Context: an optimization exercise on an open-source flow, tuned for small area and a short achievable clock period. The choices shown serve that exercise and are no tape-out recipe. RTL that was checked went through simulation tests only; none was proved equivalent to the original. Some runs may be left out. An edit can pass the tests and still lose a function that they never use. For runs 1 and 2, only the layout was checked, not whether the RTL still works.

### Cells by drive strength, run 1

Scale bar: 100 um.
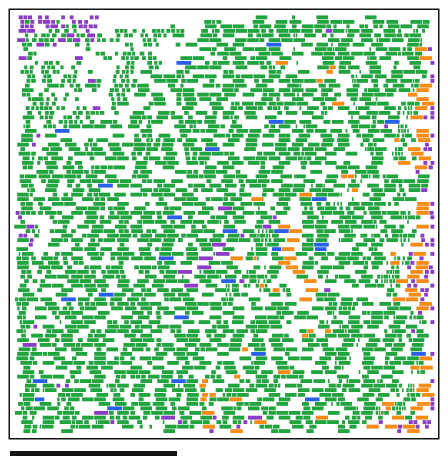
### Wiring heat map, run 1

Scale bar: 100 um. 26 x 26 tiles, from dark blue (low) to red (high), scaled to the fullest tile. Values are wire area over tile area, all layers added.
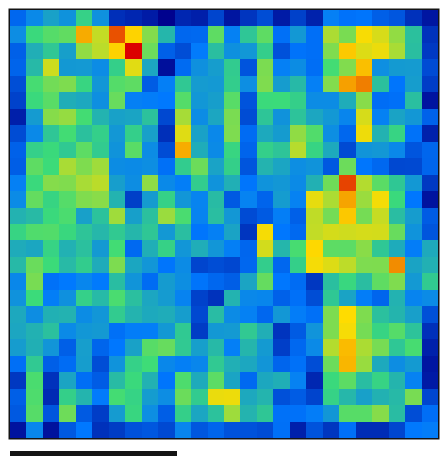
### Placement view, run 1

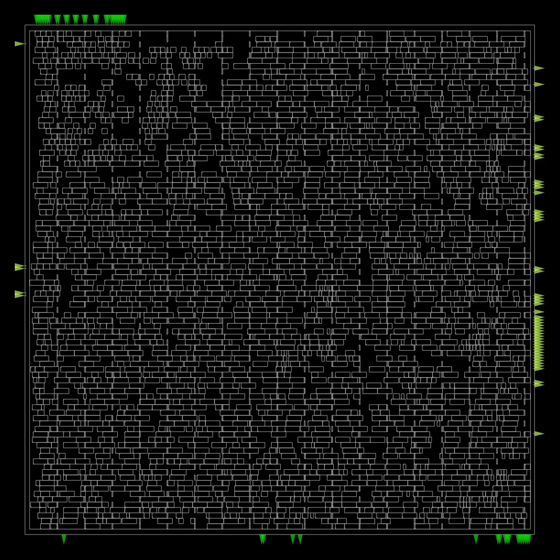
## flow/design.v in outline (module list and top-level ports)
// module DOUBLY_PIPELINE: 1092 lines
// module scale607: 197 lines
// module angtab_a: 16 lines
// module angtab_b: 16 lines
// module fa: 6 lines
// module ha: 6 lines
// module mj: 5 lines
// module xn2: 5 lines
// module or2: 5 lines
// module add16: 120 lines
// module sub16: 121 lines
// module kg: 1 lines
// module kp: 1 lines
// module kgn: 1 lines
// module kpn: 1 lines
// module kor: 1 lines
// module kao: 1 lines
// module kan: 1 lines
// module kx: 1 lines
module DOUBLY_PIPELINE(clk,xi,yi,r,ang,xf,yf);
  // ...
==> flow/flow/run.sh <==
#!/bin/bash
# The standard layout, with two changes: the ports are buffered with buf_4
# instead of the default delay-cell buffer, and after placement the flip-flops
# that drive an output port or many loads get a stronger drive (same cell type).
set -euo pipefail
export BUFFER_PORTS_ARGS="-buffer_cell sky130_fd_sc_hd__buf_4"
bash standard.sh synth floorplan place > standard_place.log 2>&1
openroad -no_init -exit flow/upsize.tcl > upsize.log 2>&1
bash standard.sh > standard.log 2>&1
==> flow/flow/upsize.tcl <==
# Give a stronger drive to flip-flops that drive an output port buffer or a
# high-fanout net, then legalize the placement again.
set res $::env(FLOW_OUT)/../orfs/results/$::env(FLOW_PLATFORM)/DOUBLY_PIPELINE/base
read_db $res/3_place.odb
read_liberty $::env(FLOW_HOME)/platforms/$::env(FLOW_PLATFORM)/lib/sky130_fd_sc_hd__tt_025C_1v80.lib
set n 0
foreach inst [get_cells *] {
  set master [get_property $inst ref_name]
  if {$master ne "sky130_fd_sc_hd__dfxtp_1"} { continue }
  set q [get_pins -of_objects $inst -filter "direction == output"]
  set net [get_nets -of_objects $q]
  set loads [get_pins -of_objects $net -filter "direction == input"]
  set nl [llength $loads]
  set to_port 0
  foreach l $loads {
    set lc [get_cells -of_objects $l]
    set onet [get_nets -of_objects [get_pins -of_objects $lc -filter "direction == output"]]
    if {[llength [get_ports -quiet -of_objects $onet]] > 0} { set to_port 1 }
  }
  if {$to_port || $nl >= 8} {
    set new [expr {$nl >= 12 ? "sky130_fd_sc_hd__dfxtp_4" : "sky130_fd_sc_hd__dfxtp_2"}]
    if {$to_port} { set new "sky130_fd_sc_hd__dfxtp_2" }
    replace_cell $inst $new
    incr n
  }
}
puts "upsized $n flip-flops"
detailed_placement
check_placement -verbose
write_db $res/3_place.odb
==> flow/standard.sh <==
#!/bin/bash
# synth_recipe.tcl (not shown) runs the flow's synth.tcl, then flattens the netlist and writes it again
# the make line also repeats each setting of config.mk as NAME=value (left out here)
make -C /OpenROAD-flow-scripts/flow DESIGN_CONFIG=/design/flow/config.mk WORK_HOME=/design/flow/orfs CLKGATE_MAP_FILE= SYNTH_SCRIPT=/design/flow/synth_recipe.tcl "${@:-finish}"
==> flow/config.mk <==
export PLATFORM = sky130hd
export DESIGN_NAME = DOUBLY_PIPELINE
export DESIGN_NICKNAME = DOUBLY_PIPELINE
export VERILOG_FILES = /design/flow/design.v
export SDC_FILE = /design/flow/constraint.sdc
export NUM_CORES = 4
export LEC_CHECK = 0
export CAP_MARGIN = 20
export CORE_MARGIN = 2
export CORE_UTILIZATION = 55
export CTS_BUF_LIST = sky130_fd_sc_hd__clkbuf_16
export CTS_CLUSTER_DIAMETER = 120
export CTS_CLUSTER_SIZE = 30
export SLEW_MARGIN = 20
export SYNTH_HIERARCHICAL = 1
export SYNTH_MINIMUM_KEEP_SIZE = 0
==> flow/constraint.sdc <==
create_clock -name core_clock -period 25.0 [get_ports {clk}]
set_input_delay 5.0000 -clock core_clock [delete_from_list [all_inputs] [get_ports {clk}]]
set_output_delay 5.0000 -clock core_clock [all_outputs]
set_load 0.01 [all_outputs]
==> Flow_metrics.wiki, run 1 <==
{| class="wikitable"
! Metric !! Value
|-
| Adder-cell area share of the yosys netlist || 0.442
|-
| Min Tclk post-route || 6170 ps
|-
| CP Data Arrival Time || 6670 ps
|-
| Stage delay of the slowest cell on the critical path || 460 ps
|-
| Total overflow reported by the global router || 0
|-
| Largest cells by area after synthesis || fa_1, dfxtp_1, xor2_1, ha_1, xnor2_1
|-
| Fin nets || 3405
|-
| Crit path buffers/inverters || 1
|-
| Critical Path Most Common Cell || fa_1
|-
| Number of maximum-capacitance constraint violations || 0
|-
| Largest net degree at the start of global routing || 32
|-
| Post-CTS sizing || 0
|-
| Xor-xnor portion of the synthesized cell area || 0.132
|-
| Final ANT Viol Nets || 0
|-
| Io pins || 97
|-
| Met3 Routed Length || 1490 um
|-
| Fraction of synthesized cell area taken by the top area cell type || 0.376
|-
| Syn_area_per_cell || 13.9 um2
|-
| Number of global-route vias before repair || 19400
|-
| Worst Setup Slack post-DPL || 18430 ps
|-
| Achievable frequency || 162 MHz
|-
| Combinational family with the most area after synthesis || adder cells
|-
| Buffers inserted during post-CTS setup optimization || 0
|-
| Wire length on met1 || 27600 um
|-
| Startpoint type of the worst setup path || flip-flop
|-
| Antenna diodes || 0
|-
| Run status || no timing/DRC/antenna violations
|-
| Cell family with the largest share of critical-path delay || adder cells
|-
| Met2 WL || 32900 um
|-
| CTS H-tree lvls || 1
|-
| EDFF count, synth || 0
|-
| Mux contribution to synthesized area || 0.000717
|-
| Core ar. || 63000 um2
|-
| Met1 global-route usage || 0.270
|-
| Required @ worst endpoint || 25500 ps
|-
| Router iterations before antenna repair || 5
|-
| # DRC || 0
|-
| Clock tree from TritonCTS || yes
|-
| Share of final-layout standard cells stronger than drive strength 1 || 0.102
|-
| Number of gates on the worst path with buffers counted || 16
|-
| Placer Congestion || 0.879
|-
| Number of antenna violations at the first check in global routing || 0
|-
| Endpoint type of the worst setup path || flip-flop
|-
| Chip width || 256 um
|-
| Number of unique standard cell types used by synthesis || 35
|-
| HPWL after DPL || 55200 um
|-
| Ratio of routed vias to standard cells || 4.92
|-
| Reg2reg setup slack || 18830 ps
|-
| Effective utilization at floorplan || 0.555
|-
| Met3 capacity usage during global routing || 0.0194
|-
| Number of warnings reported in the yosys synthesis log || 9
|-
| Number of endpoints with negative hold slack in the final report || 0
|-
| Die extent in y || 256 um
|-
| RSZ-0062 raised after global routing || false
|-
| Standard cell with the maximum stage delay on the critical path || fa_1
|-
| Tightest hold margin || 332 ps
|-
| Synthesized cell area || 34900 um2
|-
| Total of hold buffers inserted after clock tree synthesis || 0
|-
| Hold Path Cell Cnt || 0
|-
| Min-delay worst type || reg2reg
|-
| Prevailing post-synth register cell || dfxtp_1
|-
| Worst max-slew margin expressed relative to the limit || 0.341
|-
| Top sig layer || met4
|-
| Clock Tree Buf Depth || 3
|-
| Final Skew || 22.2 ps
|-
| Part of the cycle the worst path needs || 0.247
|-
| Clock sink count || 559
|-
| Final TNS setup || 0 ps
|-
| Fraction of the mapped netlist area in compound gates || 0.0273
|-
| Cell types with the highest counts after synthesis || fa_1, dfxtp_1, xor2_1, ha_1, xnor2_1
|-
| Wire length of the first global-routing pass || 105000 um
|-
| Basic-gate share of the synthesized area counting and, or, nand and nor cells || 0.0470
|-
| Clock-pin slew of the registers on the worst-case setup and hold paths || 110 ps
|-
| Largest area contributor in the netlist || fa_1
|-
| Cell area after layout || 36800 um2
|-
| Filler-free cell count of the finished design || 3402
|-
| Number of buffers created by CTS || 23
|-
| Number of cells after detailed placement || 3367
|-
| Root buffer selected by CTS || clkbuf_16
|-
| Synthesized instance count || 2507
|-
| Port Buf Inserts || 95
|-
| Slew of the pin with the lowest slew margin || 985 ps
|-
| CP max FO || 21
|-
| Cell chain of the critical path || buf_4 -> xor2_1 -> fa_1 -> fa_1 -> fa_1 -> fa_1 -> fa_1 -> fa_1 -> fa_1 -> fa_1 -> fa_1 -> fa_1 -> fa_1 -> fa_1 -> ha_1 -> xor2_1
|-
| Area of the die || 65500 um2
|-
| Dpl cell area || 36000 um2
|-
| Cell depth of the worst flop-to-flop path || 16
|-
| Top Usage Layer GRT || met2
|-
| Worst-skew pair later-pin latency || 600 ps
|-
| Proportion of synthesized chip area in sequential cells || 0.321
|-
| Violation count after the first detailed-routing iteration || 630
|-
| Met2 Track Usage GR || 0.368
|-
| Cell with the most instances after synthesis || fa_1
|-
| Kind of critical path || reg2reg
|-
| Final setup violation count || 0
|-
| Async set or reset register ratio after synthesis || 0
|-
| Max-slew violation total from the final report || 0
|-
| Post-synthesis sequential element count || 559
|}
About 'Cells by drive strength':
legend:
  blue:
    size: drive 6 and up
    cells: 26
    share: 1.0%
  green:
    size: drive 1 or less
    cells: 2295
    share: 90%
  purple:
    size: drive 3 to 4
    cells: 139
    share: 5.4%
  orange:
    size: drive 2
    cells: 96
    share: 3.8%
setup slack after layout: 18830 ps
layout buffer count excluding clock buffers: 106
Area growth, synth to finish: 5.53%

About 'Wiring heat map':
fullest tile: 0.39
nearly empty tiles: 0.10%
mean over tiles: 0.15
WL per Instance: 18.6 um
global-route total usage across every layer: 0.204
via count of the routed design: 16700
Routed Wire Length: 63200 um

About 'Placement view':
Core Util, Final: 0.585
Seq Cell Count: 559
Tap Count: 846
count of standard-cell rows: 92
Filler cells: 5125

run 1: worst register-to-register path: stages, from the launching register on:
cell	delay (ps)
dfxtp_1	320
buf_4	290
xor2_1	150
fa_1	410
fa_1	390
fa_1	410
fa_1	410
fa_1	410
fa_1	410
fa_1	400
fa_1	390
fa_1	400
fa_1	400
fa_1	400
fa_1	460
ha_1	240
xor2_1	150
run 1: area by class of cell:
class	instances	area (um2)	area share
flip-flops and latches	559	11300	0.307
well taps	846	1060	0.0287
clock inverters	12	93.8	0.00255
clock buffers	23	576	0.0156
multi-input cells	1766	22700	0.615
inverters	90	338	0.00917
repair buffers	106	796	0.0216
run 1: cell usage in the layout (no fill, tap or decap), drive strengths merged:
cell type	n
buf	106
inv	100
nor2	10
o21ai	9
nor3	3
a21o	91
or2	45
a31oi	6
and3	6
and2	78
dfxtp	559
conb	1
a41oi	3
ha	170
a311o	3
mux2	1
clkbuf	23
maj3	16
nand2b	2
nor2b	15
clkinvlp	2
xor2	402
nand2	30
o21ba	3
nand3	42
xnor2	123
a21oi	16
nand4	34
fa	656
mux2i	1
## Run 2: large edit since run 1, in outline
flow/design.v: 1597 -> 1689 lines; modules unchanged: 18
  DOUBLY_PIPELINE: edited, 1092 -> 1184 lines
### Routing view, run 2

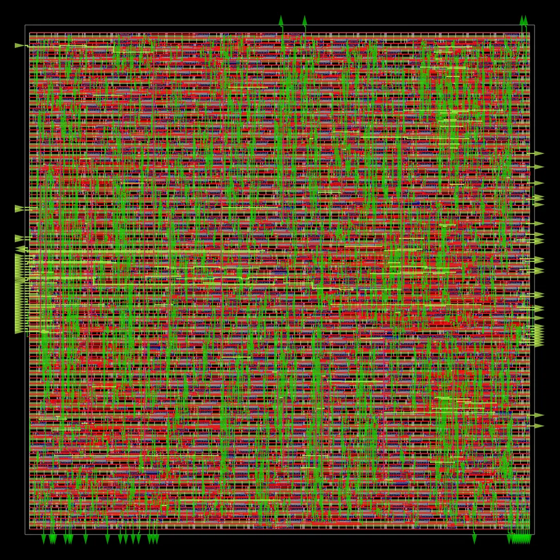
wire length on met1: 25500 um
WL per Instance: 18.0 um
Met3 Routed Length: 2140 um
global-route total usage across every layer: 0.200

### Cells by drive strength, run 2

Scale bar: 100 um.
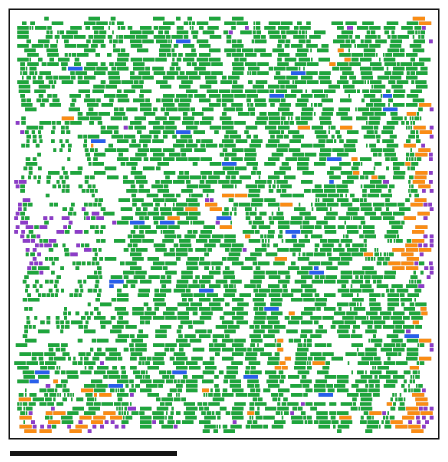
legend:
  blue:
    size: drive 6 and up
    cells: 29
    share: 1.1%
  orange:
    size: drive 2
    cells: 101
    share: 3.9%
  purple:
    size: drive 3 to 4
    cells: 126
    share: 4.8%
  green:
    size: drive 1 or less
    cells: 2363
    share: 90%
layout buffer count excluding clock buffers: 105
Area growth, synth to finish: 5.17%
cell area after layout: 37000 um2
setup slack after layout: 18820 ps

==> run 2 against run 1 <==
  * Synthesized cell count increased by 2.8%
  * Register-to-register slack about the same
  * Via count increased by 1.4%
  * Non-clock buffer count decreased by 1
  * Critical endpoint is now y7[12]$_DFF_P_
  * Highest routed layer unchanged
  * Sequential cell count decreased by 12
  * Utilization increased by 0.11 points
  * Area after synthesis increased by 0.70%
  * Critical path depth decreased by 2
  * Cell count increased by 1.9%
  * Maximum frequency decreased by 0.24%
==> Flow_metrics.wiki, run 2 <==
{| class="wikitable"
! Metric !! Value
|-
| Dpl cell area || 36200 um2
|-
| Min-delay worst type || reg2reg
|-
| Placer Congestion || 0.904
|-
| Cell family with the largest share of critical-path delay || adder cells
|-
| Run status || no timing/DRC/antenna violations
|-
| Hold Path Cell Cnt || 0
|-
| Synthesized cell area || 35200 um2
|-
| Router iterations before antenna repair || 4
|-
| Critical Path Most Common Cell || fa_1
|-
| Cell chain of the critical path || xnor2_1 -> fa_1 -> fa_1 -> fa_1 -> fa_1 -> fa_1 -> fa_1 -> fa_1 -> fa_1 -> fa_1 -> fa_1 -> fa_1 -> ha_1 -> xor2_1
|-
| Fraction of synthesized cell area taken by the top area cell type || 0.373
|-
| Cell with the most instances after synthesis || fa_1
|-
| HPWL after DPL || 54100 um
|-
| CTS H-tree lvls || 1
|-
| Number of antenna violations at the first check in global routing || 3
|-
| Syn_area_per_cell || 13.6 um2
|-
| Synthesized instance count || 2577
|-
| Antenna diodes || 0
|-
| Worst Setup Slack post-DPL || 18470 ps
|-
| Tightest hold margin || 333 ps
|-
| Final setup violation count || 0
|-
| Share of final-layout standard cells stronger than drive strength 1 || 0.0977
|-
| Number of global-route vias before repair || 19700
|-
| Cell depth of the worst flop-to-flop path || 14
|-
| Wire length of the first global-routing pass || 104000 um
|-
| Filler-free cell count of the finished design || 3465
|-
| Ratio of routed vias to standard cells || 4.90
|-
| Clock tree from TritonCTS || yes
|-
| Worst-skew pair later-pin latency || 590 ps
|-
| Via count of the routed design || 17000
|-
| Largest net degree at the start of global routing || 34
|-
| Chip width || 257 um
|-
| Total overflow reported by the global router || 0
|-
| Buffers inserted during post-CTS setup optimization || 0
|-
| Standard cell with the maximum stage delay on the critical path || dfxtp_2
|-
| CP Data Arrival Time || 6650 ps
|-
| Crit path buffers/inverters || 0
|-
| Required @ worst endpoint || 25470 ps
|-
| Root buffer selected by CTS || clkbuf_16
|-
| Achievable frequency || 162 MHz
|-
| Largest cells by area after synthesis || fa_1, dfxtp_1, xor2_1, xnor2_1, ha_1
|-
| Min Tclk post-route || 6180 ps
|-
| Max-slew violation total from the final report || 0
|-
| Number of cells after detailed placement || 3434
|-
| Slew of the pin with the lowest slew margin || 1030 ps
|-
| Clock-pin slew of the registers on the worst-case setup and hold paths || 110 ps
|-
| Stage delay of the slowest cell on the critical path || 970 ps
|-
| Final Skew || 24.3 ps
|-
| Prevailing post-synth register cell || dfxtp_1
|-
| Violation count after the first detailed-routing iteration || 657
|-
| Io pins || 97
|-
| Cell types with the highest counts after synthesis || fa_1, dfxtp_1, xor2_1, xnor2_1, ha_1
|-
| Post-synthesis sequential element count || 547
|-
| Number of buffers created by CTS || 23
|-
| Number of warnings reported in the yosys synthesis log || 9
|-
| Startpoint type of the worst setup path || flip-flop
|-
| Most common cell after layout, fill and taps aside || fa_1
|-
| Effective utilization at floorplan || 0.557
|-
| Largest area contributor in the netlist || fa_1
|-
| RSZ-0062 raised after global routing || false
|-
| Post-CTS sizing || 0
|-
| CP max FO || 32
|-
| Clock Tree Buf Depth || 3
|-
| Kind of critical path || reg2reg
|-
| Number of endpoints with negative hold slack in the final report || 0
|-
| Clock sink count || 547
|-
| Number of gates on the worst path with buffers counted || 14
|-
| Final TNS setup || 0 ps
|-
| # DRC || 0
|-
| EDFF count, synth || 0
|-
| Commonest cells after routing, fill and taps aside || fa_1, dfxtp_1, xor2_1
|-
| Routed Wire Length || 62300 um
|-
| Reg2reg setup slack || 18820 ps
|-
| Worst max-slew margin expressed relative to the limit || 0.314
|-
| Count of standard-cell rows || 92
|-
| Async set or reset register ratio after synthesis || 0
|-
| Die extent in y || 257 um
|-
| Area of the die || 66000 um2
|-
| Port Buf Inserts || 95
|-
| Endpoint type of the worst setup path || flip-flop
|-
| Number of unique standard cell types used by synthesis || 37
|-
| Final ANT Viol Nets || 0
|-
| Proportion of synthesized chip area in sequential cells || 0.311
|-
| Number of maximum-capacitance constraint violations || 0
|-
| Part of the cycle the worst path needs || 0.247
|-
| Total of hold buffers inserted after clock tree synthesis || 0
|-
| Fin nets || 3468
|}
### Placement view, run 2

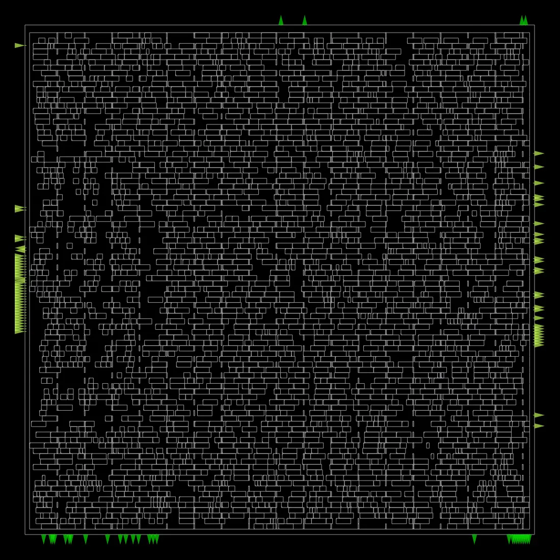
Core ar.: 63100 um2
Core Util, Final: 0.586
register share of the cell area: 0.299

==> run 2: changes by cell type after synthesis, sizes merged, moves of 2 or more <==
cell	change
dfxtp	-12
ha	-3
inv	+24
nand3	+2
nor2	+24
xnor2	+154
xor2	-123
==> run 2: worst register-to-register path, delay by kind of cell, from the launching register on <==
kind / cells / cell delay, ps
fa+ha+maj: 12 / 4760
flops: 1 / 970
xor+xnor: 2 / 360
==> run 2: final cells by class <==
class | instances | area [um2]
Sequential cell | 547 | 11000
Clock inverter | 8 | 81.3
Fill cell | 5137 | 26100
Multi-Input combinational cell | 1822 | 23000
Inverter | 114 | 428
Timing Repair Buffer | 105 | 788
Tap cell | 846 | 1060
Clock buffer | 23 | 576
==> run 2: cells by family after synthesis <==
group,share of synthesized area
AOI/OAI and AO/OA,0.0272
xor gates and xnor gates,0.139
adders and majority gates,0.438
buffers and inverters,0.0342
DFF,0.311
muxes,0.000712
other,0.000107
and+or+nand+nor,0.0503
==> run 2: metal layers <==
layer,share of wire,track usage,up-vias
li1,-,-,8083
met1,0.41,0.245,8607
met2,0.53,0.372,221
met3,0.034,0.0260,64
met4,0.027,0.0473,0
met5,0,0,-
--- run 3: outline of the changes from run 2 ---
flow/design.v: 1689 -> 1422 lines; modules unchanged: 3
  DOUBLY_PIPELINE: edited, 1184 -> 1185 lines
  scale607: edited, 197 -> 210 lines
  add16: edited, 120 -> 5 lines
  sub16: edited, 121 -> 5 lines
  removed: angtab_a, angtab_b, xn2, or2, kg, kp, kgn, kpn, kor, kao, kan, kx
==> module add16 as of run 3 <==
module add16(a, b, s);
input [15:0] a, b;
output [15:0] s;
assign s = a + b;
endmodule
==> module sub16 as of run 3 <==
module sub16(a, b, s);
input [15:0] a, b;
output [15:0] s;
assign s = a - b;
endmodule
==> flow/flow/run.sh (replaced) <==
#!/bin/bash
# Standard layout, but buffer the ports with buf_4 instead of the default delay-cell buffer.
export BUFFER_PORTS_ARGS="-buffer_cell sky130_fd_sc_hd__buf_4"
bash standard.sh > standard.log 2>&1
--- a/flow/config.mk
+++ b/flow/config.mk
@@ -8,8 +8,7 @@
 export CAP_MARGIN = 20
 export CORE_MARGIN = 2
-export CORE_UTILIZATION = 55
-export CTS_BUF_LIST = sky130_fd_sc_hd__clkbuf_16
-export CTS_CLUSTER_DIAMETER = 120
-export CTS_CLUSTER_SIZE = 30
+export CORE_UTILIZATION = 60
+export CTS_BUF_LIST = sky130_fd_sc_hd__clkbuf_4
+export CTS_CLUSTER_SIZE = 20
 export SLEW_MARGIN = 20
 export SYNTH_HIERARCHICAL = 1
removed: flow/flow/upsize.tcl
==> run 3 against run 2 <==
  * Still clean on timing, DRC and antenna
  * Cell count increased by 12%
  * Design area increased by 8.4%
  * Global-route usage up 2.0 points
  * Clock skew up 20 ps
  * Sequential cell count is 12 higher
  * Sequential share of layout area fell by 2.0 points
  * Critical path depth fell by 13
  * Worst setup slack lost 310 ps
  * Maximum frequency is 4.7% lower
  * Area after synthesis increased by 5.1%
  * Synthesized cell count rose by 8.4%
==> Flow_metrics.wiki, run 3 <==
{| class="wikitable"
! Metric !! Value
|-
| Met2 Track Usage GR || 0.395
|-
| Wire length on met1 || 26300 um
|-
| Endpoint type of the worst setup path || output pin
|-
| Ratio of routed vias to standard cells || 4.97
|-
| Cell depth of the worst flop-to-flop path || 16
|-
| Required @ worst endpoint || 20000 ps
|-
| Synthesized instance count || 2794
|-
| Dpl cell area || 38200 um2
|-
| Multi-input logic portion of the cell area || 0.603
|-
| Die extent in y || 252 um
|-
| Async set or reset register ratio after synthesis || 0
|-
| Area of the die || 63600 um2
|-
| Run status || no timing/DRC/antenna violations
|-
| Clock distribution area overhead in the final layout || 0.0465
|-
| Chip width || 252 um
|-
| Met3 capacity usage during global routing || 0.0517
|-
| Clock Tree Buf Depth || 3
|-
| Slew of the pin with the lowest slew margin || 958 ps
|-
| CP Data Arrival Time || 1490 ps
|-
| Stage delay of the slowest cell on the critical path || 400 ps
|-
| Kind of critical path || reg2out
|-
| Prevailing post-synth register cell || dfxtp_1
|-
| Number of maximum-capacitance constraint violations || 0
|-
| Share of final-layout standard cells stronger than drive strength 1 || 0.121
|-
| Top sig layer || met4
|-
| Router iterations before antenna repair || 4
|-
| Commonest cells after routing, fill and taps aside || fa_1, dfxtp_1, xor2_1
|-
| Clock tree from TritonCTS || yes
|-
| Largest cells by area after synthesis || fa_1, dfxtp_1, xor2_1, ha_1, inv_1
|-
| Met3 Routed Length || 2320 um
|-
| Number of warnings reported in the yosys synthesis log || 7
|-
| Cell chain of the critical path || buf_4
|-
| Filler cells || 4608
|-
| Final setup violation count || 0
|-
| Clock sink count || 559
|-
| Clk_buf instances || 193
|-
| Violation count after the first detailed-routing iteration || 593
|-
| Total overflow reported by the global router || 0
|-
| Proportion of synthesized chip area in sequential cells || 0.303
|-
| Mux contribution to synthesized area || 0.00112
|-
| Placer Congestion || 0.926
|-
| Fin nets || 3967
|-
| Achievable frequency || 154 MHz
|-
| Dominant kind of cell || multi-input gates
|-
| Register share of the cell area || 0.279
|-
| Inverters, non-clock || 295
|-
| Number of antenna violations at the first check in global routing || 3
|-
| Most common cell after layout, fill and taps aside || fa_1
|-
| Non-clock buffering overhead || 0.0191
|-
| Cell family with the largest share of critical-path delay || flip-flops
|-
| #MultiIn Comb || 1879
|-
| Final Skew || 44.2 ps
|-
| Core ar. || 60600 um2
|-
| Count of standard-cell rows || 90
|-
| Fraction of synthesized cell area taken by the top area cell type || 0.392
|-
| HPWL after DPL || 54400 um
|-
| Post-CTS sizing || 0
|-
| Wire length of the first global-routing pass || 109000 um
|-
| Largest net degree at the start of global routing || 20
|-
| Synthesized cell area || 37000 um2
|-
| Number of endpoints with negative hold slack in the final report || 0
|-
| Number of gates on the worst path with buffers counted || 1
|-
| Final ANT Viol Nets || 0
|-
| Clock-pin slew of the registers on the worst-case setup and hold paths || 70 ps
|-
| Largest area contributor in the netlist || fa_1
|-
| Met1 global-route usage || 0.256
|-
| Worst max-slew margin expressed relative to the limit || 0.359
|-
| Worst-skew pair later-pin latency || 940 ps
|-
| Buffers inserted during post-CTS setup optimization || 0
|-
| Crit path buffers/inverters || 1
|-
| Min Tclk post-route || 6490 ps
|-
| Root buffer selected by CTS || clkbuf_4
|-
| Hold Path Cell Cnt || 0
|-
| Min-delay worst type || reg2reg
|-
| Total of hold buffers inserted after clock tree synthesis || 0
|-
| # DRC || 0
|-
| Effective utilization at floorplan || 0.610
|-
| Final TNS setup || 0 ps
|-
| Cell types with the highest counts after synthesis || fa_1, dfxtp_1, xor2_1, inv_1, ha_1
|-
| RSZ-0062 raised after global routing || false
|-
| Sequential cell area || 11200 um2
|-
| Basic-gate share of the synthesized area counting and, or, nand and nor cells || 0.0370
|-
| Post-synthesis sequential element count || 559
|-
| Startpoint type of the worst setup path || flip-flop
|-
| CP max FO || 1
|-
| Part of the cycle the worst path needs || 0.259
|-
| Port Buf Inserts || 95
|-
| Fraction of the mapped netlist area in compound gates || 0.0249
|-
| Top Usage Layer GRT || met2
|-
| Number of unique standard cell types used by synthesis || 63
|-
| Reg2reg setup slack || 18650 ps
|-
| Seq Cell Count || 559
|-
| Xor-xnor portion of the synthesized cell area || 0.114
|-
| Max-slew violation total from the final report || 0
|-
| Number of global-route vias before repair || 22200
|-
| Syn_area_per_cell || 13.2 um2
|-
| Io pins || 97
|-
| Met2 WL || 34400 um
|-
| Combinational family with the most area after synthesis || adder cells
|-
| Adder-cell area share of the yosys netlist || 0.474
|-
| Standard cell with the maximum stage delay on the critical path || dfxtp_1
|-
| Antenna diodes || 1
|-
| Combined area of the multi-input logic cells || 24200 um2
|-
| EDFF count, synth || 0
|-
| Number of buffers created by CTS || 147
|-
| CTS H-tree lvls || 4
|-
| Cell with the most instances after synthesis || fa_1
|}
[run 3: cell types whose count changed in the layout (fill, tap and decap cells not counted), sizes merged, moves of 60 or more]
cell	before	now
inv	118	299
and2	78	1
xnor2	277	95
clkbuf	23	193
xor2	279	384
fa	655	723
a21o	91	11
ha	167	227
[run 3: cells by family after synthesis]
group	count (synthesis)
adders and majority gates	969
AOI/OAI and AO/OA	135
other	1
DFF	559
xor gates and xnor gates	479
muxes	4
buffers and inverters	391
and+or+nand+nor	256
[run 3: stage by stage]
stage | instances | worst slack, ps | hold WS [ps]
3_3_place_gp | 3617 | 18030 | 312
2_1_floorplan | 2829 | 18390 | 310
4_1_cts | 3869 | 18330 | 312
5_1_grt | 3870 | 18350 | 325
6_report | 3870 | 18510 | 305
3_5_place_dp | 3617 | 18000 | 312
### Cells by drive strength, run 3

Scale bar: 100 um.
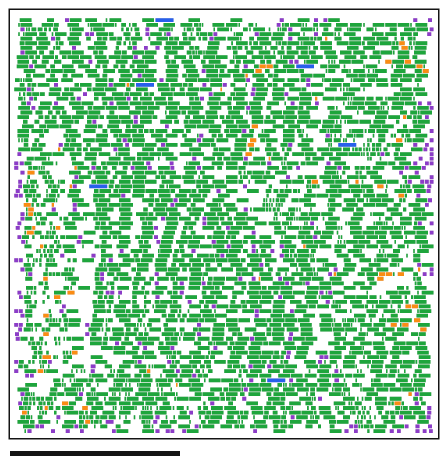
legend:
  orange:
    size: drive 2
    cells: 68
    share: 2.2%
  blue:
    size: drive 6 and up
    cells: 6
    share: 0.19%
  green:
    size: drive 1 or less
    cells: 2712
    share: 88%
  purple:
    size: drive 3 to 4
    cells: 301
    share: 9.8%
layout buffer count excluding clock buffers: 102
Area growth, synth to finish: 8.51%
setup slack after layout: 18510 ps
cell area after layout: 40100 um2

### Placement view, run 3

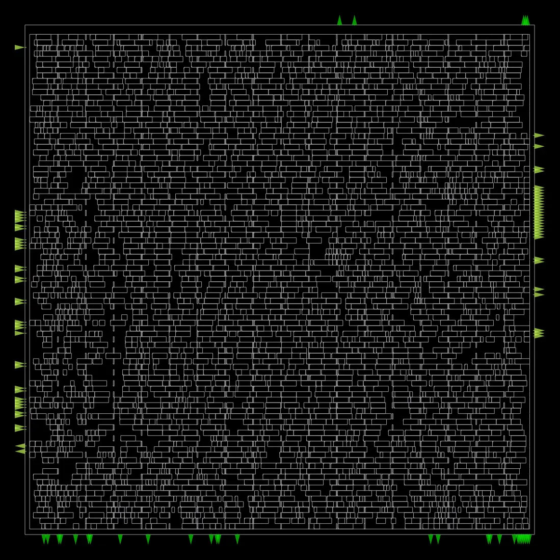
Tap Count: 782
filler-free cell count of the finished design: 3870
Core Util, Final: 0.662

### Wiring heat map, run 3

Scale bar: 100 um. 25 x 25 tiles, from dark blue (low) to red (high), scaled to the fullest tile. Values are wire area over tile area, all layers added.
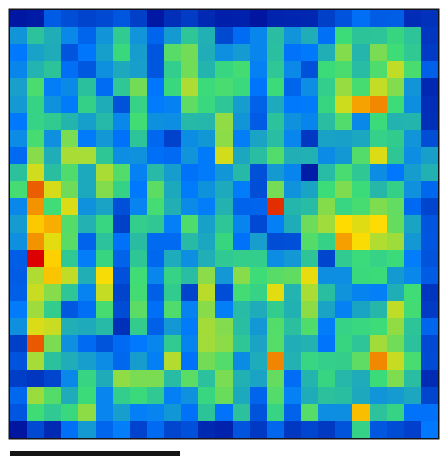
mean over tiles: 0.16
fullest tile: 0.42
densest ninth of the die: middle left
tiles over half the peak: 23%
via count of the routed design: 19200
global-route total usage across every layer: 0.219
WL per Instance: 16.7 um
Routed Wire Length: 64700 um

### Port wiring, run 3

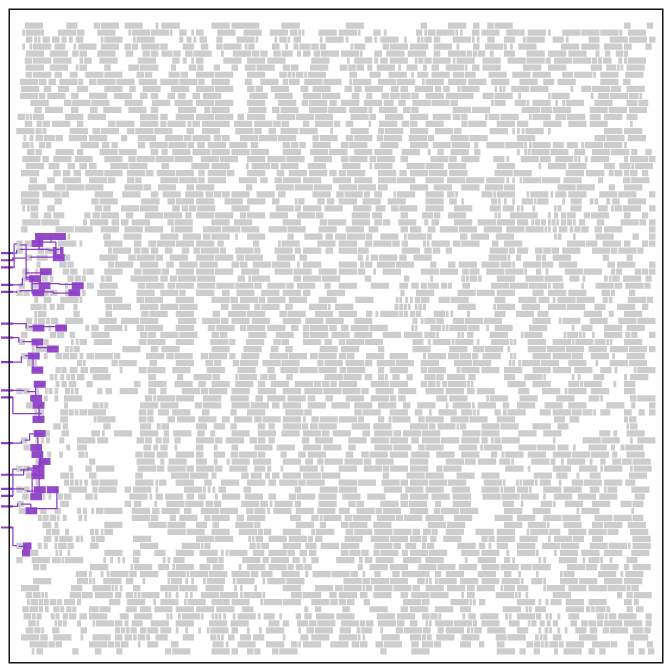

--- run 4 (diff from run 3) ---
--- a/flow/config.mk
+++ b/flow/config.mk
@@ -8,8 +8,6 @@
 export CAP_MARGIN = 20
 export CORE_MARGIN = 2
 export CORE_UTILIZATION = 60
-export CTS_BUF_LIST = sky130_fd_sc_hd__clkbuf_4
-export CTS_CLUSTER_SIZE = 20
 export SLEW_MARGIN = 20
 export SYNTH_HIERARCHICAL = 1
 export SYNTH_MINIMUM_KEEP_SIZE = 0
### Port wiring, run 4

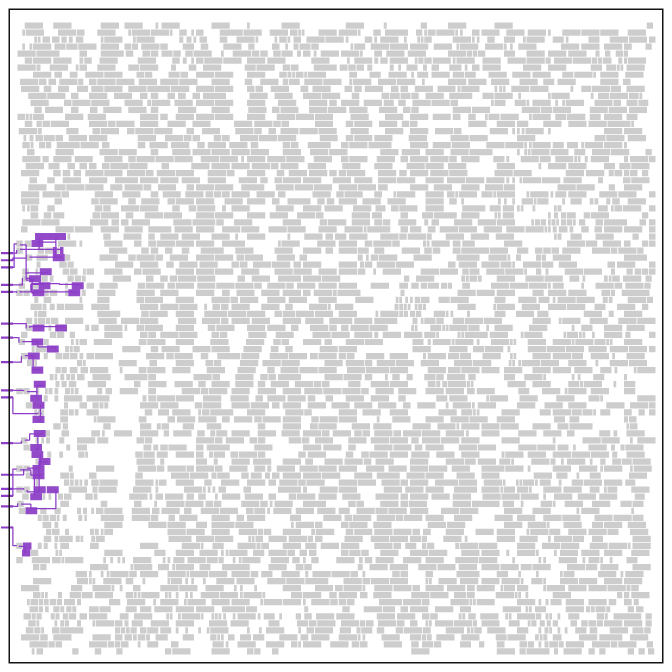
legend:
  purple:
    port: yi
    bits: 16
    direction: input
    end_cells: 34
    wire: 401 um
Port Buf Inserts: 95
io pins: 97

### Wiring heat map, run 4

Scale bar: 100 um. 25 x 25 tiles, from dark blue (low) to red (high), scaled to the fullest tile. Values are wire area over tile area, all layers added.
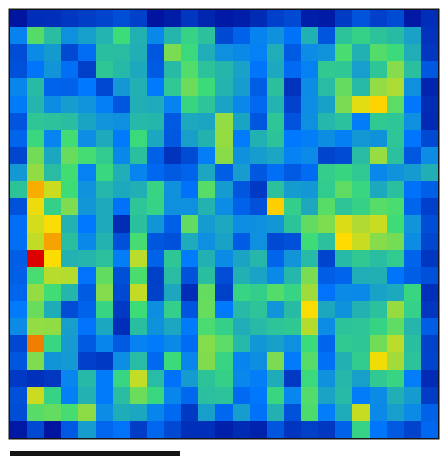
tiles over half the peak: 16%
mean over tiles: 0.16
fullest tile: 0.45
densest ninth of the die: middle left
Routed Wire Length: 64300 um
via count of the routed design: 18800
global-route total usage across every layer: 0.214
WL per Instance: 17.3 um

### Placement view, run 4

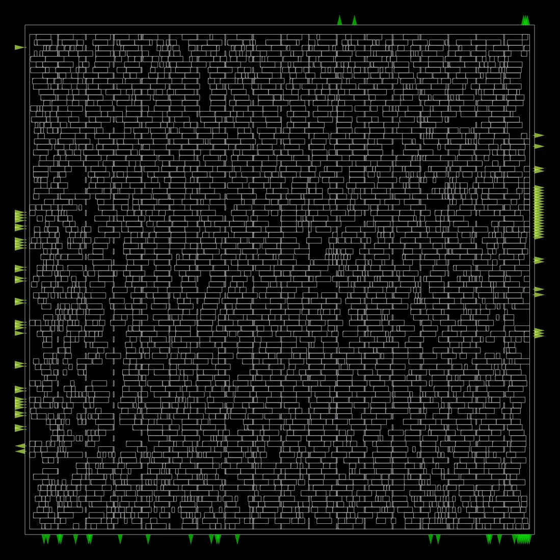
count of standard-cell rows: 90
Core ar.: 60600 um2

==> run 4 against run 3 <==
  * Design area rose by 0.34%
  * Count of clock-buffer cells in the layout decreased by 109
  * Register-to-register slack hardly changed
  * Still clean on timing, DRC and antenna
  * Worst setup slack improved by 120 ps
  * Sequential share of layout area fell by 0.095 points
==> Flow_metrics.wiki, run 4 <==
{| class="wikitable"
! Metric !! Value
|-
| Standard cell with the maximum stage delay on the critical path || fa_1
|-
| Largest net degree at the start of global routing || 20
|-
| Combined area of the multi-input logic cells || 24200 um2
|-
| Combinational family with the most area after synthesis || adder cells
|-
| Core Util, Final || 0.664
|-
| Root buffer selected by CTS || clkbuf_16
|-
| Fraction of the mapped netlist area in compound gates || 0.0249
|-
| Max-slew violation total from the final report || 0
|-
| Most common cell after layout, fill and taps aside || fa_1
|-
| Router iterations before antenna repair || 5
|-
| CP Data Arrival Time || 6880 ps
|-
| Endpoint type of the worst setup path || flip-flop
|-
| Area growth, synth to finish || 8.88%
|-
| Filler cells || 4553
|-
| Cell chain of the critical path || buf_4 -> ha_1 -> fa_1 -> a21o_1 -> a31oi_1 -> o21ba_2 -> o21ai_1 -> xor2_1
|-
| Required @ worst endpoint || 25510 ps
|-
| CP max FO || 3
|-
| CTS H-tree lvls || 2
|-
| Mux contribution to synthesized area || 0.00112
|-
| Sequential cell area || 11200 um2
|-
| Clock sink count || 559
|-
| Number of antenna violations at the first check in global routing || 2
|-
| Buffers inserted during post-CTS setup optimization || 0
|-
| Die extent in y || 252 um
|-
| Commonest cells after routing, fill and taps aside || fa_1, dfxtp_1, xor2_1
|-
| Number of buffers created by CTS || 59
|-
| Final ANT Viol Nets || 0
|-
| Adder-cell area share of the yosys netlist || 0.474
|-
| Part of the cycle the worst path needs || 0.255
|-
| Post-CTS sizing || 0
|-
| Largest area contributor in the netlist || fa_1
|-
| Reg2reg setup slack || 18660 ps
|-
| Kind of critical path || in2reg
|-
| Async set or reset register ratio after synthesis || 0
|-
| Proportion of synthesized chip area in sequential cells || 0.303
|-
| Placer Congestion || 0.926
|-
| Startpoint type of the worst setup path || input pin
|-
| Run status || no timing/DRC/antenna violations
|-
| Synthesized instance count || 2794
|-
| Final setup violation count || 0
|-
| Stage delay of the slowest cell on the critical path || 410 ps
|-
| Share of final-layout standard cells stronger than drive strength 1 || 0.0863
|-
| Total overflow reported by the global router || 0
|-
| # DRC || 0
|-
| Synthesized cell area || 37000 um2
|-
| Antenna diodes || 0
|-
| Slew of the pin with the lowest slew margin || 975 ps
|-
| EDFF count, synth || 0
|-
| Fraction of synthesized cell area taken by the top area cell type || 0.392
|-
| Number of maximum-capacitance constraint violations || 0
|-
| Fin nets || 3879
|-
| Xor-xnor portion of the synthesized cell area || 0.114
|-
| Final Skew || 22.5 ps
|-
| Hold Path Cell Cnt || 0
|-
| Syn_area_per_cell || 13.2 um2
|-
| Prevailing post-synth register cell || dfxtp_1
|-
| Worst max-slew margin expressed relative to the limit || 0.348
|-
| Min-delay worst type || reg2reg
|-
| Clock tree from TritonCTS || yes
|-
| Basic-gate share of the synthesized area counting and, or, nand and nor cells || 0.0370
|-
| Violation count after the first detailed-routing iteration || 629
|-
| Area of the die || 63600 um2
|-
| Worst-skew pair later-pin latency || 630 ps
|-
| Cell depth of the worst flop-to-flop path || 16
|-
| RSZ-0062 raised after global routing || false
|-
| Min Tclk post-route || 6370 ps
|-
| Number of global-route vias before repair || 21500
|-
| Achievable frequency || 157 MHz
|-
| Post-synthesis sequential element count || 559
|-
| Cell types with the highest counts after synthesis || fa_1, dfxtp_1, xor2_1, inv_1, ha_1
|-
| Clock-pin slew of the registers on the worst-case setup and hold paths || 60 ps
|-
| Number of unique standard cell types used by synthesis || 63
|-
| Final TNS setup || 0 ps
|-
| Number of endpoints with negative hold slack in the final report || 0
|-
| Total of hold buffers inserted after clock tree synthesis || 0
|-
| Number of warnings reported in the yosys synthesis log || 7
|-
| Largest cells by area after synthesis || fa_1, dfxtp_1, xor2_1, ha_1, inv_1
|-
| Effective utilization at floorplan || 0.610
|-
| Ratio of routed vias to standard cells || 5.04
|-
| Chip width || 252 um
|-
| Cell with the most instances after synthesis || fa_1
|}
## run 4: metal layers
metal  track usage  part of all wire
met5             0                 0
met4        0.0661             0.029
met3        0.0281             0.032
met2         0.394              0.53
met1         0.263              0.41
## run 4: critical path: cells and delay by family
kind,cells,cell delay [ps]
AOI/OAI and AO/OA,4,970
xor gates and xnor gates,1,140
buffers and inverters,1,120
adders and majority gates,2,650
## run 4: cell type report
class,instances,share of cell area
Clock inverter,24,0.00703
Tap cell,782,0.0243
Multi-Input combinational cell,1879,0.601
Sequential cell,559,0.278
Inverter,295,0.0275
Timing Repair Buffer,102,0.0190
Clock buffer,84,0.0428
## run 4: stage by stage
step                setup slack [ps]  cell area (um2)  instances  hold WS (ps)
floorplan                      18390            37100       2829           310
global placement               18030            38200       3617           312
detailed placement             18000            38200       3617           312
CTS                            18610            40200       3725           318
global route                   18330            40200       3725           329
finish                         18630            40200       3725           316
--- run 5 (diff from run 4) ---
--- a/flow/config.mk
+++ b/flow/config.mk
@@ -7,7 +7,7 @@
 export LEC_CHECK = 0
 export CAP_MARGIN = 20
 export CORE_MARGIN = 2
-export CORE_UTILIZATION = 60
+export CORE_UTILIZATION = 40
 export SLEW_MARGIN = 20
 export SYNTH_HIERARCHICAL = 1
 export SYNTH_MINIMUM_KEEP_SIZE = 0
### Cells by drive strength, run 5

Scale bar: 100 um.
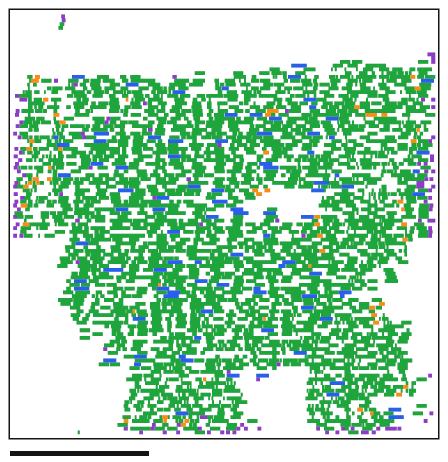
legend:
  orange:
    size: drive 2
    cells: 58
    share: 2.0%
  green:
    size: drive 1 or less
    cells: 2682
    share: 91%
  blue:
    size: drive 6 and up
    cells: 92
    share: 3.1%
  purple:
    size: drive 3 to 4
    cells: 121
    share: 4.1%
setup slack after layout: 18720 ps
layout buffer count excluding clock buffers: 104
Area growth, synth to finish: 11.2%
cell area after layout: 41100 um2

### Layout detail, run 5

Scale bar: 10 um. Region (211, 57) to (251, 97) um. Cells in grey, sequential cells in the stronger grey; small squares are vias.
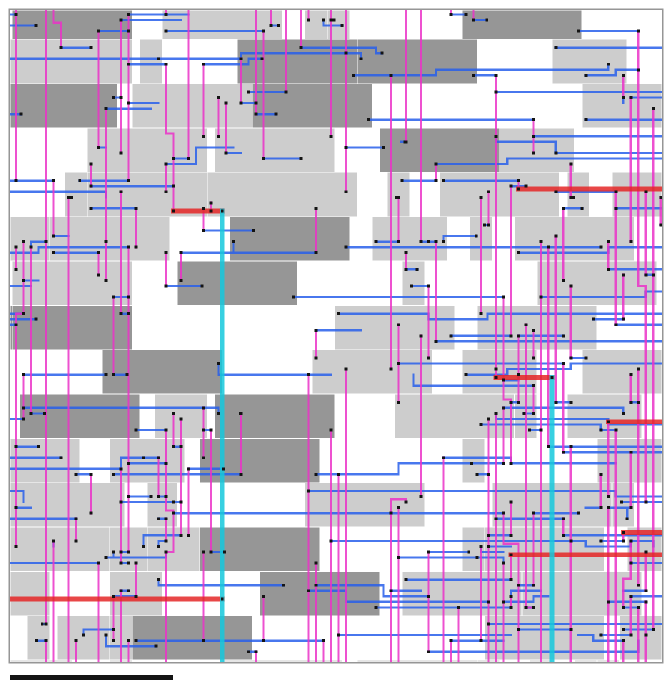
legend:
  blue:
    layer: met1
  magenta:
    layer: met2
  red:
    layer: met3
  cyan:
    layer: met4
most frequent: fa_1 (25), dfxtp_1 (17), inv_1 (11)
sequential cells in the window: 17
cells with their middle in the window: 71

### Routing view, run 5

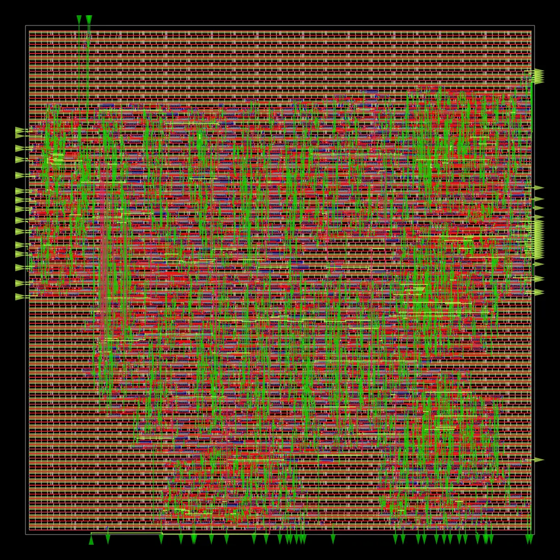
Routed Wire Length: 61700 um
wire length on met1: 27200 um

==> run 5 against run 4 <==
  * Via count decreased by 1.9%
  * Area after synthesis stayed put
  * Clock skew grew 45 ps
  * Die area rose by 49%
  * Worst setup slack improved by 89 ps
  * Utilization is 22 points lower
==> Flow_metrics.wiki, run 5 <==
{| class="wikitable"
! Metric !! Value
|-
| Cell with the most instances after synthesis || fa_1
|-
| Die extent in y || 308 um
|-
| Slew of the pin with the lowest slew margin || 879 ps
|-
| Crit path buffers/inverters || 2
|-
| Number of unique standard cell types used by synthesis || 63
|-
| Number of buffers created by CTS || 61
|-
| Global-route total usage across every layer || 0.137
|-
| Syn_area_per_cell || 13.2 um2
|-
| Violation count after the first detailed-routing iteration || 612
|-
| Share of final-layout standard cells stronger than drive strength 1 || 0.0918
|-
| Post-synthesis sequential element count || 559
|-
| Final Skew || 67.6 ps
|-
| Worst-skew pair later-pin latency || 650 ps
|-
| Router iterations before antenna repair || 5
|-
| Async set or reset register ratio after synthesis || 0
|-
| Part of the cycle the worst path needs || 0.251
|-
| CP Data Arrival Time || 6830 ps
|-
| Achievable frequency || 159 MHz
|-
| Kind of critical path || in2reg
|-
| Largest area contributor in the netlist || fa_1
|-
| Final TNS setup || 0 ps
|-
| Wire length of the first global-routing pass || 106000 um
|-
| # DRC || 0
|-
| EDFF count, synth || 0
|-
| Buffers inserted during post-CTS setup optimization || 0
|-
| Number of endpoints with negative hold slack in the final report || 0
|-
| HPWL after DPL || 52200 um
|-
| Standard cell with the maximum stage delay on the critical path || fa_1
|-
| CP max FO || 4
|-
| Startpoint type of the worst setup path || input pin
|-
| Stage delay of the slowest cell on the critical path || 400 ps
|-
| Met1 global-route usage || 0.177
|-
| Count of standard-cell rows || 111
|-
| Clock-pin slew of the registers on the worst-case setup and hold paths || 60 ps
|-
| Top Usage Layer GRT || met2
|-
| Fraction of synthesized cell area taken by the top area cell type || 0.392
|-
| Max-slew violation total from the final report || 0
|-
| Min Tclk post-route || 6280 ps
|-
| RSZ-0062 raised after global routing || false
|-
| Clock sink count || 559
|-
| Via count of the routed design || 18400
|-
| Ratio of routed vias to standard cells || 4.45
|-
| Number of gates on the worst path with buffers counted || 9
|-
| Clock Tree Buf Depth || 3
|-
| Port Buf Inserts || 95
|-
| Proportion of synthesized chip area in sequential cells || 0.303
|-
| Synthesized cell area || 37000 um2
|-
| Cell family with the largest share of critical-path delay || compound AO/OA/AOI/OAI gates
|-
| Min-delay worst type || reg2reg
|-
| Post-CTS sizing || 0
|-
| Io pins || 97
|-
| Number of warnings reported in the yosys synthesis log || 7
|-
| Antenna diodes || 0
|-
| WL per Instance || 14.9 um
|-
| Met2 Track Usage GR || 0.241
|-
| Reg2reg setup slack || 18780 ps
|-
| Endpoint type of the worst setup path || flip-flop
|-
| Prevailing post-synth register cell || dfxtp_1
|-
| Largest net degree at the start of global routing || 20
|-
| Chip width || 308 um
|-
| Required @ worst endpoint || 25550 ps
|-
| Largest cells by area after synthesis || fa_1, dfxtp_1, xor2_1, ha_1, inv_1
|-
| Most common cell after layout, fill and taps aside || fa_1
|-
| Number of global-route vias before repair || 20700
|-
| Dpl cell area || 38800 um2
|-
| Fin nets || 3883
|-
| Total of hold buffers inserted after clock tree synthesis || 0
|-
| Worst max-slew margin expressed relative to the limit || 0.412
|-
| Effective utilization at floorplan || 0.403
|-
| Commonest cells after routing, fill and taps aside || fa_1, dfxtp_1, xor2_1
|-
| Final ANT Viol Nets || 0
|-
| Worst Setup Slack post-DPL || 18080 ps
|-
| Core ar. || 91700 um2
|-
| Run status || no timing/DRC/antenna violations
|-
| Area of the die || 94800 um2
|-
| Number of antenna violations at the first check in global routing || 0
|-
| Cell depth of the worst flop-to-flop path || 16
|-
| Final setup violation count || 0
|-
| Synthesized instance count || 2794
|-
| Clock tree from TritonCTS || yes
|-
| Number of maximum-capacitance constraint violations || 0
|-
| Cell chain of the critical path || buf_4 -> inv_1 -> ha_1 -> fa_1 -> and2b_1 -> o211ai_1 -> a31oi_1 -> o22ai_1 -> xnor2_1
|-
| Hold Path Cell Cnt || 0
|-
| Total overflow reported by the global router || 0
|-
| Met3 capacity usage during global routing || 0.0177
|-
| Cell types with the highest counts after synthesis || fa_1, dfxtp_1, xor2_1, inv_1, ha_1
|-
| Root buffer selected by CTS || clkbuf_16
|-
| CTS H-tree lvls || 2
|-
| Placer Congestion || 0.864
|}
-- run 5: cell families after synthesis --
kind of cell | synth area share
buffers and inverters | 0.0461
muxes | 0.00112
other | 0.000101
DFF | 0.303
and+or+nand+nor | 0.0370
AOI/OAI and AO/OA | 0.0249
adders and majority gates | 0.474
xor gates and xnor gates | 0.114
-- run 5: layout make-up --
| class | instances | area (um2) |
|---|---|---|
| clock buffer | 76 | 1700 |
| inverter | 295 | 1110 |
| fill | 8396 | 50600 |
| tap | 1186 | 1480 |
| sequential | 559 | 11200 |
| timing repair buffer | 104 | 781 |
| clock inverter | 40 | 641 |
| multi-input combinational | 1879 | 24200 |
-- run 5: per-stage QoR --
step	utilization	hold slack [ps]	instances
global route	0.448	332	4139
floorplan	-	310	2829
finish	0.448	326	4139
detailed placement	0.423	312	4023
CTS	0.448	326	4139
global placement	0.423	311	4023
-- run 5: layer usage --
metal	share of wire	vias up
met5	0	-
met4	0.029	0
met3	0.031	88
met2	0.50	263
met1	0.44	9180
li1	-	8875
### Port wiring, run 5

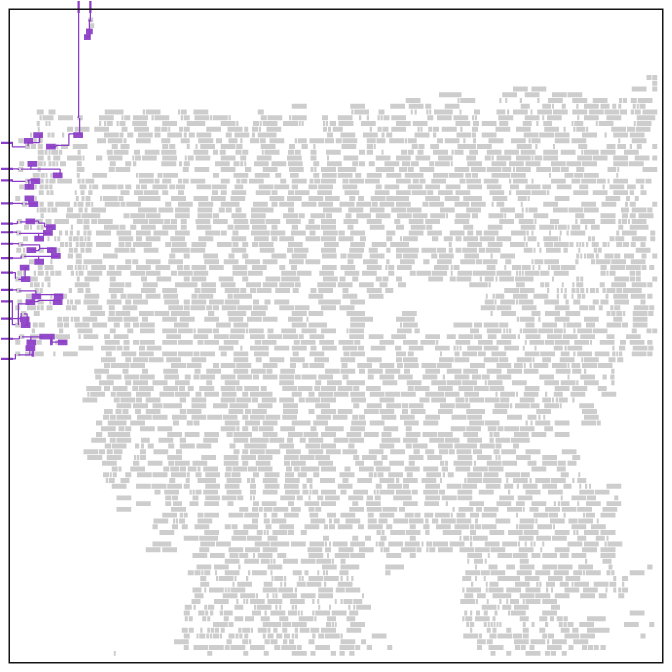

--- run 6 (diff from run 5) ---
--- a/flow/config.mk
+++ b/flow/config.mk
@@ -7,7 +7,10 @@
 export LEC_CHECK = 0
 export CAP_MARGIN = 20
 export CORE_MARGIN = 2
-export CORE_UTILIZATION = 40
+export CORE_UTILIZATION = 55
+export CTS_BUF_LIST = sky130_fd_sc_hd__clkbuf_16 sky130_fd_sc_hd__clkbuf_8
+export CTS_CLUSTER_DIAMETER = 80
+export CTS_CLUSTER_SIZE = 16
 export SLEW_MARGIN = 20
 export SYNTH_HIERARCHICAL = 1
 export SYNTH_MINIMUM_KEEP_SIZE = 0
### Port wiring, run 6

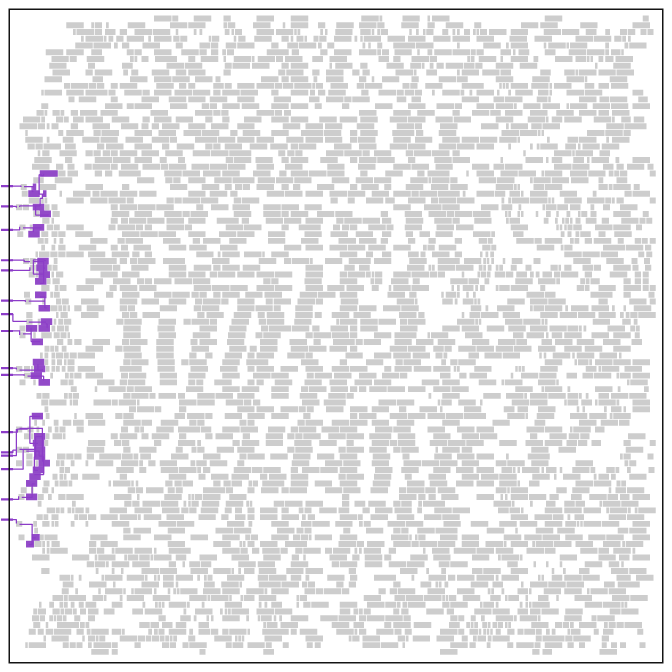
legend:
  purple:
    port: yi
    bits: 16
    direction: input
    end_cells: 34
    wire: 350 um

### Wiring heat map, run 6

Scale bar: 100 um. 26 x 26 tiles, from dark blue (low) to red (high), scaled to the fullest tile. Values are wire area over tile area, all layers added.
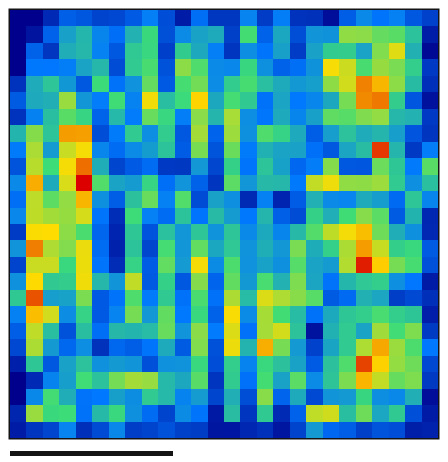
nearly empty tiles: 1.2%
tiles over half the peak: 27%
mean over tiles: 0.14
global-route total usage across every layer: 0.196
via count of the routed design: 18700
Routed Wire Length: 64300 um
WL per Instance: 17.1 um

==> run 6 against run 5 <==
  * Count of clock-buffer cells in the layout decreased by 31
  * Utilization increased by 15 points
  * Design area decreased by 3.5%
  * Highest routed layer unchanged
  * Sequential share of layout area increased by 0.97 points
==> Flow_metrics.wiki, run 6 <==
{| class="wikitable"
! Metric !! Value
|-
| Run status || no timing/DRC/antenna violations
|-
| Filler-free cell count of the finished design || 3770
|-
| Largest net degree at the start of global routing || 20
|-
| Reg2reg setup slack || 18740 ps
|-
| Post-synthesis sequential element count || 559
|-
| Worst Setup Slack post-DPL || 17940 ps
|-
| CP max FO || 3
|-
| Total of hold buffers inserted after clock tree synthesis || 0
|-
| Slew of the pin with the lowest slew margin || 954 ps
|-
| Prevailing post-synth register cell || dfxtp_1
|-
| Required @ worst endpoint || 25470 ps
|-
| Fraction of the mapped netlist area in compound gates || 0.0249
|-
| Largest area contributor in the netlist || fa_1
|-
| Antenna diodes || 0
|-
| Hold Path Cell Cnt || 0
|-
| Adder-cell area share of the yosys netlist || 0.474
|-
| Final setup violation count || 0
|-
| Number of global-route vias before repair || 21400
|-
| Mux contribution to synthesized area || 0.00112
|-
| Placer Congestion || 0.921
|-
| Combinational family with the most area after synthesis || adder cells
|-
| HPWL after DPL || 55000 um
|-
| Syn_area_per_cell || 13.2 um2
|-
| Chip width || 263 um
|-
| Area growth, synth to finish || 7.37%
|-
| Worst max-slew margin expressed relative to the limit || 0.362
|-
| Ratio of routed vias to standard cells || 4.96
|-
| Basic-gate share of the synthesized area counting and, or, nand and nor cells || 0.0370
|-
| Min-delay worst type || reg2reg
|-
| Number of warnings reported in the yosys synthesis log || 7
|-
| Number of unique standard cell types used by synthesis || 63
|-
| Buffers inserted during post-CTS setup optimization || 0
|-
| Xor-xnor portion of the synthesized cell area || 0.114
|-
| Number of buffers created by CTS || 45
|-
| Share of final-layout standard cells stronger than drive strength 1 || 0.0749
|-
| Violation count after the first detailed-routing iteration || 579
|-
| Final ANT Viol Nets || 0
|-
| Part of the cycle the worst path needs || 0.258
|-
| Clock tree from TritonCTS || yes
|-
| Number of maximum-capacitance constraint violations || 0
|-
| Die extent in y || 263 um
|-
| Total overflow reported by the global router || 0
|-
| Tightest hold margin || 327 ps
|-
| Count of standard-cell rows || 95
|-
| Clock-pin slew of the registers on the worst-case setup and hold paths || 70 ps
|-
| CP Data Arrival Time || 6920 ps
|-
| Cell depth of the worst flop-to-flop path || 16
|-
| EDFF count, synth || 0
|-
| Clock sink count || 559
|-
| Core ar. || 66800 um2
|-
| Synthesized cell area || 37000 um2
|-
| Area of the die || 69300 um2
|-
| Async set or reset register ratio after synthesis || 0
|-
| CTS H-tree lvls || 2
|-
| Cell with the most instances after synthesis || fa_1
|-
| Clock Tree Buf Depth || 3
|-
| Kind of critical path || in2reg
|-
| Synthesized instance count || 2794
|-
| Setup slack after layout || 18550 ps
|-
| Min Tclk post-route || 6450 ps
|-
| Startpoint type of the worst setup path || input pin
|-
| Most common cell after layout, fill and taps aside || fa_1
|-
| # DRC || 0
|-
| Port Buf Inserts || 95
|-
| Largest cells by area after synthesis || fa_1, dfxtp_1, xor2_1, ha_1, inv_1
|-
| Number of endpoints with negative hold slack in the final report || 0
|-
| Filler cells || 5401
|-
| Final TNS setup || 0 ps
|-
| Cell types with the highest counts after synthesis || fa_1, dfxtp_1, xor2_1, inv_1, ha_1
|-
| Router iterations before antenna repair || 5
|-
| Commonest cells after routing, fill and taps aside || fa_1, dfxtp_1, xor2_1
|-
| Endpoint type of the worst setup path || flip-flop
|-
| Sequential cell area || 11200 um2
|-
| RSZ-0062 raised after global routing || false
|-
| Combined area of the multi-input logic cells || 24200 um2
|}
### Layout detail, run 6

Scale bar: 10 um. Region (177, 46) to (217, 86) um. Cells in grey, sequential cells in the stronger grey; small squares are vias.
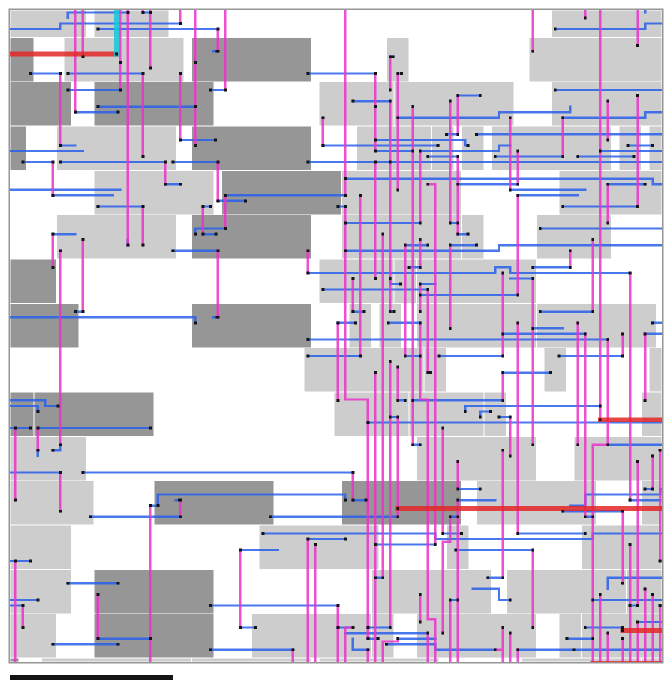
legend:
  blue:
    layer: met1
  red:
    layer: met3
  magenta:
    layer: met2
  cyan:
    layer: met4
cells with their middle in the window: 64
sequential cells in the window: 13
most frequent: fa_1 (29), inv_1 (14), dfxtp_1 (13)

[run 6: critical path, stage by stage]
cell and delay (ps):
buf_4 110, ha_1 240, fa_1 430, a21o_1 230, a31oi_1 410, o21ba_2 260
o21ai_1 80, xor2_1 150
[run 6: layout make-up]
type                       instances  area share
multi-input combinational       1879       0.610
sequential                       559       0.282
clock buffer                      45      0.0284
inverter                         295      0.0279
tap                              873      0.0275
timing repair buffer             104      0.0197
clock inverter                    15     0.00476
[run 6: through the flow]
step	instance area, um2	util
after floorplan	37100	-
after global placement	38400	0.574
after detailed placement	38400	0.574
after CTS	39700	0.594
after global routing	39700	0.594
final	39700	0.594
[run 6: per-layer routing]
| layer | GRT usage | up-vias | part of all wire |
|---|---|---|---|
| met4 | 0.0575 | 0 | 0.026 |
| met2 | 0.370 | 261 | 0.54 |
| li1 | - | 8828 | - |
| met3 | 0.0250 | 99 | 0.029 |
| met5 | 0 | - | 0 |
| met1 | 0.233 | 9496 | 0.40 |
==> run 7: too many edits to list; what changed since run 6 <==
flow/design.v: 1422 -> 1686 lines; modules unchanged: 3
  DOUBLY_PIPELINE: edited, 1185 -> 1181 lines
  scale607: edited, 210 -> 197 lines
  angtab_a: new, 16 lines
  angtab_b: new, 16 lines
  xn2: new, 5 lines
  or2: new, 5 lines
  add16: edited, 5 -> 120 lines
  sub16: edited, 5 -> 121 lines
  kg: new, 1 lines
  kp: new, 1 lines
  kgn: new, 1 lines
  kpn: new, 1 lines
  kor: new, 1 lines
  kao: new, 1 lines
  kan: new, 1 lines
  kx: new, 1 lines
==> module kan as of run 7 <==
module kan(a, b, y); input a, b; output y; assign y = a & b; endmodule
==> module angtab_a as of run 7 <==
module angtab_a(d, q);
input [2:0] d;
output reg [14:0] q;
always @(*)
  case (d)
    3'd0: q = 15'd4302;
    3'd1: q = 15'd1645;
    3'd2: q = 15'd2898;
    3'd3: q = 15'd241;
    3'd4: q = 15'd3589;
    3'd5: q = 15'd932;
    3'd6: q = 15'd2185;
    3'd7: q = 15'd32296;
    default: q = 0;
  endcase
endmodule
==> module kpn as of run 7 <==
module kpn(a, b, y); input a, b; output y; assign y = ~(a ^ b); endmodule
==> module or2 as of run 7 <==
module or2(a, b, y);
input a, b;
output y;
assign y = a | b;
endmodule
==> module angtab_b as of run 7 <==
module angtab_b(d, q);
input [2:0] d;
output reg [9:0] q;
always @(*)
  case (d)
    3'd0: q = 10'd626;
    3'd1: q = 10'd268;
    3'd2: q = 10'd447;
    3'd3: q = 10'd89;
    3'd4: q = 10'd537;
    3'd5: q = 10'd179;
    3'd6: q = 10'd358;
    3'd7: q = 10'd0;
    default: q = 0;
  endcase
endmodule
==> module kg as of run 7 <==
module kg(a, b, y); input a, b; output y; assign y = a & b; endmodule
==> module kx as of run 7 <==
module kx(a, b, y); input a, b; output y; assign y = a ^ b; endmodule
==> module kao as of run 7 <==
module kao(g1, p1, g0, y); input g1, p1, g0; output y; assign y = g1 | (p1 & g0); endmodule
==> module sub16 as of run 7 <==
module sub16(a, b, s);
input [15:0] a, b;
output [15:0] s;
wire [15:0] g0, p0;
kgn u_g0 (.a(a[0]), .b(b[0]), .y(g0[0])); kpn u_p0 (.a(a[0]), .b(b[0]), .y(p0[0]));
kgn u_g1 (.a(a[1]), .b(b[1]), .y(g0[1])); kpn u_p1 (.a(a[1]), .b(b[1]), .y(p0[1]));
kgn u_g2 (.a(a[2]), .b(b[2]), .y(g0[2])); kpn u_p2 (.a(a[2]), .b(b[2]), .y(p0[2]));
kgn u_g3 (.a(a[3]), .b(b[3]), .y(g0[3])); kpn u_p3 (.a(a[3]), .b(b[3]), .y(p0[3]));
kgn u_g4 (.a(a[4]), .b(b[4]), .y(g0[4])); kpn u_p4 (.a(a[4]), .b(b[4]), .y(p0[4]));
kgn u_g5 (.a(a[5]), .b(b[5]), .y(g0[5])); kpn u_p5 (.a(a[5]), .b(b[5]), .y(p0[5]));
kgn u_g6 (.a(a[6]), .b(b[6]), .y(g0[6])); kpn u_p6 (.a(a[6]), .b(b[6]), .y(p0[6]));
kgn u_g7 (.a(a[7]), .b(b[7]), .y(g0[7])); kpn u_p7 (.a(a[7]), .b(b[7]), .y(p0[7]));
kgn u_g8 (.a(a[8]), .b(b[8]), .y(g0[8])); kpn u_p8 (.a(a[8]), .b(b[8]), .y(p0[8]));
kgn u_g9 (.a(a[9]), .b(b[9]), .y(g0[9])); kpn u_p9 (.a(a[9]), .b(b[9]), .y(p0[9]));
kgn u_g10 (.a(a[10]), .b(b[10]), .y(g0[10])); kpn u_p10 (.a(a[10]), .b(b[10]), .y(p0[10]));
kgn u_g11 (.a(a[11]), .b(b[11]), .y(g0[11])); kpn u_p11 (.a(a[11]), .b(b[11]), .y(p0[11]));
kgn u_g12 (.a(a[12]), .b(b[12]), .y(g0[12])); kpn u_p12 (.a(a[12]), .b(b[12]), .y(p0[12]));
kgn u_g13 (.a(a[13]), .b(b[13]), .y(g0[13])); kpn u_p13 (.a(a[13]), .b(b[13]), .y(p0[13]));
kgn u_g14 (.a(a[14]), .b(b[14]), .y(g0[14])); kpn u_p14 (.a(a[14]), .b(b[14]), .y(p0[14]));
kgn u_g15 (.a(a[15]), .b(b[15]), .y(g0[15])); kpn u_p15 (.a(a[15]), .b(b[15]), .y(p0[15]));
wire c0g; kor u_c0 (.a(g0[0]), .b(p0[0]), .y(c0g));
wire G1_1; kao u_G1_1 (.g1(g0[1]), .p1(p0[1]), .g0(c0g), .y(G1_1));
wire G1_2; kao u_G1_2 (.g1(g0[2]), .p1(p0[2]), .g0(g0[1]), .y(G1_2));
wire P1_2; kan u_P1_2 (.a(p0[2]), .b(p0[1]), .y(P1_2));
wire G1_3; kao u_G1_3 (.g1(g0[3]), .p1(p0[3]), .g0(g0[2]), .y(G1_3));
wire P1_3; kan u_P1_3 (.a(p0[3]), .b(p0[2]), .y(P1_3));
wire G1_4; kao u_G1_4 (.g1(g0[4]), .p1(p0[4]), .g0(g0[3]), .y(G1_4));
wire P1_4; kan u_P1_4 (.a(p0[4]), .b(p0[3]), .y(P1_4));
wire G1_5; kao u_G1_5 (.g1(g0[5]), .p1(p0[5]), .g0(g0[4]), .y(G1_5));
wire P1_5; kan u_P1_5 (.a(p0[5]), .b(p0[4]), .y(P1_5));
wire G1_6; kao u_G1_6 (.g1(g0[6]), .p1(p0[6]), .g0(g0[5]), .y(G1_6));
wire P1_6; kan u_P1_6 (.a(p0[6]), .b(p0[5]), .y(P1_6));
wire G1_7; kao u_G1_7 (.g1(g0[7]), .p1(p0[7]), .g0(g0[6]), .y(G1_7));
wire P1_7; kan u_P1_7 (.a(p0[7]), .b(p0[6]), .y(P1_7));
wire G1_8; kao u_G1_8 (.g1(g0[8]), .p1(p0[8]), .g0(g0[7]), .y(G1_8));
wire P1_8; kan u_P1_8 (.a(p0[8]), .b(p0[7]), .y(P1_8));
wire G1_9; kao u_G1_9 (.g1(g0[9]), .p1(p0[9]), .g0(g0[8]), .y(G1_9));
wire P1_9; kan u_P1_9 (.a(p0[9]), .b(p0[8]), .y(P1_9));
wire G1_10; kao u_G1_10 (.g1(g0[10]), .p1(p0[10]), .g0(g0[9]), .y(G1_10));
wire P1_10; kan u_P1_10 (.a(p0[10]), .b(p0[9]), .y(P1_10));
wire G1_11; kao u_G1_11 (.g1(g0[11]), .p1(p0[11]), .g0(g0[10]), .y(G1_11));
wire P1_11; kan u_P1_11 (.a(p0[11]), .b(p0[10]), .y(P1_11));
wire G1_12; kao u_G1_12 (.g1(g0[12]), .p1(p0[12]), .g0(g0[11]), .y(G1_12));
wire P1_12; kan u_P1_12 (.a(p0[12]), .b(p0[11]), .y(P1_12));
wire G1_13; kao u_G1_13 (.g1(g0[13]), .p1(p0[13]), .g0(g0[12]), .y(G1_13));
wire P1_13; kan u_P1_13 (.a(p0[13]), .b(p0[12]), .y(P1_13));
wire G1_14; kao u_G1_14 (.g1(g0[14]), .p1(p0[14]), .g0(g0[13]), .y(G1_14));
wire P1_14; kan u_P1_14 (.a(p0[14]), .b(p0[13]), .y(P1_14));
wire G1_15; kao u_G1_15 (.g1(g0[15]), .p1(p0[15]), .g0(g0[14]), .y(G1_15));
wire P1_15; kan u_P1_15 (.a(p0[15]), .b(p0[14]), .y(P1_15));
wire G2_2; kao u_G2_2 (.g1(G1_2), .p1(P1_2), .g0(c0g), .y(G2_2));
wire G2_3; kao u_G2_3 (.g1(G1_3), .p1(P1_3), .g0(G1_1), .y(G2_3));
wire G2_4; kao u_G2_4 (.g1(G1_4), .p1(P1_4), .g0(G1_2), .y(G2_4));
wire P2_4; kan u_P2_4 (.a(P1_4), .b(P1_2), .y(P2_4));
wire G2_5; kao u_G2_5 (.g1(G1_5), .p1(P1_5), .g0(G1_3), .y(G2_5));
wire P2_5; kan u_P2_5 (.a(P1_5), .b(P1_3), .y(P2_5));
wire G2_6; kao u_G2_6 (.g1(G1_6), .p1(P1_6), .g0(G1_4), .y(G2_6));
wire P2_6; kan u_P2_6 (.a(P1_6), .b(P1_4), .y(P2_6));
wire G2_7; kao u_G2_7 (.g1(G1_7), .p1(P1_7), .g0(G1_5), .y(G2_7));
wire P2_7; kan u_P2_7 (.a(P1_7), .b(P1_5), .y(P2_7));
wire G2_8; kao u_G2_8 (.g1(G1_8), .p1(P1_8), .g0(G1_6), .y(G2_8));
wire P2_8; kan u_P2_8 (.a(P1_8), .b(P1_6), .y(P2_8));
wire G2_9; kao u_G2_9 (.g1(G1_9), .p1(P1_9), .g0(G1_7), .y(G2_9));
wire P2_9; kan u_P2_9 (.a(P1_9), .b(P1_7), .y(P2_9));
wire G2_10; kao u_G2_10 (.g1(G1_10), .p1(P1_10), .g0(G1_8), .y(G2_10));
wire P2_10; kan u_P2_10 (.a(P1_10), .b(P1_8), .y(P2_10));
wire G2_11; kao u_G2_11 (.g1(G1_11), .p1(P1_11), .g0(G1_9), .y(G2_11));
wire P2_11; kan u_P2_11 (.a(P1_11), .b(P1_9), .y(P2_11));
wire G2_12; kao u_G2_12 (.g1(G1_12), .p1(P1_12), .g0(G1_10), .y(G2_12));
wire P2_12; kan u_P2_12 (.a(P1_12), .b(P1_10), .y(P2_12));
wire G2_13; kao u_G2_13 (.g1(G1_13), .p1(P1_13), .g0(G1_11), .y(G2_13));
wire P2_13; kan u_P2_13 (.a(P1_13), .b(P1_11), .y(P2_13));
wire G2_14; kao u_G2_14 (.g1(G1_14), .p1(P1_14), .g0(G1_12), .y(G2_14));
wire P2_14; kan u_P2_14 (.a(P1_14), .b(P1_12), .y(P2_14));
wire G2_15; kao u_G2_15 (.g1(G1_15), .p1(P1_15), .g0(G1_13), .y(G2_15));
wire P2_15; kan u_P2_15 (.a(P1_15), .b(P1_13), .y(P2_15));
wire G4_4; kao u_G4_4 (.g1(G2_4), .p1(P2_4), .g0(c0g), .y(G4_4));
wire G4_5; kao u_G4_5 (.g1(G2_5), .p1(P2_5), .g0(G1_1), .y(G4_5));
wire G4_6; kao u_G4_6 (.g1(G2_6), .p1(P2_6), .g0(G2_2), .y(G4_6));
wire G4_7; kao u_G4_7 (.g1(G2_7), .p1(P2_7), .g0(G2_3), .y(G4_7));
wire G4_8; kao u_G4_8 (.g1(G2_8), .p1(P2_8), .g0(G2_4), .y(G4_8));
wire P4_8; kan u_P4_8 (.a(P2_8), .b(P2_4), .y(P4_8));
wire G4_9; kao u_G4_9 (.g1(G2_9), .p1(P2_9), .g0(G2_5), .y(G4_9));
wire P4_9; kan u_P4_9 (.a(P2_9), .b(P2_5), .y(P4_9));
wire G4_10; kao u_G4_10 (.g1(G2_10), .p1(P2_10), .g0(G2_6), .y(G4_10));
wire P4_10; kan u_P4_10 (.a(P2_10), .b(P2_6), .y(P4_10));
wire G4_11; kao u_G4_11 (.g1(G2_11), .p1(P2_11), .g0(G2_7), .y(G4_11));
wire P4_11; kan u_P4_11 (.a(P2_11), .b(P2_7), .y(P4_11));
wire G4_12; kao u_G4_12 (.g1(G2_12), .p1(P2_12), .g0(G2_8), .y(G4_12));
wire P4_12; kan u_P4_12 (.a(P2_12), .b(P2_8), .y(P4_12));
wire G4_13; kao u_G4_13 (.g1(G2_13), .p1(P2_13), .g0(G2_9), .y(G4_13));
wire P4_13; kan u_P4_13 (.a(P2_13), .b(P2_9), .y(P4_13));
wire G4_14; kao u_G4_14 (.g1(G2_14), .p1(P2_14), .g0(G2_10), .y(G4_14));
wire P4_14; kan u_P4_14 (.a(P2_14), .b(P2_10), .y(P4_14));
wire G4_15; kao u_G4_15 (.g1(G2_15), .p1(P2_15), .g0(G2_11), .y(G4_15));
wire P4_15; kan u_P4_15 (.a(P2_15), .b(P2_11), .y(P4_15));
wire G8_8; kao u_G8_8 (.g1(G4_8), .p1(P4_8), .g0(c0g), .y(G8_8));
wire G8_9; kao u_G8_9 (.g1(G4_9), .p1(P4_9), .g0(G1_1), .y(G8_9));
wire G8_10; kao u_G8_10 (.g1(G4_10), .p1(P4_10), .g0(G2_2), .y(G8_10));
wire G8_11; kao u_G8_11 (.g1(G4_11), .p1(P4_11), .g0(G2_3), .y(G8_11));
wire G8_12; kao u_G8_12 (.g1(G4_12), .p1(P4_12), .g0(G4_4), .y(G8_12));
wire G8_13; kao u_G8_13 (.g1(G4_13), .p1(P4_13), .g0(G4_5), .y(G8_13));
wire G8_14; kao u_G8_14 (.g1(G4_14), .p1(P4_14), .g0(G4_6), .y(G8_14));
wire G8_15; kao u_G8_15 (.g1(G4_15), .p1(P4_15), .g0(G4_7), .y(G8_15));
assign s[0] = ~p0[0];
kx u_s1 (.a(p0[1]), .b(c0g), .y(s[1]));
kx u_s2 (.a(p0[2]), .b(G1_1), .y(s[2]));
kx u_s3 (.a(p0[3]), .b(G2_2), .y(s[3]));
kx u_s4 (.a(p0[4]), .b(G2_3), .y(s[4]));
kx u_s5 (.a(p0[5]), .b(G4_4), .y(s[5]));
kx u_s6 (.a(p0[6]), .b(G4_5), .y(s[6]));
kx u_s7 (.a(p0[7]), .b(G4_6), .y(s[7]));
kx u_s8 (.a(p0[8]), .b(G4_7), .y(s[8]));
kx u_s9 (.a(p0[9]), .b(G8_8), .y(s[9]));
kx u_s10 (.a(p0[10]), .b(G8_9), .y(s[10]));
kx u_s11 (.a(p0[11]), .b(G8_10), .y(s[11]));
kx u_s12 (.a(p0[12]), .b(G8_11), .y(s[12]));
kx u_s13 (.a(p0[13]), .b(G8_12), .y(s[13]));
kx u_s14 (.a(p0[14]), .b(G8_13), .y(s[14]));
kx u_s15 (.a(p0[15]), .b(G8_14), .y(s[15]));
endmodule
==> module kor as of run 7 <==
module kor(a, b, y); input a, b; output y; assign y = a | b; endmodule
==> module kgn as of run 7 <==
module kgn(a, b, y); input a, b; output y; assign y = a & ~b; endmodule
==> module xn2 as of run 7 <==
module xn2(a, b, y);
input a, b;
output y;
assign y = ~(a ^ b);
endmodule
==> module kp as of run 7 <==
module kp(a, b, y); input a, b; output y; assign y = a ^ b; endmodule
--- a/flow/config.mk
+++ b/flow/config.mk
@@ -9,7 +9,7 @@
 export CORE_MARGIN = 2
 export CORE_UTILIZATION = 55
-export CTS_BUF_LIST = sky130_fd_sc_hd__clkbuf_16 sky130_fd_sc_hd__clkbuf_8
-export CTS_CLUSTER_DIAMETER = 80
-export CTS_CLUSTER_SIZE = 16
+export CTS_BUF_LIST = sky130_fd_sc_hd__clkbuf_16
+export CTS_CLUSTER_DIAMETER = 120
+export CTS_CLUSTER_SIZE = 30
 export SLEW_MARGIN = 20
 export SYNTH_HIERARCHICAL = 1
### Routing view, run 7

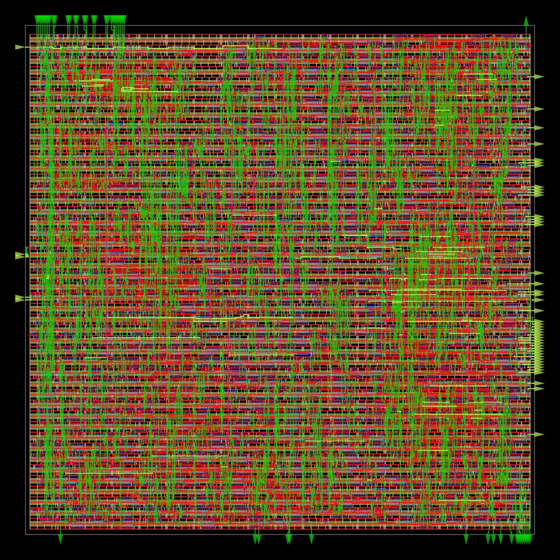
via count of the routed design: 17000
wire length on met1: 27000 um

### Wiring heat map, run 7

Scale bar: 100 um. 26 x 26 tiles, from dark blue (low) to red (high), scaled to the fullest tile. Values are wire area over tile area, all layers added.
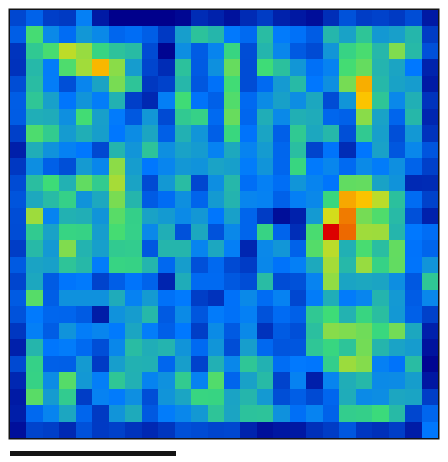
tiles over half the peak: 10%
fullest tile: 0.48
mean over tiles: 0.14
densest ninth of the die: middle right
Routed Wire Length: 63300 um
WL per Instance: 18.2 um
global-route total usage across every layer: 0.201

==> run 7 against run 6 <==
  * Still clean on timing, DRC and antenna
  * First-iteration DRC count grew 4.0%
  * Area after synthesis shrank 4.4%
  * Sequential share of layout area grew 1.9 points
  * Count of clock-buffer cells in the layout shrank 22
  * Die area shrank 4.3%
  * Worst setup slack gained 270 ps
  * Utilization shrank 0.69 points
  * Routed wire length shrank 1.6%
  * Synthesized cell count shrank 7.5%
  * Global-route usage grew 0.52 points
  * Critical path type is now reg2out
==> Flow_metrics.wiki, run 7 <==
{| class="wikitable"
! Metric !! Value
|-
| Run status || no timing/DRC/antenna violations
|-
| Number of warnings reported in the yosys synthesis log || 9
|-
| Router iterations before antenna repair || 4
|-
| Clock tree from TritonCTS || yes
|-
| Root buffer selected by CTS || clkbuf_16
|-
| # DRC || 0
|-
| Effective utilization at floorplan || 0.558
|-
| Number of endpoints with negative hold slack in the final report || 0
|-
| CP max FO || 1
|-
| Cell depth of the worst flop-to-flop path || 15
|-
| Worst max-slew margin expressed relative to the limit || 0.361
|-
| Reg2reg setup slack || 18970 ps
|-
| Final TNS setup || 0 ps
|-
| Final ANT Viol Nets || 0
|-
| Adder-cell area share of the yosys netlist || 0.435
|-
| Ratio of routed vias to standard cells || 4.91
|-
| Most common cell after layout, fill and taps aside || fa_1
|-
| Buffers inserted during post-CTS setup optimization || 0
|-
| Startpoint type of the worst setup path || flip-flop
|-
| Xor-xnor portion of the synthesized cell area || 0.139
|-
| Final Skew || 23.1 ps
|-
| Standard cell with the maximum stage delay on the critical path || dfxtp_1
|-
| Worst-skew pair later-pin latency || 610 ps
|-
| Tightest hold margin || 334 ps
|-
| Commonest cells after routing, fill and taps aside || fa_1, dfxtp_1, xor2_1
|-
| Largest net degree at the start of global routing || 31
|-
| Synthesized cell area || 35300 um2
|-
| Post-synthesis sequential element count || 559
|-
| Number of global-route vias before repair || 19800
|-
| Prevailing post-synth register cell || dfxtp_1
|-
| Part of the cycle the worst path needs || 0.247
|-
| Cell family with the largest share of critical-path delay || flip-flops
|-
| Number of antenna violations at the first check in global routing || 0
|-
| Antenna diodes || 0
|-
| Cell types with the highest counts after synthesis || fa_1, dfxtp_1, xor2_1, ha_1, xnor2_1
|-
| Basic-gate share of the synthesized area counting and, or, nand and nor cells || 0.0502
|-
| Crit path buffers/inverters || 1
|-
| Fraction of the mapped netlist area in compound gates || 0.0270
|-
| Number of buffers created by CTS || 23
|-
| Number of gates on the worst path with buffers counted || 1
|-
| Count of standard-cell rows || 92
|-
| Async set or reset register ratio after synthesis || 0
|-
| Hold Path Cell Cnt || 0
|-
| Cell with the most instances after synthesis || fa_1
|-
| Clock Tree Buf Depth || 3
|-
| Area of the die || 66300 um2
|-
| CP Data Arrival Time || 1180 ps
|-
| Required @ worst endpoint || 20000 ps
|-
| Total overflow reported by the global router || 0
|-
| Synthesized instance count || 2585
|-
| Fraction of synthesized cell area taken by the top area cell type || 0.371
|-
| Mux contribution to synthesized area || 0.000708
|-
| Min Tclk post-route || 6180 ps
|-
| Port Buf Inserts || 95
|-
| Number of unique standard cell types used by synthesis || 37
|-
| Stage delay of the slowest cell on the critical path || 430 ps
|}
### Layout detail, run 7

Scale bar: 10 um. Region (173, 44) to (213, 84) um. Cells in grey, sequential cells in the stronger grey; small squares are vias.
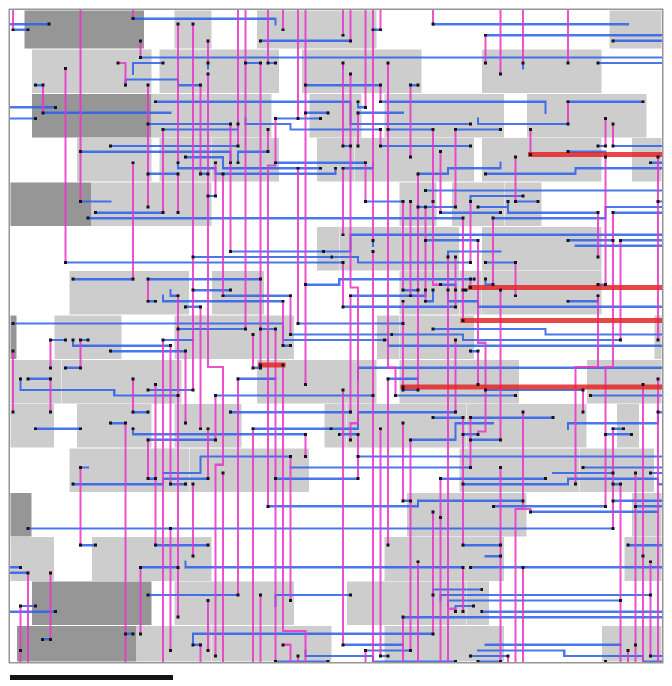
legend:
  blue:
    layer: met1
  magenta:
    layer: met2
  red:
    layer: met3
sequential cells in the window: 5
most frequent: fa_1 (33), inv_1 (6), ha_1 (6)
cells with their middle in the window: 64

[run 7: cell types whose count changed after synthesis, moves of 32 or more]
| cell | before | now |
|---|---|---|
| inv_1 | 295 | 107 |
| a21o_1 | 10 | 91 |
| and2_1 | 0 | 77 |
| fa_1 | 723 | 655 |
| ha_1 | 227 | 167 |
| xor2_1 | 384 | 432 |
| or2_1 | 0 | 44 |
| xnor2_1 | 95 | 127 |
[run 7: per-stage QoR]
stage	utilization	cells	setup slack, ps	instance area, um2
detailed placement	0.577	3445	18410	36500
global placement	0.577	3445	18340	36500
floorplan	-	2585	18760	35300
finish	0.587	3474	18820	37200
global route	0.587	3474	18730	37200
CTS	0.587	3474	18800	37200
[run 7: layout make-up]
type / count / area [um2]
flip-flops and latches: 559 / 11200
repair buffers: 106 / 796
clock buffers: 23 / 576
inverters: 107 / 402
fillers: 5136 / 26100
clock inverters: 6 / 73.8
multi-input cells: 1827 / 23100
well taps: 846 / 1060
[run 7: per-layer routing]
layer	track usage	wire, um	up-vias
met5	0	0	-
met4	0.0326	981	0
met3	0.0184	1540	49
met2	0.376	33700	181
met1	0.258	27000	8695
li1	-	-	8117
### Placement view, run 7

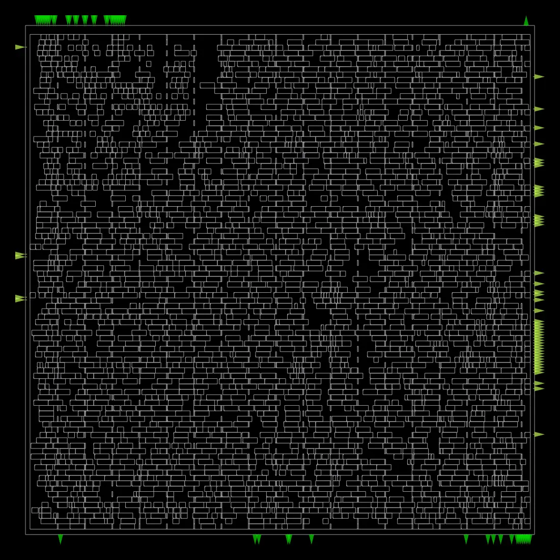

--- run 8 (diff from run 7) ---
==> flow/flow/run.sh (replaced) <==
#!/bin/bash
# The standard layout, with two changes: the ports are buffered with buf_4
# instead of the default delay-cell buffer, and after placement the flip-flops
# that drive an output port or many loads get a stronger drive (same cell type).
set -euo pipefail
export BUFFER_PORTS_ARGS="-buffer_cell sky130_fd_sc_hd__buf_4"
bash standard.sh synth floorplan place > standard_place.log 2>&1
openroad -no_init -exit flow/upsize.tcl > upsize.log 2>&1
bash standard.sh > standard.log 2>&1
==> flow/flow/upsize.tcl (new file) <==
# Give a stronger drive to flip-flops that drive an output port buffer or a
# high-fanout net, then legalize the placement again.
set res $::env(FLOW_OUT)/../orfs/results/$::env(FLOW_PLATFORM)/DOUBLY_PIPELINE/base
read_db $res/3_place.odb
read_liberty $::env(FLOW_HOME)/platforms/$::env(FLOW_PLATFORM)/lib/sky130_fd_sc_hd__tt_025C_1v80.lib
set n 0
foreach inst [get_cells *] {
  set master [get_property $inst ref_name]
  if {$master ne "sky130_fd_sc_hd__dfxtp_1"} { continue }
  set q [get_pins -of_objects $inst -filter "direction == output"]
  set net [get_nets -of_objects $q]
  set loads [get_pins -of_objects $net -filter "direction == input"]
  set nl [llength $loads]
  set to_port 0
  foreach l $loads {
    set lc [get_cells -of_objects $l]
    set onet [get_nets -of_objects [get_pins -of_objects $lc -filter "direction == output"]]
    if {[llength [get_ports -quiet -of_objects $onet]] > 0} { set to_port 1 }
  }
  if {$to_port || $nl >= 8} {
    set new [expr {$nl >= 12 ? "sky130_fd_sc_hd__dfxtp_4" : "sky130_fd_sc_hd__dfxtp_2"}]
    if {$to_port} { set new "sky130_fd_sc_hd__dfxtp_2" }
    replace_cell $inst $new
    incr n
  }
}
puts "upsized $n flip-flops"
detailed_placement
check_placement -verbose
write_db $res/3_place.odb
### Placement view, run 8

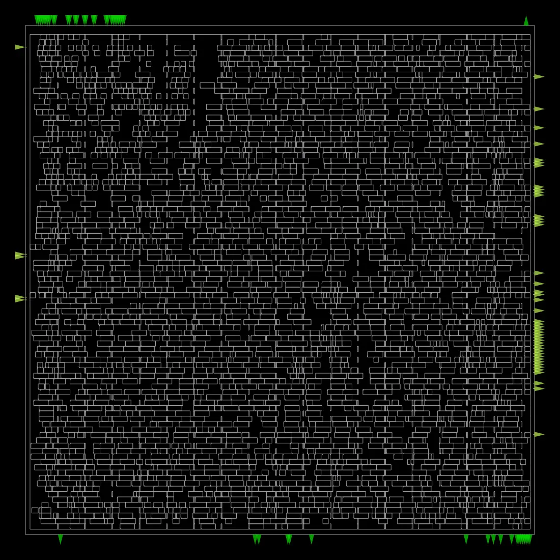
Tap Count: 846
register share of the cell area: 0.303

### Layout detail, run 8

Scale bar: 10 um. Region (173, 44) to (213, 84) um. Cells in grey, sequential cells in the stronger grey; small squares are vias.
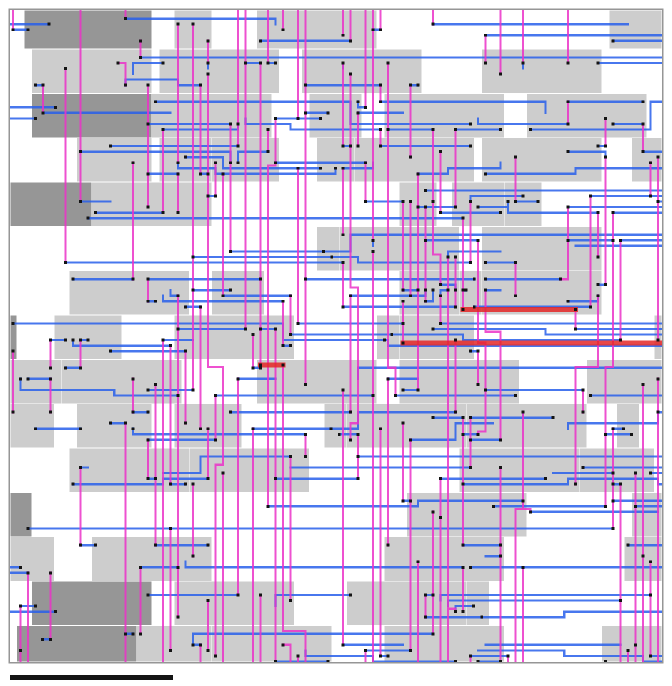
legend:
  blue:
    layer: met1
  magenta:
    layer: met2
  red:
    layer: met3
cells with their middle in the window: 64
sequential cells in the window: 5
most frequent: fa_1 (33), inv_1 (6), ha_1 (6)

### Wiring heat map, run 8

Scale bar: 100 um. 26 x 26 tiles, from dark blue (low) to red (high), scaled to the fullest tile. Values are wire area over tile area, all layers added.
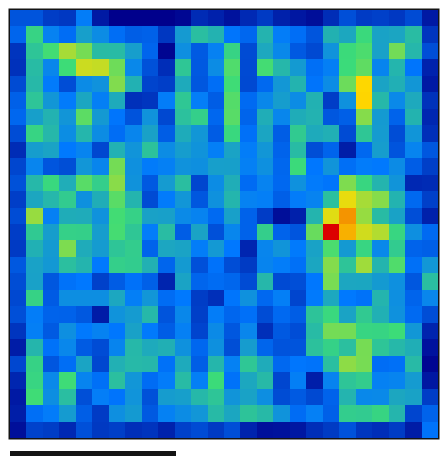
mean over tiles: 0.15
tiles over half the peak: 7.8%
nearly empty tiles: 1.0%
fullest tile: 0.49
global-route total usage across every layer: 0.202
WL per Instance: 18.2 um
Routed Wire Length: 63500 um
via count of the routed design: 17100

==> run 8 against run 7 <==
  * Non-clock buffer count is the same
  * Clock skew shrank 2.4 ps
  * Via count grew 0.33%
==> Flow_metrics.wiki, run 8 <==
{| class="wikitable"
! Metric !! Value
|-
| Filler cells || 5138
|-
| Largest cells by area after synthesis || fa_1, dfxtp_1, xor2_1, ha_1, xnor2_1
|-
| Commonest cells after routing, fill and taps aside || fa_1, dfxtp_1, xor2_1
|-
| Number of warnings reported in the yosys synthesis log || 9
|-
| Combined area of the multi-input logic cells || 23100 um2
|-
| Final ANT Viol Nets || 0
|-
| Io pins || 97
|-
| Sequential cell area || 11300 um2
|-
| CP Data Arrival Time || 1120 ps
|-
| Proportion of synthesized chip area in sequential cells || 0.317
|-
| Min-delay worst type || reg2reg
|-
| Fraction of synthesized cell area taken by the top area cell type || 0.371
|-
| Clock sink count || 559
|-
| Min Tclk post-route || 6120 ps
|-
| Filler-free cell count of the finished design || 3478
|-
| Mux contribution to synthesized area || 0.000708
|-
| Port Buf Inserts || 95
|-
| Placer Congestion || 0.872
|-
| Worst max-slew margin expressed relative to the limit || 0.365
|-
| Max-slew violation total from the final report || 0
|-
| Tightest hold margin || 335 ps
|-
| Endpoint type of the worst setup path || output pin
|-
| Run status || no timing/DRC/antenna violations
|-
| Crit path buffers/inverters || 1
|-
| Number of endpoints with negative hold slack in the final report || 0
|-
| Adder-cell area share of the yosys netlist || 0.435
|-
| Fin nets || 3479
|-
| CTS H-tree lvls || 1
|-
| Prevailing post-synth register cell || dfxtp_1
|-
| Fraction of the mapped netlist area in compound gates || 0.0270
|-
| Root buffer selected by CTS || clkbuf_16
|-
| # DRC || 0
|-
| Required @ worst endpoint || 20000 ps
|-
| RSZ-0062 raised after global routing || false
|-
| Cell types with the highest counts after synthesis || fa_1, dfxtp_1, xor2_1, ha_1, xnor2_1
|-
| Largest area contributor in the netlist || fa_1
|-
| Clock-pin slew of the registers on the worst-case setup and hold paths || 110 ps
|-
| Slew of the pin with the lowest slew margin || 950 ps
|-
| Combinational family with the most area after synthesis || adder cells
|-
| Violation count after the first detailed-routing iteration || 571
|-
| Post-CTS sizing || 0
|-
| Die extent in y || 257 um
|-
| Ratio of routed vias to standard cells || 4.92
|-
| Largest net degree at the start of global routing || 32
|-
| Number of cells after detailed placement || 3445
|-
| Chip width || 257 um
|-
| Dpl cell area || 36500 um2
|-
| Area of the die || 66300 um2
|-
| Cell depth of the worst flop-to-flop path || 15
|-
| Async set or reset register ratio after synthesis || 0
|-
| Basic-gate share of the synthesized area counting and, or, nand and nor cells || 0.0502
|-
| Synthesized cell area || 35300 um2
|-
| Effective utilization at floorplan || 0.558
|-
| Worst-skew pair later-pin latency || 610 ps
|-
| EDFF count, synth || 0
|-
| Cell family with the largest share of critical-path delay || flip-flops
|-
| Router iterations before antenna repair || 6
|-
| Hold Path Cell Cnt || 0
|-
| Antenna diodes || 0
|-
| Most common cell after layout, fill and taps aside || fa_1
|-
| Stage delay of the slowest cell on the critical path || 390 ps
|-
| Syn_area_per_cell || 13.7 um2
|-
| HPWL after DPL || 55400 um
|-
| Final Skew || 20.7 ps
|-
| Total of hold buffers inserted after clock tree synthesis || 0
|-
| Xor-xnor portion of the synthesized cell area || 0.139
|-
| Reg2reg setup slack || 19260 ps
|-
| Cell area after layout || 37300 um2
|-
| Standard cell with the maximum stage delay on the critical path || dfxtp_2
|-
| Clock tree from TritonCTS || yes
|-
| Area growth, synth to finish || 5.59%
|-
| Startpoint type of the worst setup path || flip-flop
|-
| Number of unique standard cell types used by synthesis || 37
|-
| Kind of critical path || reg2out
|-
| Part of the cycle the worst path needs || 0.245
|-
| Achievable frequency || 163 MHz
|-
| Total overflow reported by the global router || 0
|-
| Cell chain of the critical path || buf_4
|-
| CP max FO || 1
|-
| Number of gates on the worst path with buffers counted || 1
|}
run 8: cell counts after synthesis:
Identical to the previous run, type by type.
run 8: area by class of cell:
class,count,share of cell area
Clock buffer,23,0.0154
Tap cell,846,0.0284
Clock inverter,10,0.00238
Multi-Input combinational cell,1827,0.618
Inverter,107,0.0108
Sequential cell,559,0.303
Timing Repair Buffer,106,0.0213
run 8: stage by stage:
stage | worst slack (ps) | util
2_1_floorplan | 18760 | -
6_report | 18880 | 0.589
4_1_cts | 18860 | 0.589
5_1_grt | 18850 | 0.589
3_5_place_dp | 18410 | 0.577
3_3_place_gp | 18340 | 0.577
run 8: routing by layer:
| layer | global-route usage | vias to the layer above | routed length (um) |
|---|---|---|---|
| met5 | 0 | - | 0 |
| met4 | 0.0328 | 0 | 988 |
| met3 | 0.0184 | 49 | 1370 |
| met2 | 0.377 | 164 | 33900 |
| met1 | 0.257 | 8760 | 27300 |
| li1 | - | 8126 | - |
--- run 9 (diff from run 8) ---
--- a/flow/flow/upsize.tcl
+++ b/flow/flow/upsize.tcl
@@ -25,6 +25,7 @@
   }
 }
 puts "upsized $n flip-flops"
+
 detailed_placement
 check_placement -verbose
 write_db $res/3_place.odb
==> run 9 against run 8 <==
  * Still clean on timing, DRC and antenna
  * Register-to-register slack barely moved
  * Design area did not move
  * Utilization did not move
  * Via count did not move
  * Worst hold slack did not move
  * Critical path depth did not move
  * Count of clock-buffer cells in the layout did not move
  * Clock skew did not move
  * Maximum frequency did not move
==> Flow_metrics.wiki, run 9 <==
{| class="wikitable"
! Metric !! Value
|-
| Router iterations before antenna repair || 6
|-
| Slew of the pin with the lowest slew margin || 950 ps
|-
| Largest cells by area after synthesis || fa_1, dfxtp_1, xor2_1, ha_1, xnor2_1
|-
| Share of final-layout standard cells stronger than drive strength 1 || 0.101
|-
| Commonest cells after routing, fill and taps aside || fa_1, dfxtp_1, xor2_1
|-
| Final ANT Viol Nets || 0
|-
| Seq Cell Count || 559
|-
| Violation count after the first detailed-routing iteration || 571
|-
| Xor-xnor portion of the synthesized cell area || 0.139
|-
| Clock tree from TritonCTS || yes
|-
| Number of gates on the worst path with buffers counted || 1
|-
| Worst max-slew margin expressed relative to the limit || 0.365
|-
| Min-delay worst type || reg2reg
|-
| Fraction of the mapped netlist area in compound gates || 0.0270
|-
| Number of buffers created by CTS || 23
|-
| Final TNS setup || 0 ps
|-
| Post-CTS sizing || 0
|-
| Die extent in y || 257 um
|-
| # DRC || 0
|-
| Post-synthesis sequential element count || 559
|-
| Core ar. || 63300 um2
|-
| RSZ-0062 raised after global routing || false
|-
| Run status || no timing/DRC/antenna violations
|-
| Proportion of synthesized chip area in sequential cells || 0.317
|-
| Max-slew violation total from the final report || 0
|-
| Combinational family with the most area after synthesis || adder cells
|-
| Cell types with the highest counts after synthesis || fa_1, dfxtp_1, xor2_1, ha_1, xnor2_1
|-
| Most common cell after layout, fill and taps aside || fa_1
|-
| Total of hold buffers inserted after clock tree synthesis || 0
|-
| Largest area contributor in the netlist || fa_1
|-
| Worst Setup Slack post-DPL || 18410 ps
|-
| Combined area of the multi-input logic cells || 23100 um2
|-
| Clock distribution area overhead in the final layout || 0.0178
|-
| Syn_area_per_cell || 13.7 um2
|-
| Effective utilization at floorplan || 0.558
|-
| Startpoint type of the worst setup path || flip-flop
|-
| Number of unique standard cell types used by synthesis || 37
|-
| Wire length of the first global-routing pass || 105000 um
|-
| Cell chain of the critical path || buf_4
|-
| Clock-pin slew of the registers on the worst-case setup and hold paths || 110 ps
|-
| Count of standard-cell rows || 92
|-
| Clk_buf instances || 23
|-
| Number of maximum-capacitance constraint violations || 0
|-
| Stage delay of the slowest cell on the critical path || 390 ps
|-
| CTS H-tree lvls || 1
|-
| CP Data Arrival Time || 1120 ps
|-
| Tap Count || 846
|-
| Via count of the routed design || 17100
|-
| Fraction of synthesized cell area taken by the top area cell type || 0.371
|-
| Non-clock buffering overhead || 0.0213
|-
| Ratio of routed vias to standard cells || 4.92
|-
| Hold Path Cell Cnt || 0
|-
| WL per Instance || 18.2 um
|-
| Filler cells || 5138
|-
| HPWL after DPL || 55400 um
|-
| Number of antenna violations at the first check in global routing || 0
|-
| Root buffer selected by CTS || clkbuf_16
|-
| Part of the cycle the worst path needs || 0.245
|-
| Clock Tree Buf Depth || 3
|-
| #MultiIn Comb || 1827
|-
| Routed Wire Length || 63500 um
|-
| Sequential cell area || 11300 um2
|-
| Number of global-route vias before repair || 19800
|-
| Mux contribution to synthesized area || 0.000708
|}
[run 9: cell counts after synthesis]
No cell type changed its count.
[run 9: per-layer routing]
| layer | track usage | up-vias |
|---|---|---|
| li1 | - | 8126 |
| met1 | 0.257 | 8760 |
| met2 | 0.377 | 164 |
| met3 | 0.0184 | 49 |
| met4 | 0.0328 | 0 |
| met5 | 0 | - |
[run 9: worst reg2reg max path, stage by stage, from the launching register on]
cell and delay (ps):
dfxtp_1 610, inv_1 320, fa_1 530, fa_1 570
fa_1 430, fa_1 490, ha_1 220, fa_1 390
fa_1 400, fa_1 500, nand4_1 120, a21oi_1 460
nand4_1 250, nand2_1 130, ha_1 160, xor2_1 120
[run 9: per-stage QoR]
step	util	instance area [um2]	std cells
4_1_cts	0.589	37300	3478
6_report	0.589	37300	3478
2_1_floorplan	-	35300	2585
3_5_place_dp	0.577	36500	3445
3_3_place_gp	0.577	36500	3445
5_1_grt	0.589	37300	3478
### Cells by drive strength, run 9

Scale bar: 100 um.
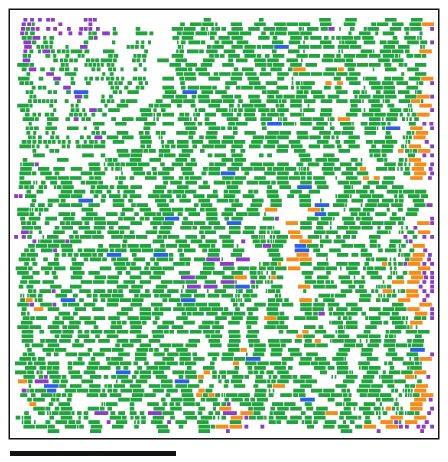
legend:
  orange:
    size: drive 2
    cells: 100
    share: 3.8%
  purple:
    size: drive 3 to 4
    cells: 140
    share: 5.3%
  green:
    size: drive 1 or less
    cells: 2366
    share: 90%
  blue:
    size: drive 6 and up
    cells: 26
    share: 0.99%
setup slack after layout: 18880 ps
Area growth, synth to finish: 5.59%
layout buffer count excluding clock buffers: 106
cell area after layout: 37300 um2

### Routing view, run 9

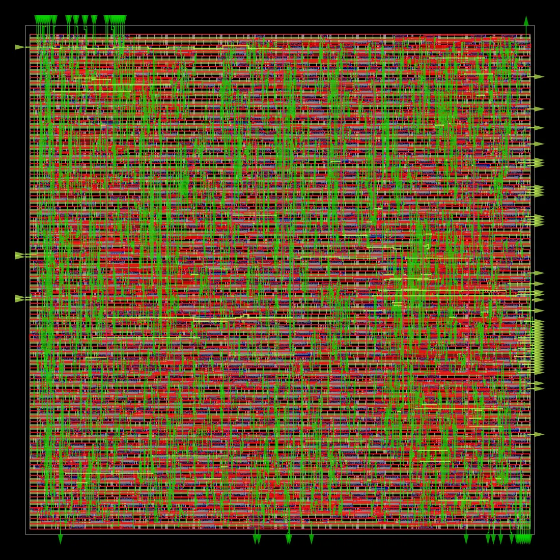
Met3 Routed Length: 1370 um
top sig layer: met4
wire length on met1: 27300 um
met2 WL: 33900 um

### Port wiring, run 9

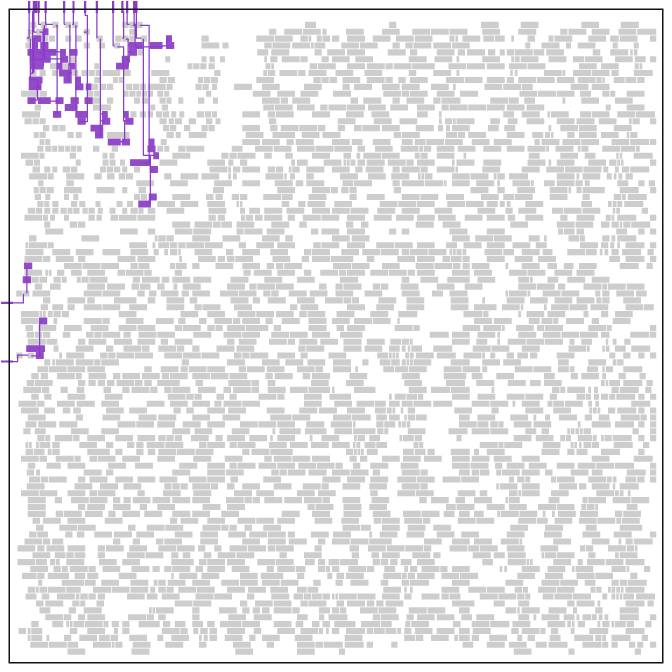
legend:
  purple:
    port: yi
    bits: 16
    direction: input
    end_cells: 62
    wire: 683 um

--- run 10 (diff from run 9) ---
--- a/flow/flow/upsize.tcl
+++ b/flow/flow/upsize.tcl
@@ -25,7 +25,27 @@
   }
 }
 puts "upsized $n flip-flops"
-
+# cells fed straight from an input port buffer that drive several loads
+set m 0
+foreach port [all_inputs] {
+  if {[get_name $port] eq "clk"} { continue }
+  set pnet [get_nets -quiet [get_name $port]]
+  foreach bpin [get_pins -of_objects $pnet -filter "direction == input"] {
+    set buf [get_cells -of_objects $bpin]
+    set bnet [get_nets -of_objects [get_pins -of_objects $buf -filter "direction == output"]]
+    foreach lpin [get_pins -of_objects $bnet -filter "direction == input"] {
+      set lc [get_cells -of_objects $lpin]
+      set ref [get_property $lc ref_name]
+      if {![regexp {^(sky130_fd_sc_hd__\w+)_1$} $ref -> base]} { continue }
+      set onet [get_nets -of_objects [get_pins -of_objects $lc -filter "direction == output"]]
+      if {[llength [get_pins -of_objects $onet -filter "direction == input"]] < 3} { continue }
+      if {[llength [get_lib_cells -quiet */${base}_2]] == 0} { continue }
+      replace_cell $lc ${base}_2
+      incr m
+    }
+  }
+}
+puts "upsized $m input-side cells"
 detailed_placement
 check_placement -verbose
 write_db $res/3_place.odb
### Cells by drive strength, run 10

Scale bar: 100 um.
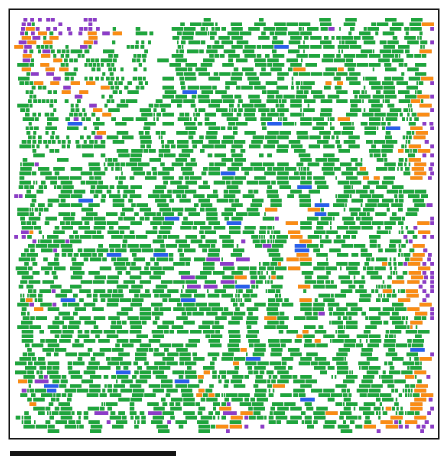
legend:
  blue:
    size: drive 6 and up
    cells: 26
    share: 0.99%
  green:
    size: drive 1 or less
    cells: 2337
    share: 89%
  purple:
    size: drive 3 to 4
    cells: 140
    share: 5.3%
  orange:
    size: drive 2
    cells: 129
    share: 4.9%
setup slack after layout: 18880 ps
cell area after layout: 37500 um2

### Routing view, run 10

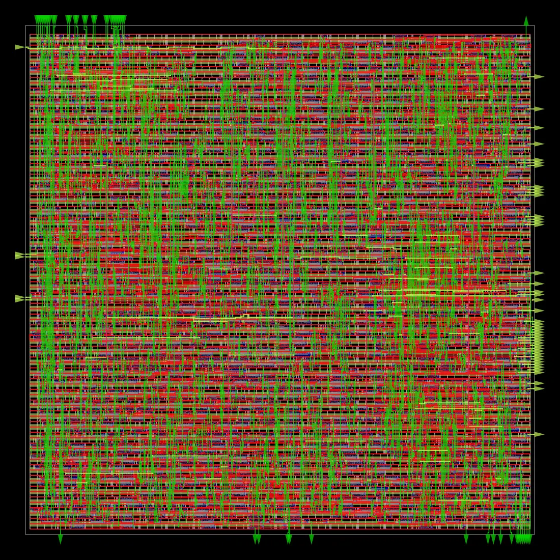
wire length on met1: 27000 um
via count of the routed design: 17100
global-route total usage across every layer: 0.202

### Layout detail, run 10

Scale bar: 10 um. Region (173, 44) to (213, 84) um. Cells in grey, sequential cells in the stronger grey; small squares are vias.
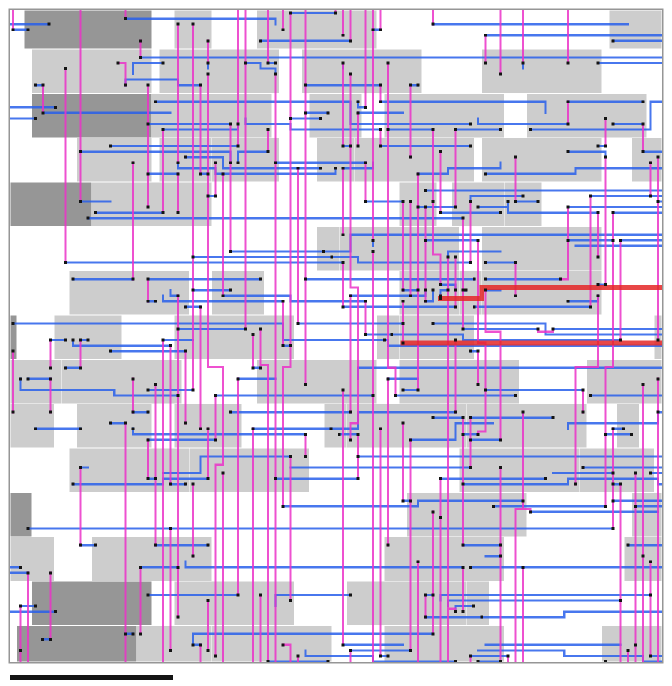
legend:
  magenta:
    layer: met2
  red:
    layer: met3
  blue:
    layer: met1
cells with their middle in the window: 64
most frequent: fa_1 (33), inv_1 (6), ha_1 (6)
sequential cells in the window: 5

==> run 10 against run 9 <==
  * Critical path depth did not move
  * Maximum frequency barely moved
  * Critical endpoint unchanged
  * Worst setup slack got worse by 1.6 ps
  * Synthesized cell count did not move
  * Largest cell class unchanged
  * Utilization rose by 0.33 points
  * Via count fell by 0.16%
  * Register-to-register slack barely moved
  * Sequential cell count did not move
==> Flow_metrics.wiki, run 10 <==
{| class="wikitable"
! Metric !! Value
|-
| EDFF count, synth || 0
|-
| CP Data Arrival Time || 1120 ps
|-
| Final Skew || 18.4 ps
|-
| Endpoint type of the worst setup path || output pin
|-
| Worst-skew pair later-pin latency || 600 ps
|-
| Io pins || 97
|-
| Most common cell after layout, fill and taps aside || fa_1
|-
| Buffers inserted during post-CTS setup optimization || 0
|-
| Area growth, synth to finish || 6.19%
|-
| Adder-cell area share of the yosys netlist || 0.435
|-
| Proportion of synthesized chip area in sequential cells || 0.317
|-
| WL per Instance || 18.2 um
|-
| Cell family with the largest share of critical-path delay || flip-flops
|-
| Kind of critical path || reg2out
|-
| Chip width || 257 um
|-
| Commonest cells after routing, fill and taps aside || fa_1, dfxtp_1, xor2_1
|-
| Hold Path Cell Cnt || 0
|-
| Effective utilization at floorplan || 0.558
|-
| Port Buf Inserts || 95
|-
| Fraction of synthesized cell area taken by the top area cell type || 0.371
|-
| Final TNS setup || 0 ps
|-
| Run status || no timing/DRC/antenna violations
|-
| Min-delay worst type || reg2reg
|-
| Number of gates on the worst path with buffers counted || 1
|-
| Largest net degree at the start of global routing || 32
|-
| Antenna diodes || 0
|-
| Total of hold buffers inserted after clock tree synthesis || 0
|-
| Synthesized cell area || 35300 um2
|-
| Number of buffers created by CTS || 23
|-
| Stage delay of the slowest cell on the critical path || 390 ps
|-
| Max-slew violation total from the final report || 0
|-
| Mux contribution to synthesized area || 0.000708
|-
| Root buffer selected by CTS || clkbuf_16
|-
| Core ar. || 63300 um2
|-
| Routed Wire Length || 63400 um
|-
| Synthesized instance count || 2585
|-
| Number of antenna violations at the first check in global routing || 0
|-
| Achievable frequency || 163 MHz
|-
| Area of the die || 66300 um2
|-
| Number of unique standard cell types used by synthesis || 37
|-
| Cell types with the highest counts after synthesis || fa_1, dfxtp_1, xor2_1, ha_1, xnor2_1
|-
| Violation count after the first detailed-routing iteration || 530
|-
| Slew of the pin with the lowest slew margin || 964 ps
|-
| Largest area contributor in the netlist || fa_1
|-
| Post-synthesis sequential element count || 559
|-
| Required @ worst endpoint || 20000 ps
|-
| RSZ-0062 raised after global routing || false
|-
| Die extent in y || 257 um
|-
| Cell with the most instances after synthesis || fa_1
|-
| CP max FO || 1
|-
| Final setup violation count || 0
|-
| Standard cell with the maximum stage delay on the critical path || dfxtp_2
|-
| Crit path buffers/inverters || 1
|-
| Clock-pin slew of the registers on the worst-case setup and hold paths || 110 ps
|-
| Clock sink count || 559
|-
| Xor-xnor portion of the synthesized cell area || 0.139
|-
| Largest cells by area after synthesis || fa_1, dfxtp_1, xor2_1, ha_1, xnor2_1
|-
| Ratio of routed vias to standard cells || 4.91
|-
| Cell depth of the worst flop-to-flop path || 15
|-
| Worst max-slew margin expressed relative to the limit || 0.355
|-
| Async set or reset register ratio after synthesis || 0
|-
| Count of standard-cell rows || 92
|-
| Fraction of the mapped netlist area in compound gates || 0.0270
|-
| Wire length of the first global-routing pass || 106000 um
|-
| Router iterations before antenna repair || 4
|-
| Syn_area_per_cell || 13.7 um2
|-
| Total overflow reported by the global router || 0
|-
| Min Tclk post-route || 6120 ps
|-
| Post-CTS sizing || 0
|-
| Part of the cycle the worst path needs || 0.245
|}
[run 10: cells by family (layout without fill, tap and decap cells)]
logic type,after synthesis,count (layout)
buf+inv,199,246
mux,2,2
fa+ha+maj,838,838
other cells,1,1
simple gates,294,294
flops,559,559
compound gates,131,131
xor+xnor,561,561
[run 10: routing by layer]
layer / GRT usage / share of wire
met2: 0.378 / 0.53
met1: 0.258 / 0.43
met3: 0.0184 / 0.025
met5: 0 / 0
met4: 0.0323 / 0.015
[run 10: through the flow]
| step | cells | hold WS (ps) | setup slack (ps) | util |
|---|---|---|---|---|
| floorplan | 2585 | 310 | 18760 | - |
| global placement | 3445 | 311 | 18340 | 0.577 |
| detailed placement | 3445 | 313 | 18410 | 0.577 |
| CTS | 3478 | 337 | 18860 | 0.593 |
| global route | 3478 | 341 | 18850 | 0.593 |
| finish | 3478 | 335 | 18880 | 0.593 |
[run 10: final cells by class]
class / count / area (um2)
fill: 5120 / 25800
multi-input combinational: 1827 / 23300
sequential: 559 / 11300
tap: 846 / 1060
timing repair buffer: 106 / 796
clock buffer: 23 / 576
inverter: 107 / 402
clock inverter: 10 / 88.8

==> layout pictures side by side <==
Routing view.
picture 1
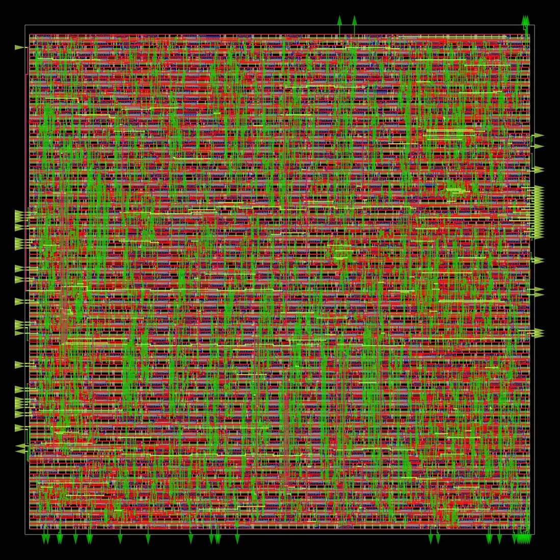
picture 2
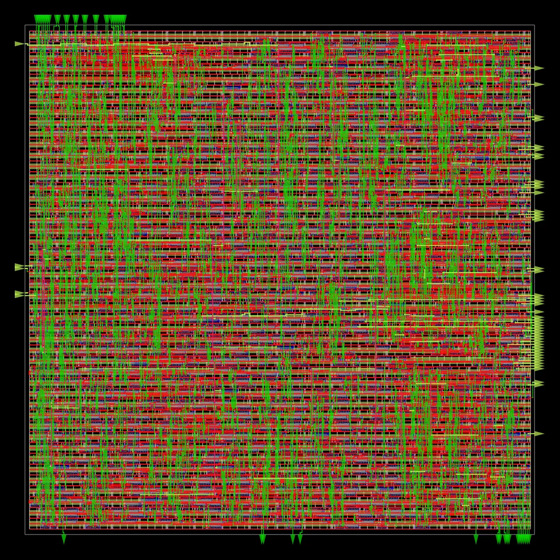
Picture 2 comes from run 1.
Picture 1 comes from run 3.


==> screenshots <==
Port wiring.
Plate I
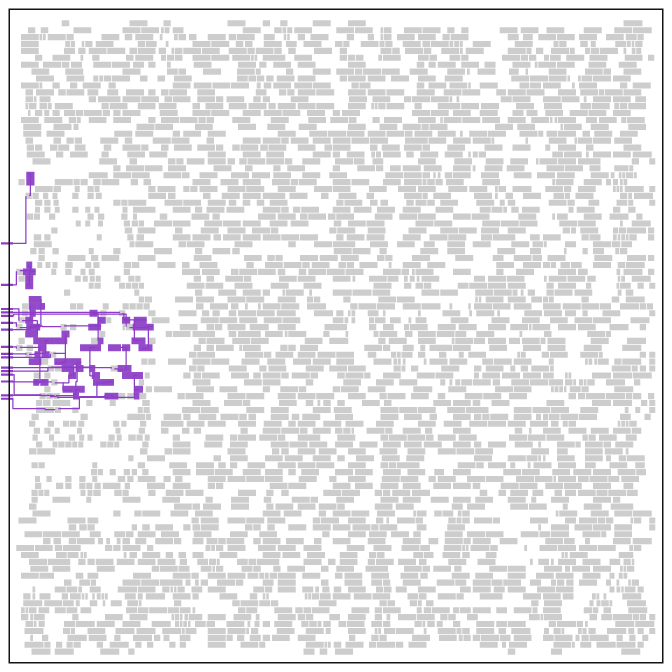
Plate II
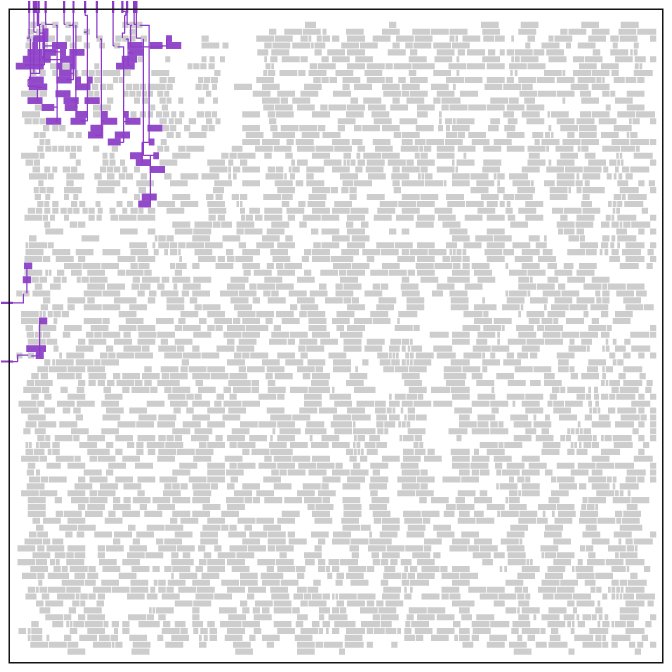
run 10: Plate II
run 2: Plate I

Key to Plate II:
legend:
  purple:
    port: yi
    bits: 16
    direction: input
    end_cells: 62
    wire: 697 um

==> separate check: timing with driven ports <==
The results above use ideal ports. As a check the final layouts listed here were re-extracted and re-timed, cells and wires unchanged.
Step 1 (the two cells are an assumption about what drives the block):
set clk [get_ports {clk}]
set_driving_cell -lib_cell sky130_fd_sc_hd__clkbuf_16 $clk
set_driving_cell -lib_cell sky130_fd_sc_hd__buf_2 [delete_from_list [all_inputs] $clk]
Step 2 times the ports against the registers' clock, not the clock port: input delays grow and output delays shrink by t, the midpoint of the rising clock arrivals with the driver on.
Three values: ideal, step 1, step 2; two values: the first two.
run | shift t [ns] | setup WS [ns] | slew at the worst register clock pin (ns) | worst slew at a driven data input, ns | pins driven straight from the clock port
run 1 | 0.659 | 18.835 / 18.805 / 18.427 | 0.11 / 0.11 | 0.04 | 1
run 2 | 0.641 | 18.820 / 18.820 / 18.477 | 0.12 / 0.12 | 0.07 | 1
run 3 | 0.978 | 18.514 / 18.459 / 17.960 | 0.07 / 0.07 | 0.03 | 1
run 4 | 0.680 | 18.631 / 18.660 / 17.988 | 0.06 / 0.06 | 0.03 | 1
run 5 | 0.675 | 18.720 / 18.752 / 18.077 | 0.07 / 0.07 | 0.05 | 1
run 6 | 0.652 | 18.548 / 18.591 / 17.939 | 0.07 / 0.07 | 0.03 | 1
run 7 | 0.658 | 18.817 / 18.752 / 18.395 | 0.12 / 0.12 | 0.04 | 1
run 8 | 0.661 | 18.881 / 18.816 / 18.408 | 0.12 / 0.12 | 0.04 | 1
run 9 | 0.661 | 18.881 / 18.816 / 18.408 | 0.12 / 0.12 | 0.04 | 1
run 10 | 0.659 | 18.879 / 18.814 / 18.440 | 0.12 / 0.12 | 0.04 | 1
After both steps every run listed still meets setup and hold.
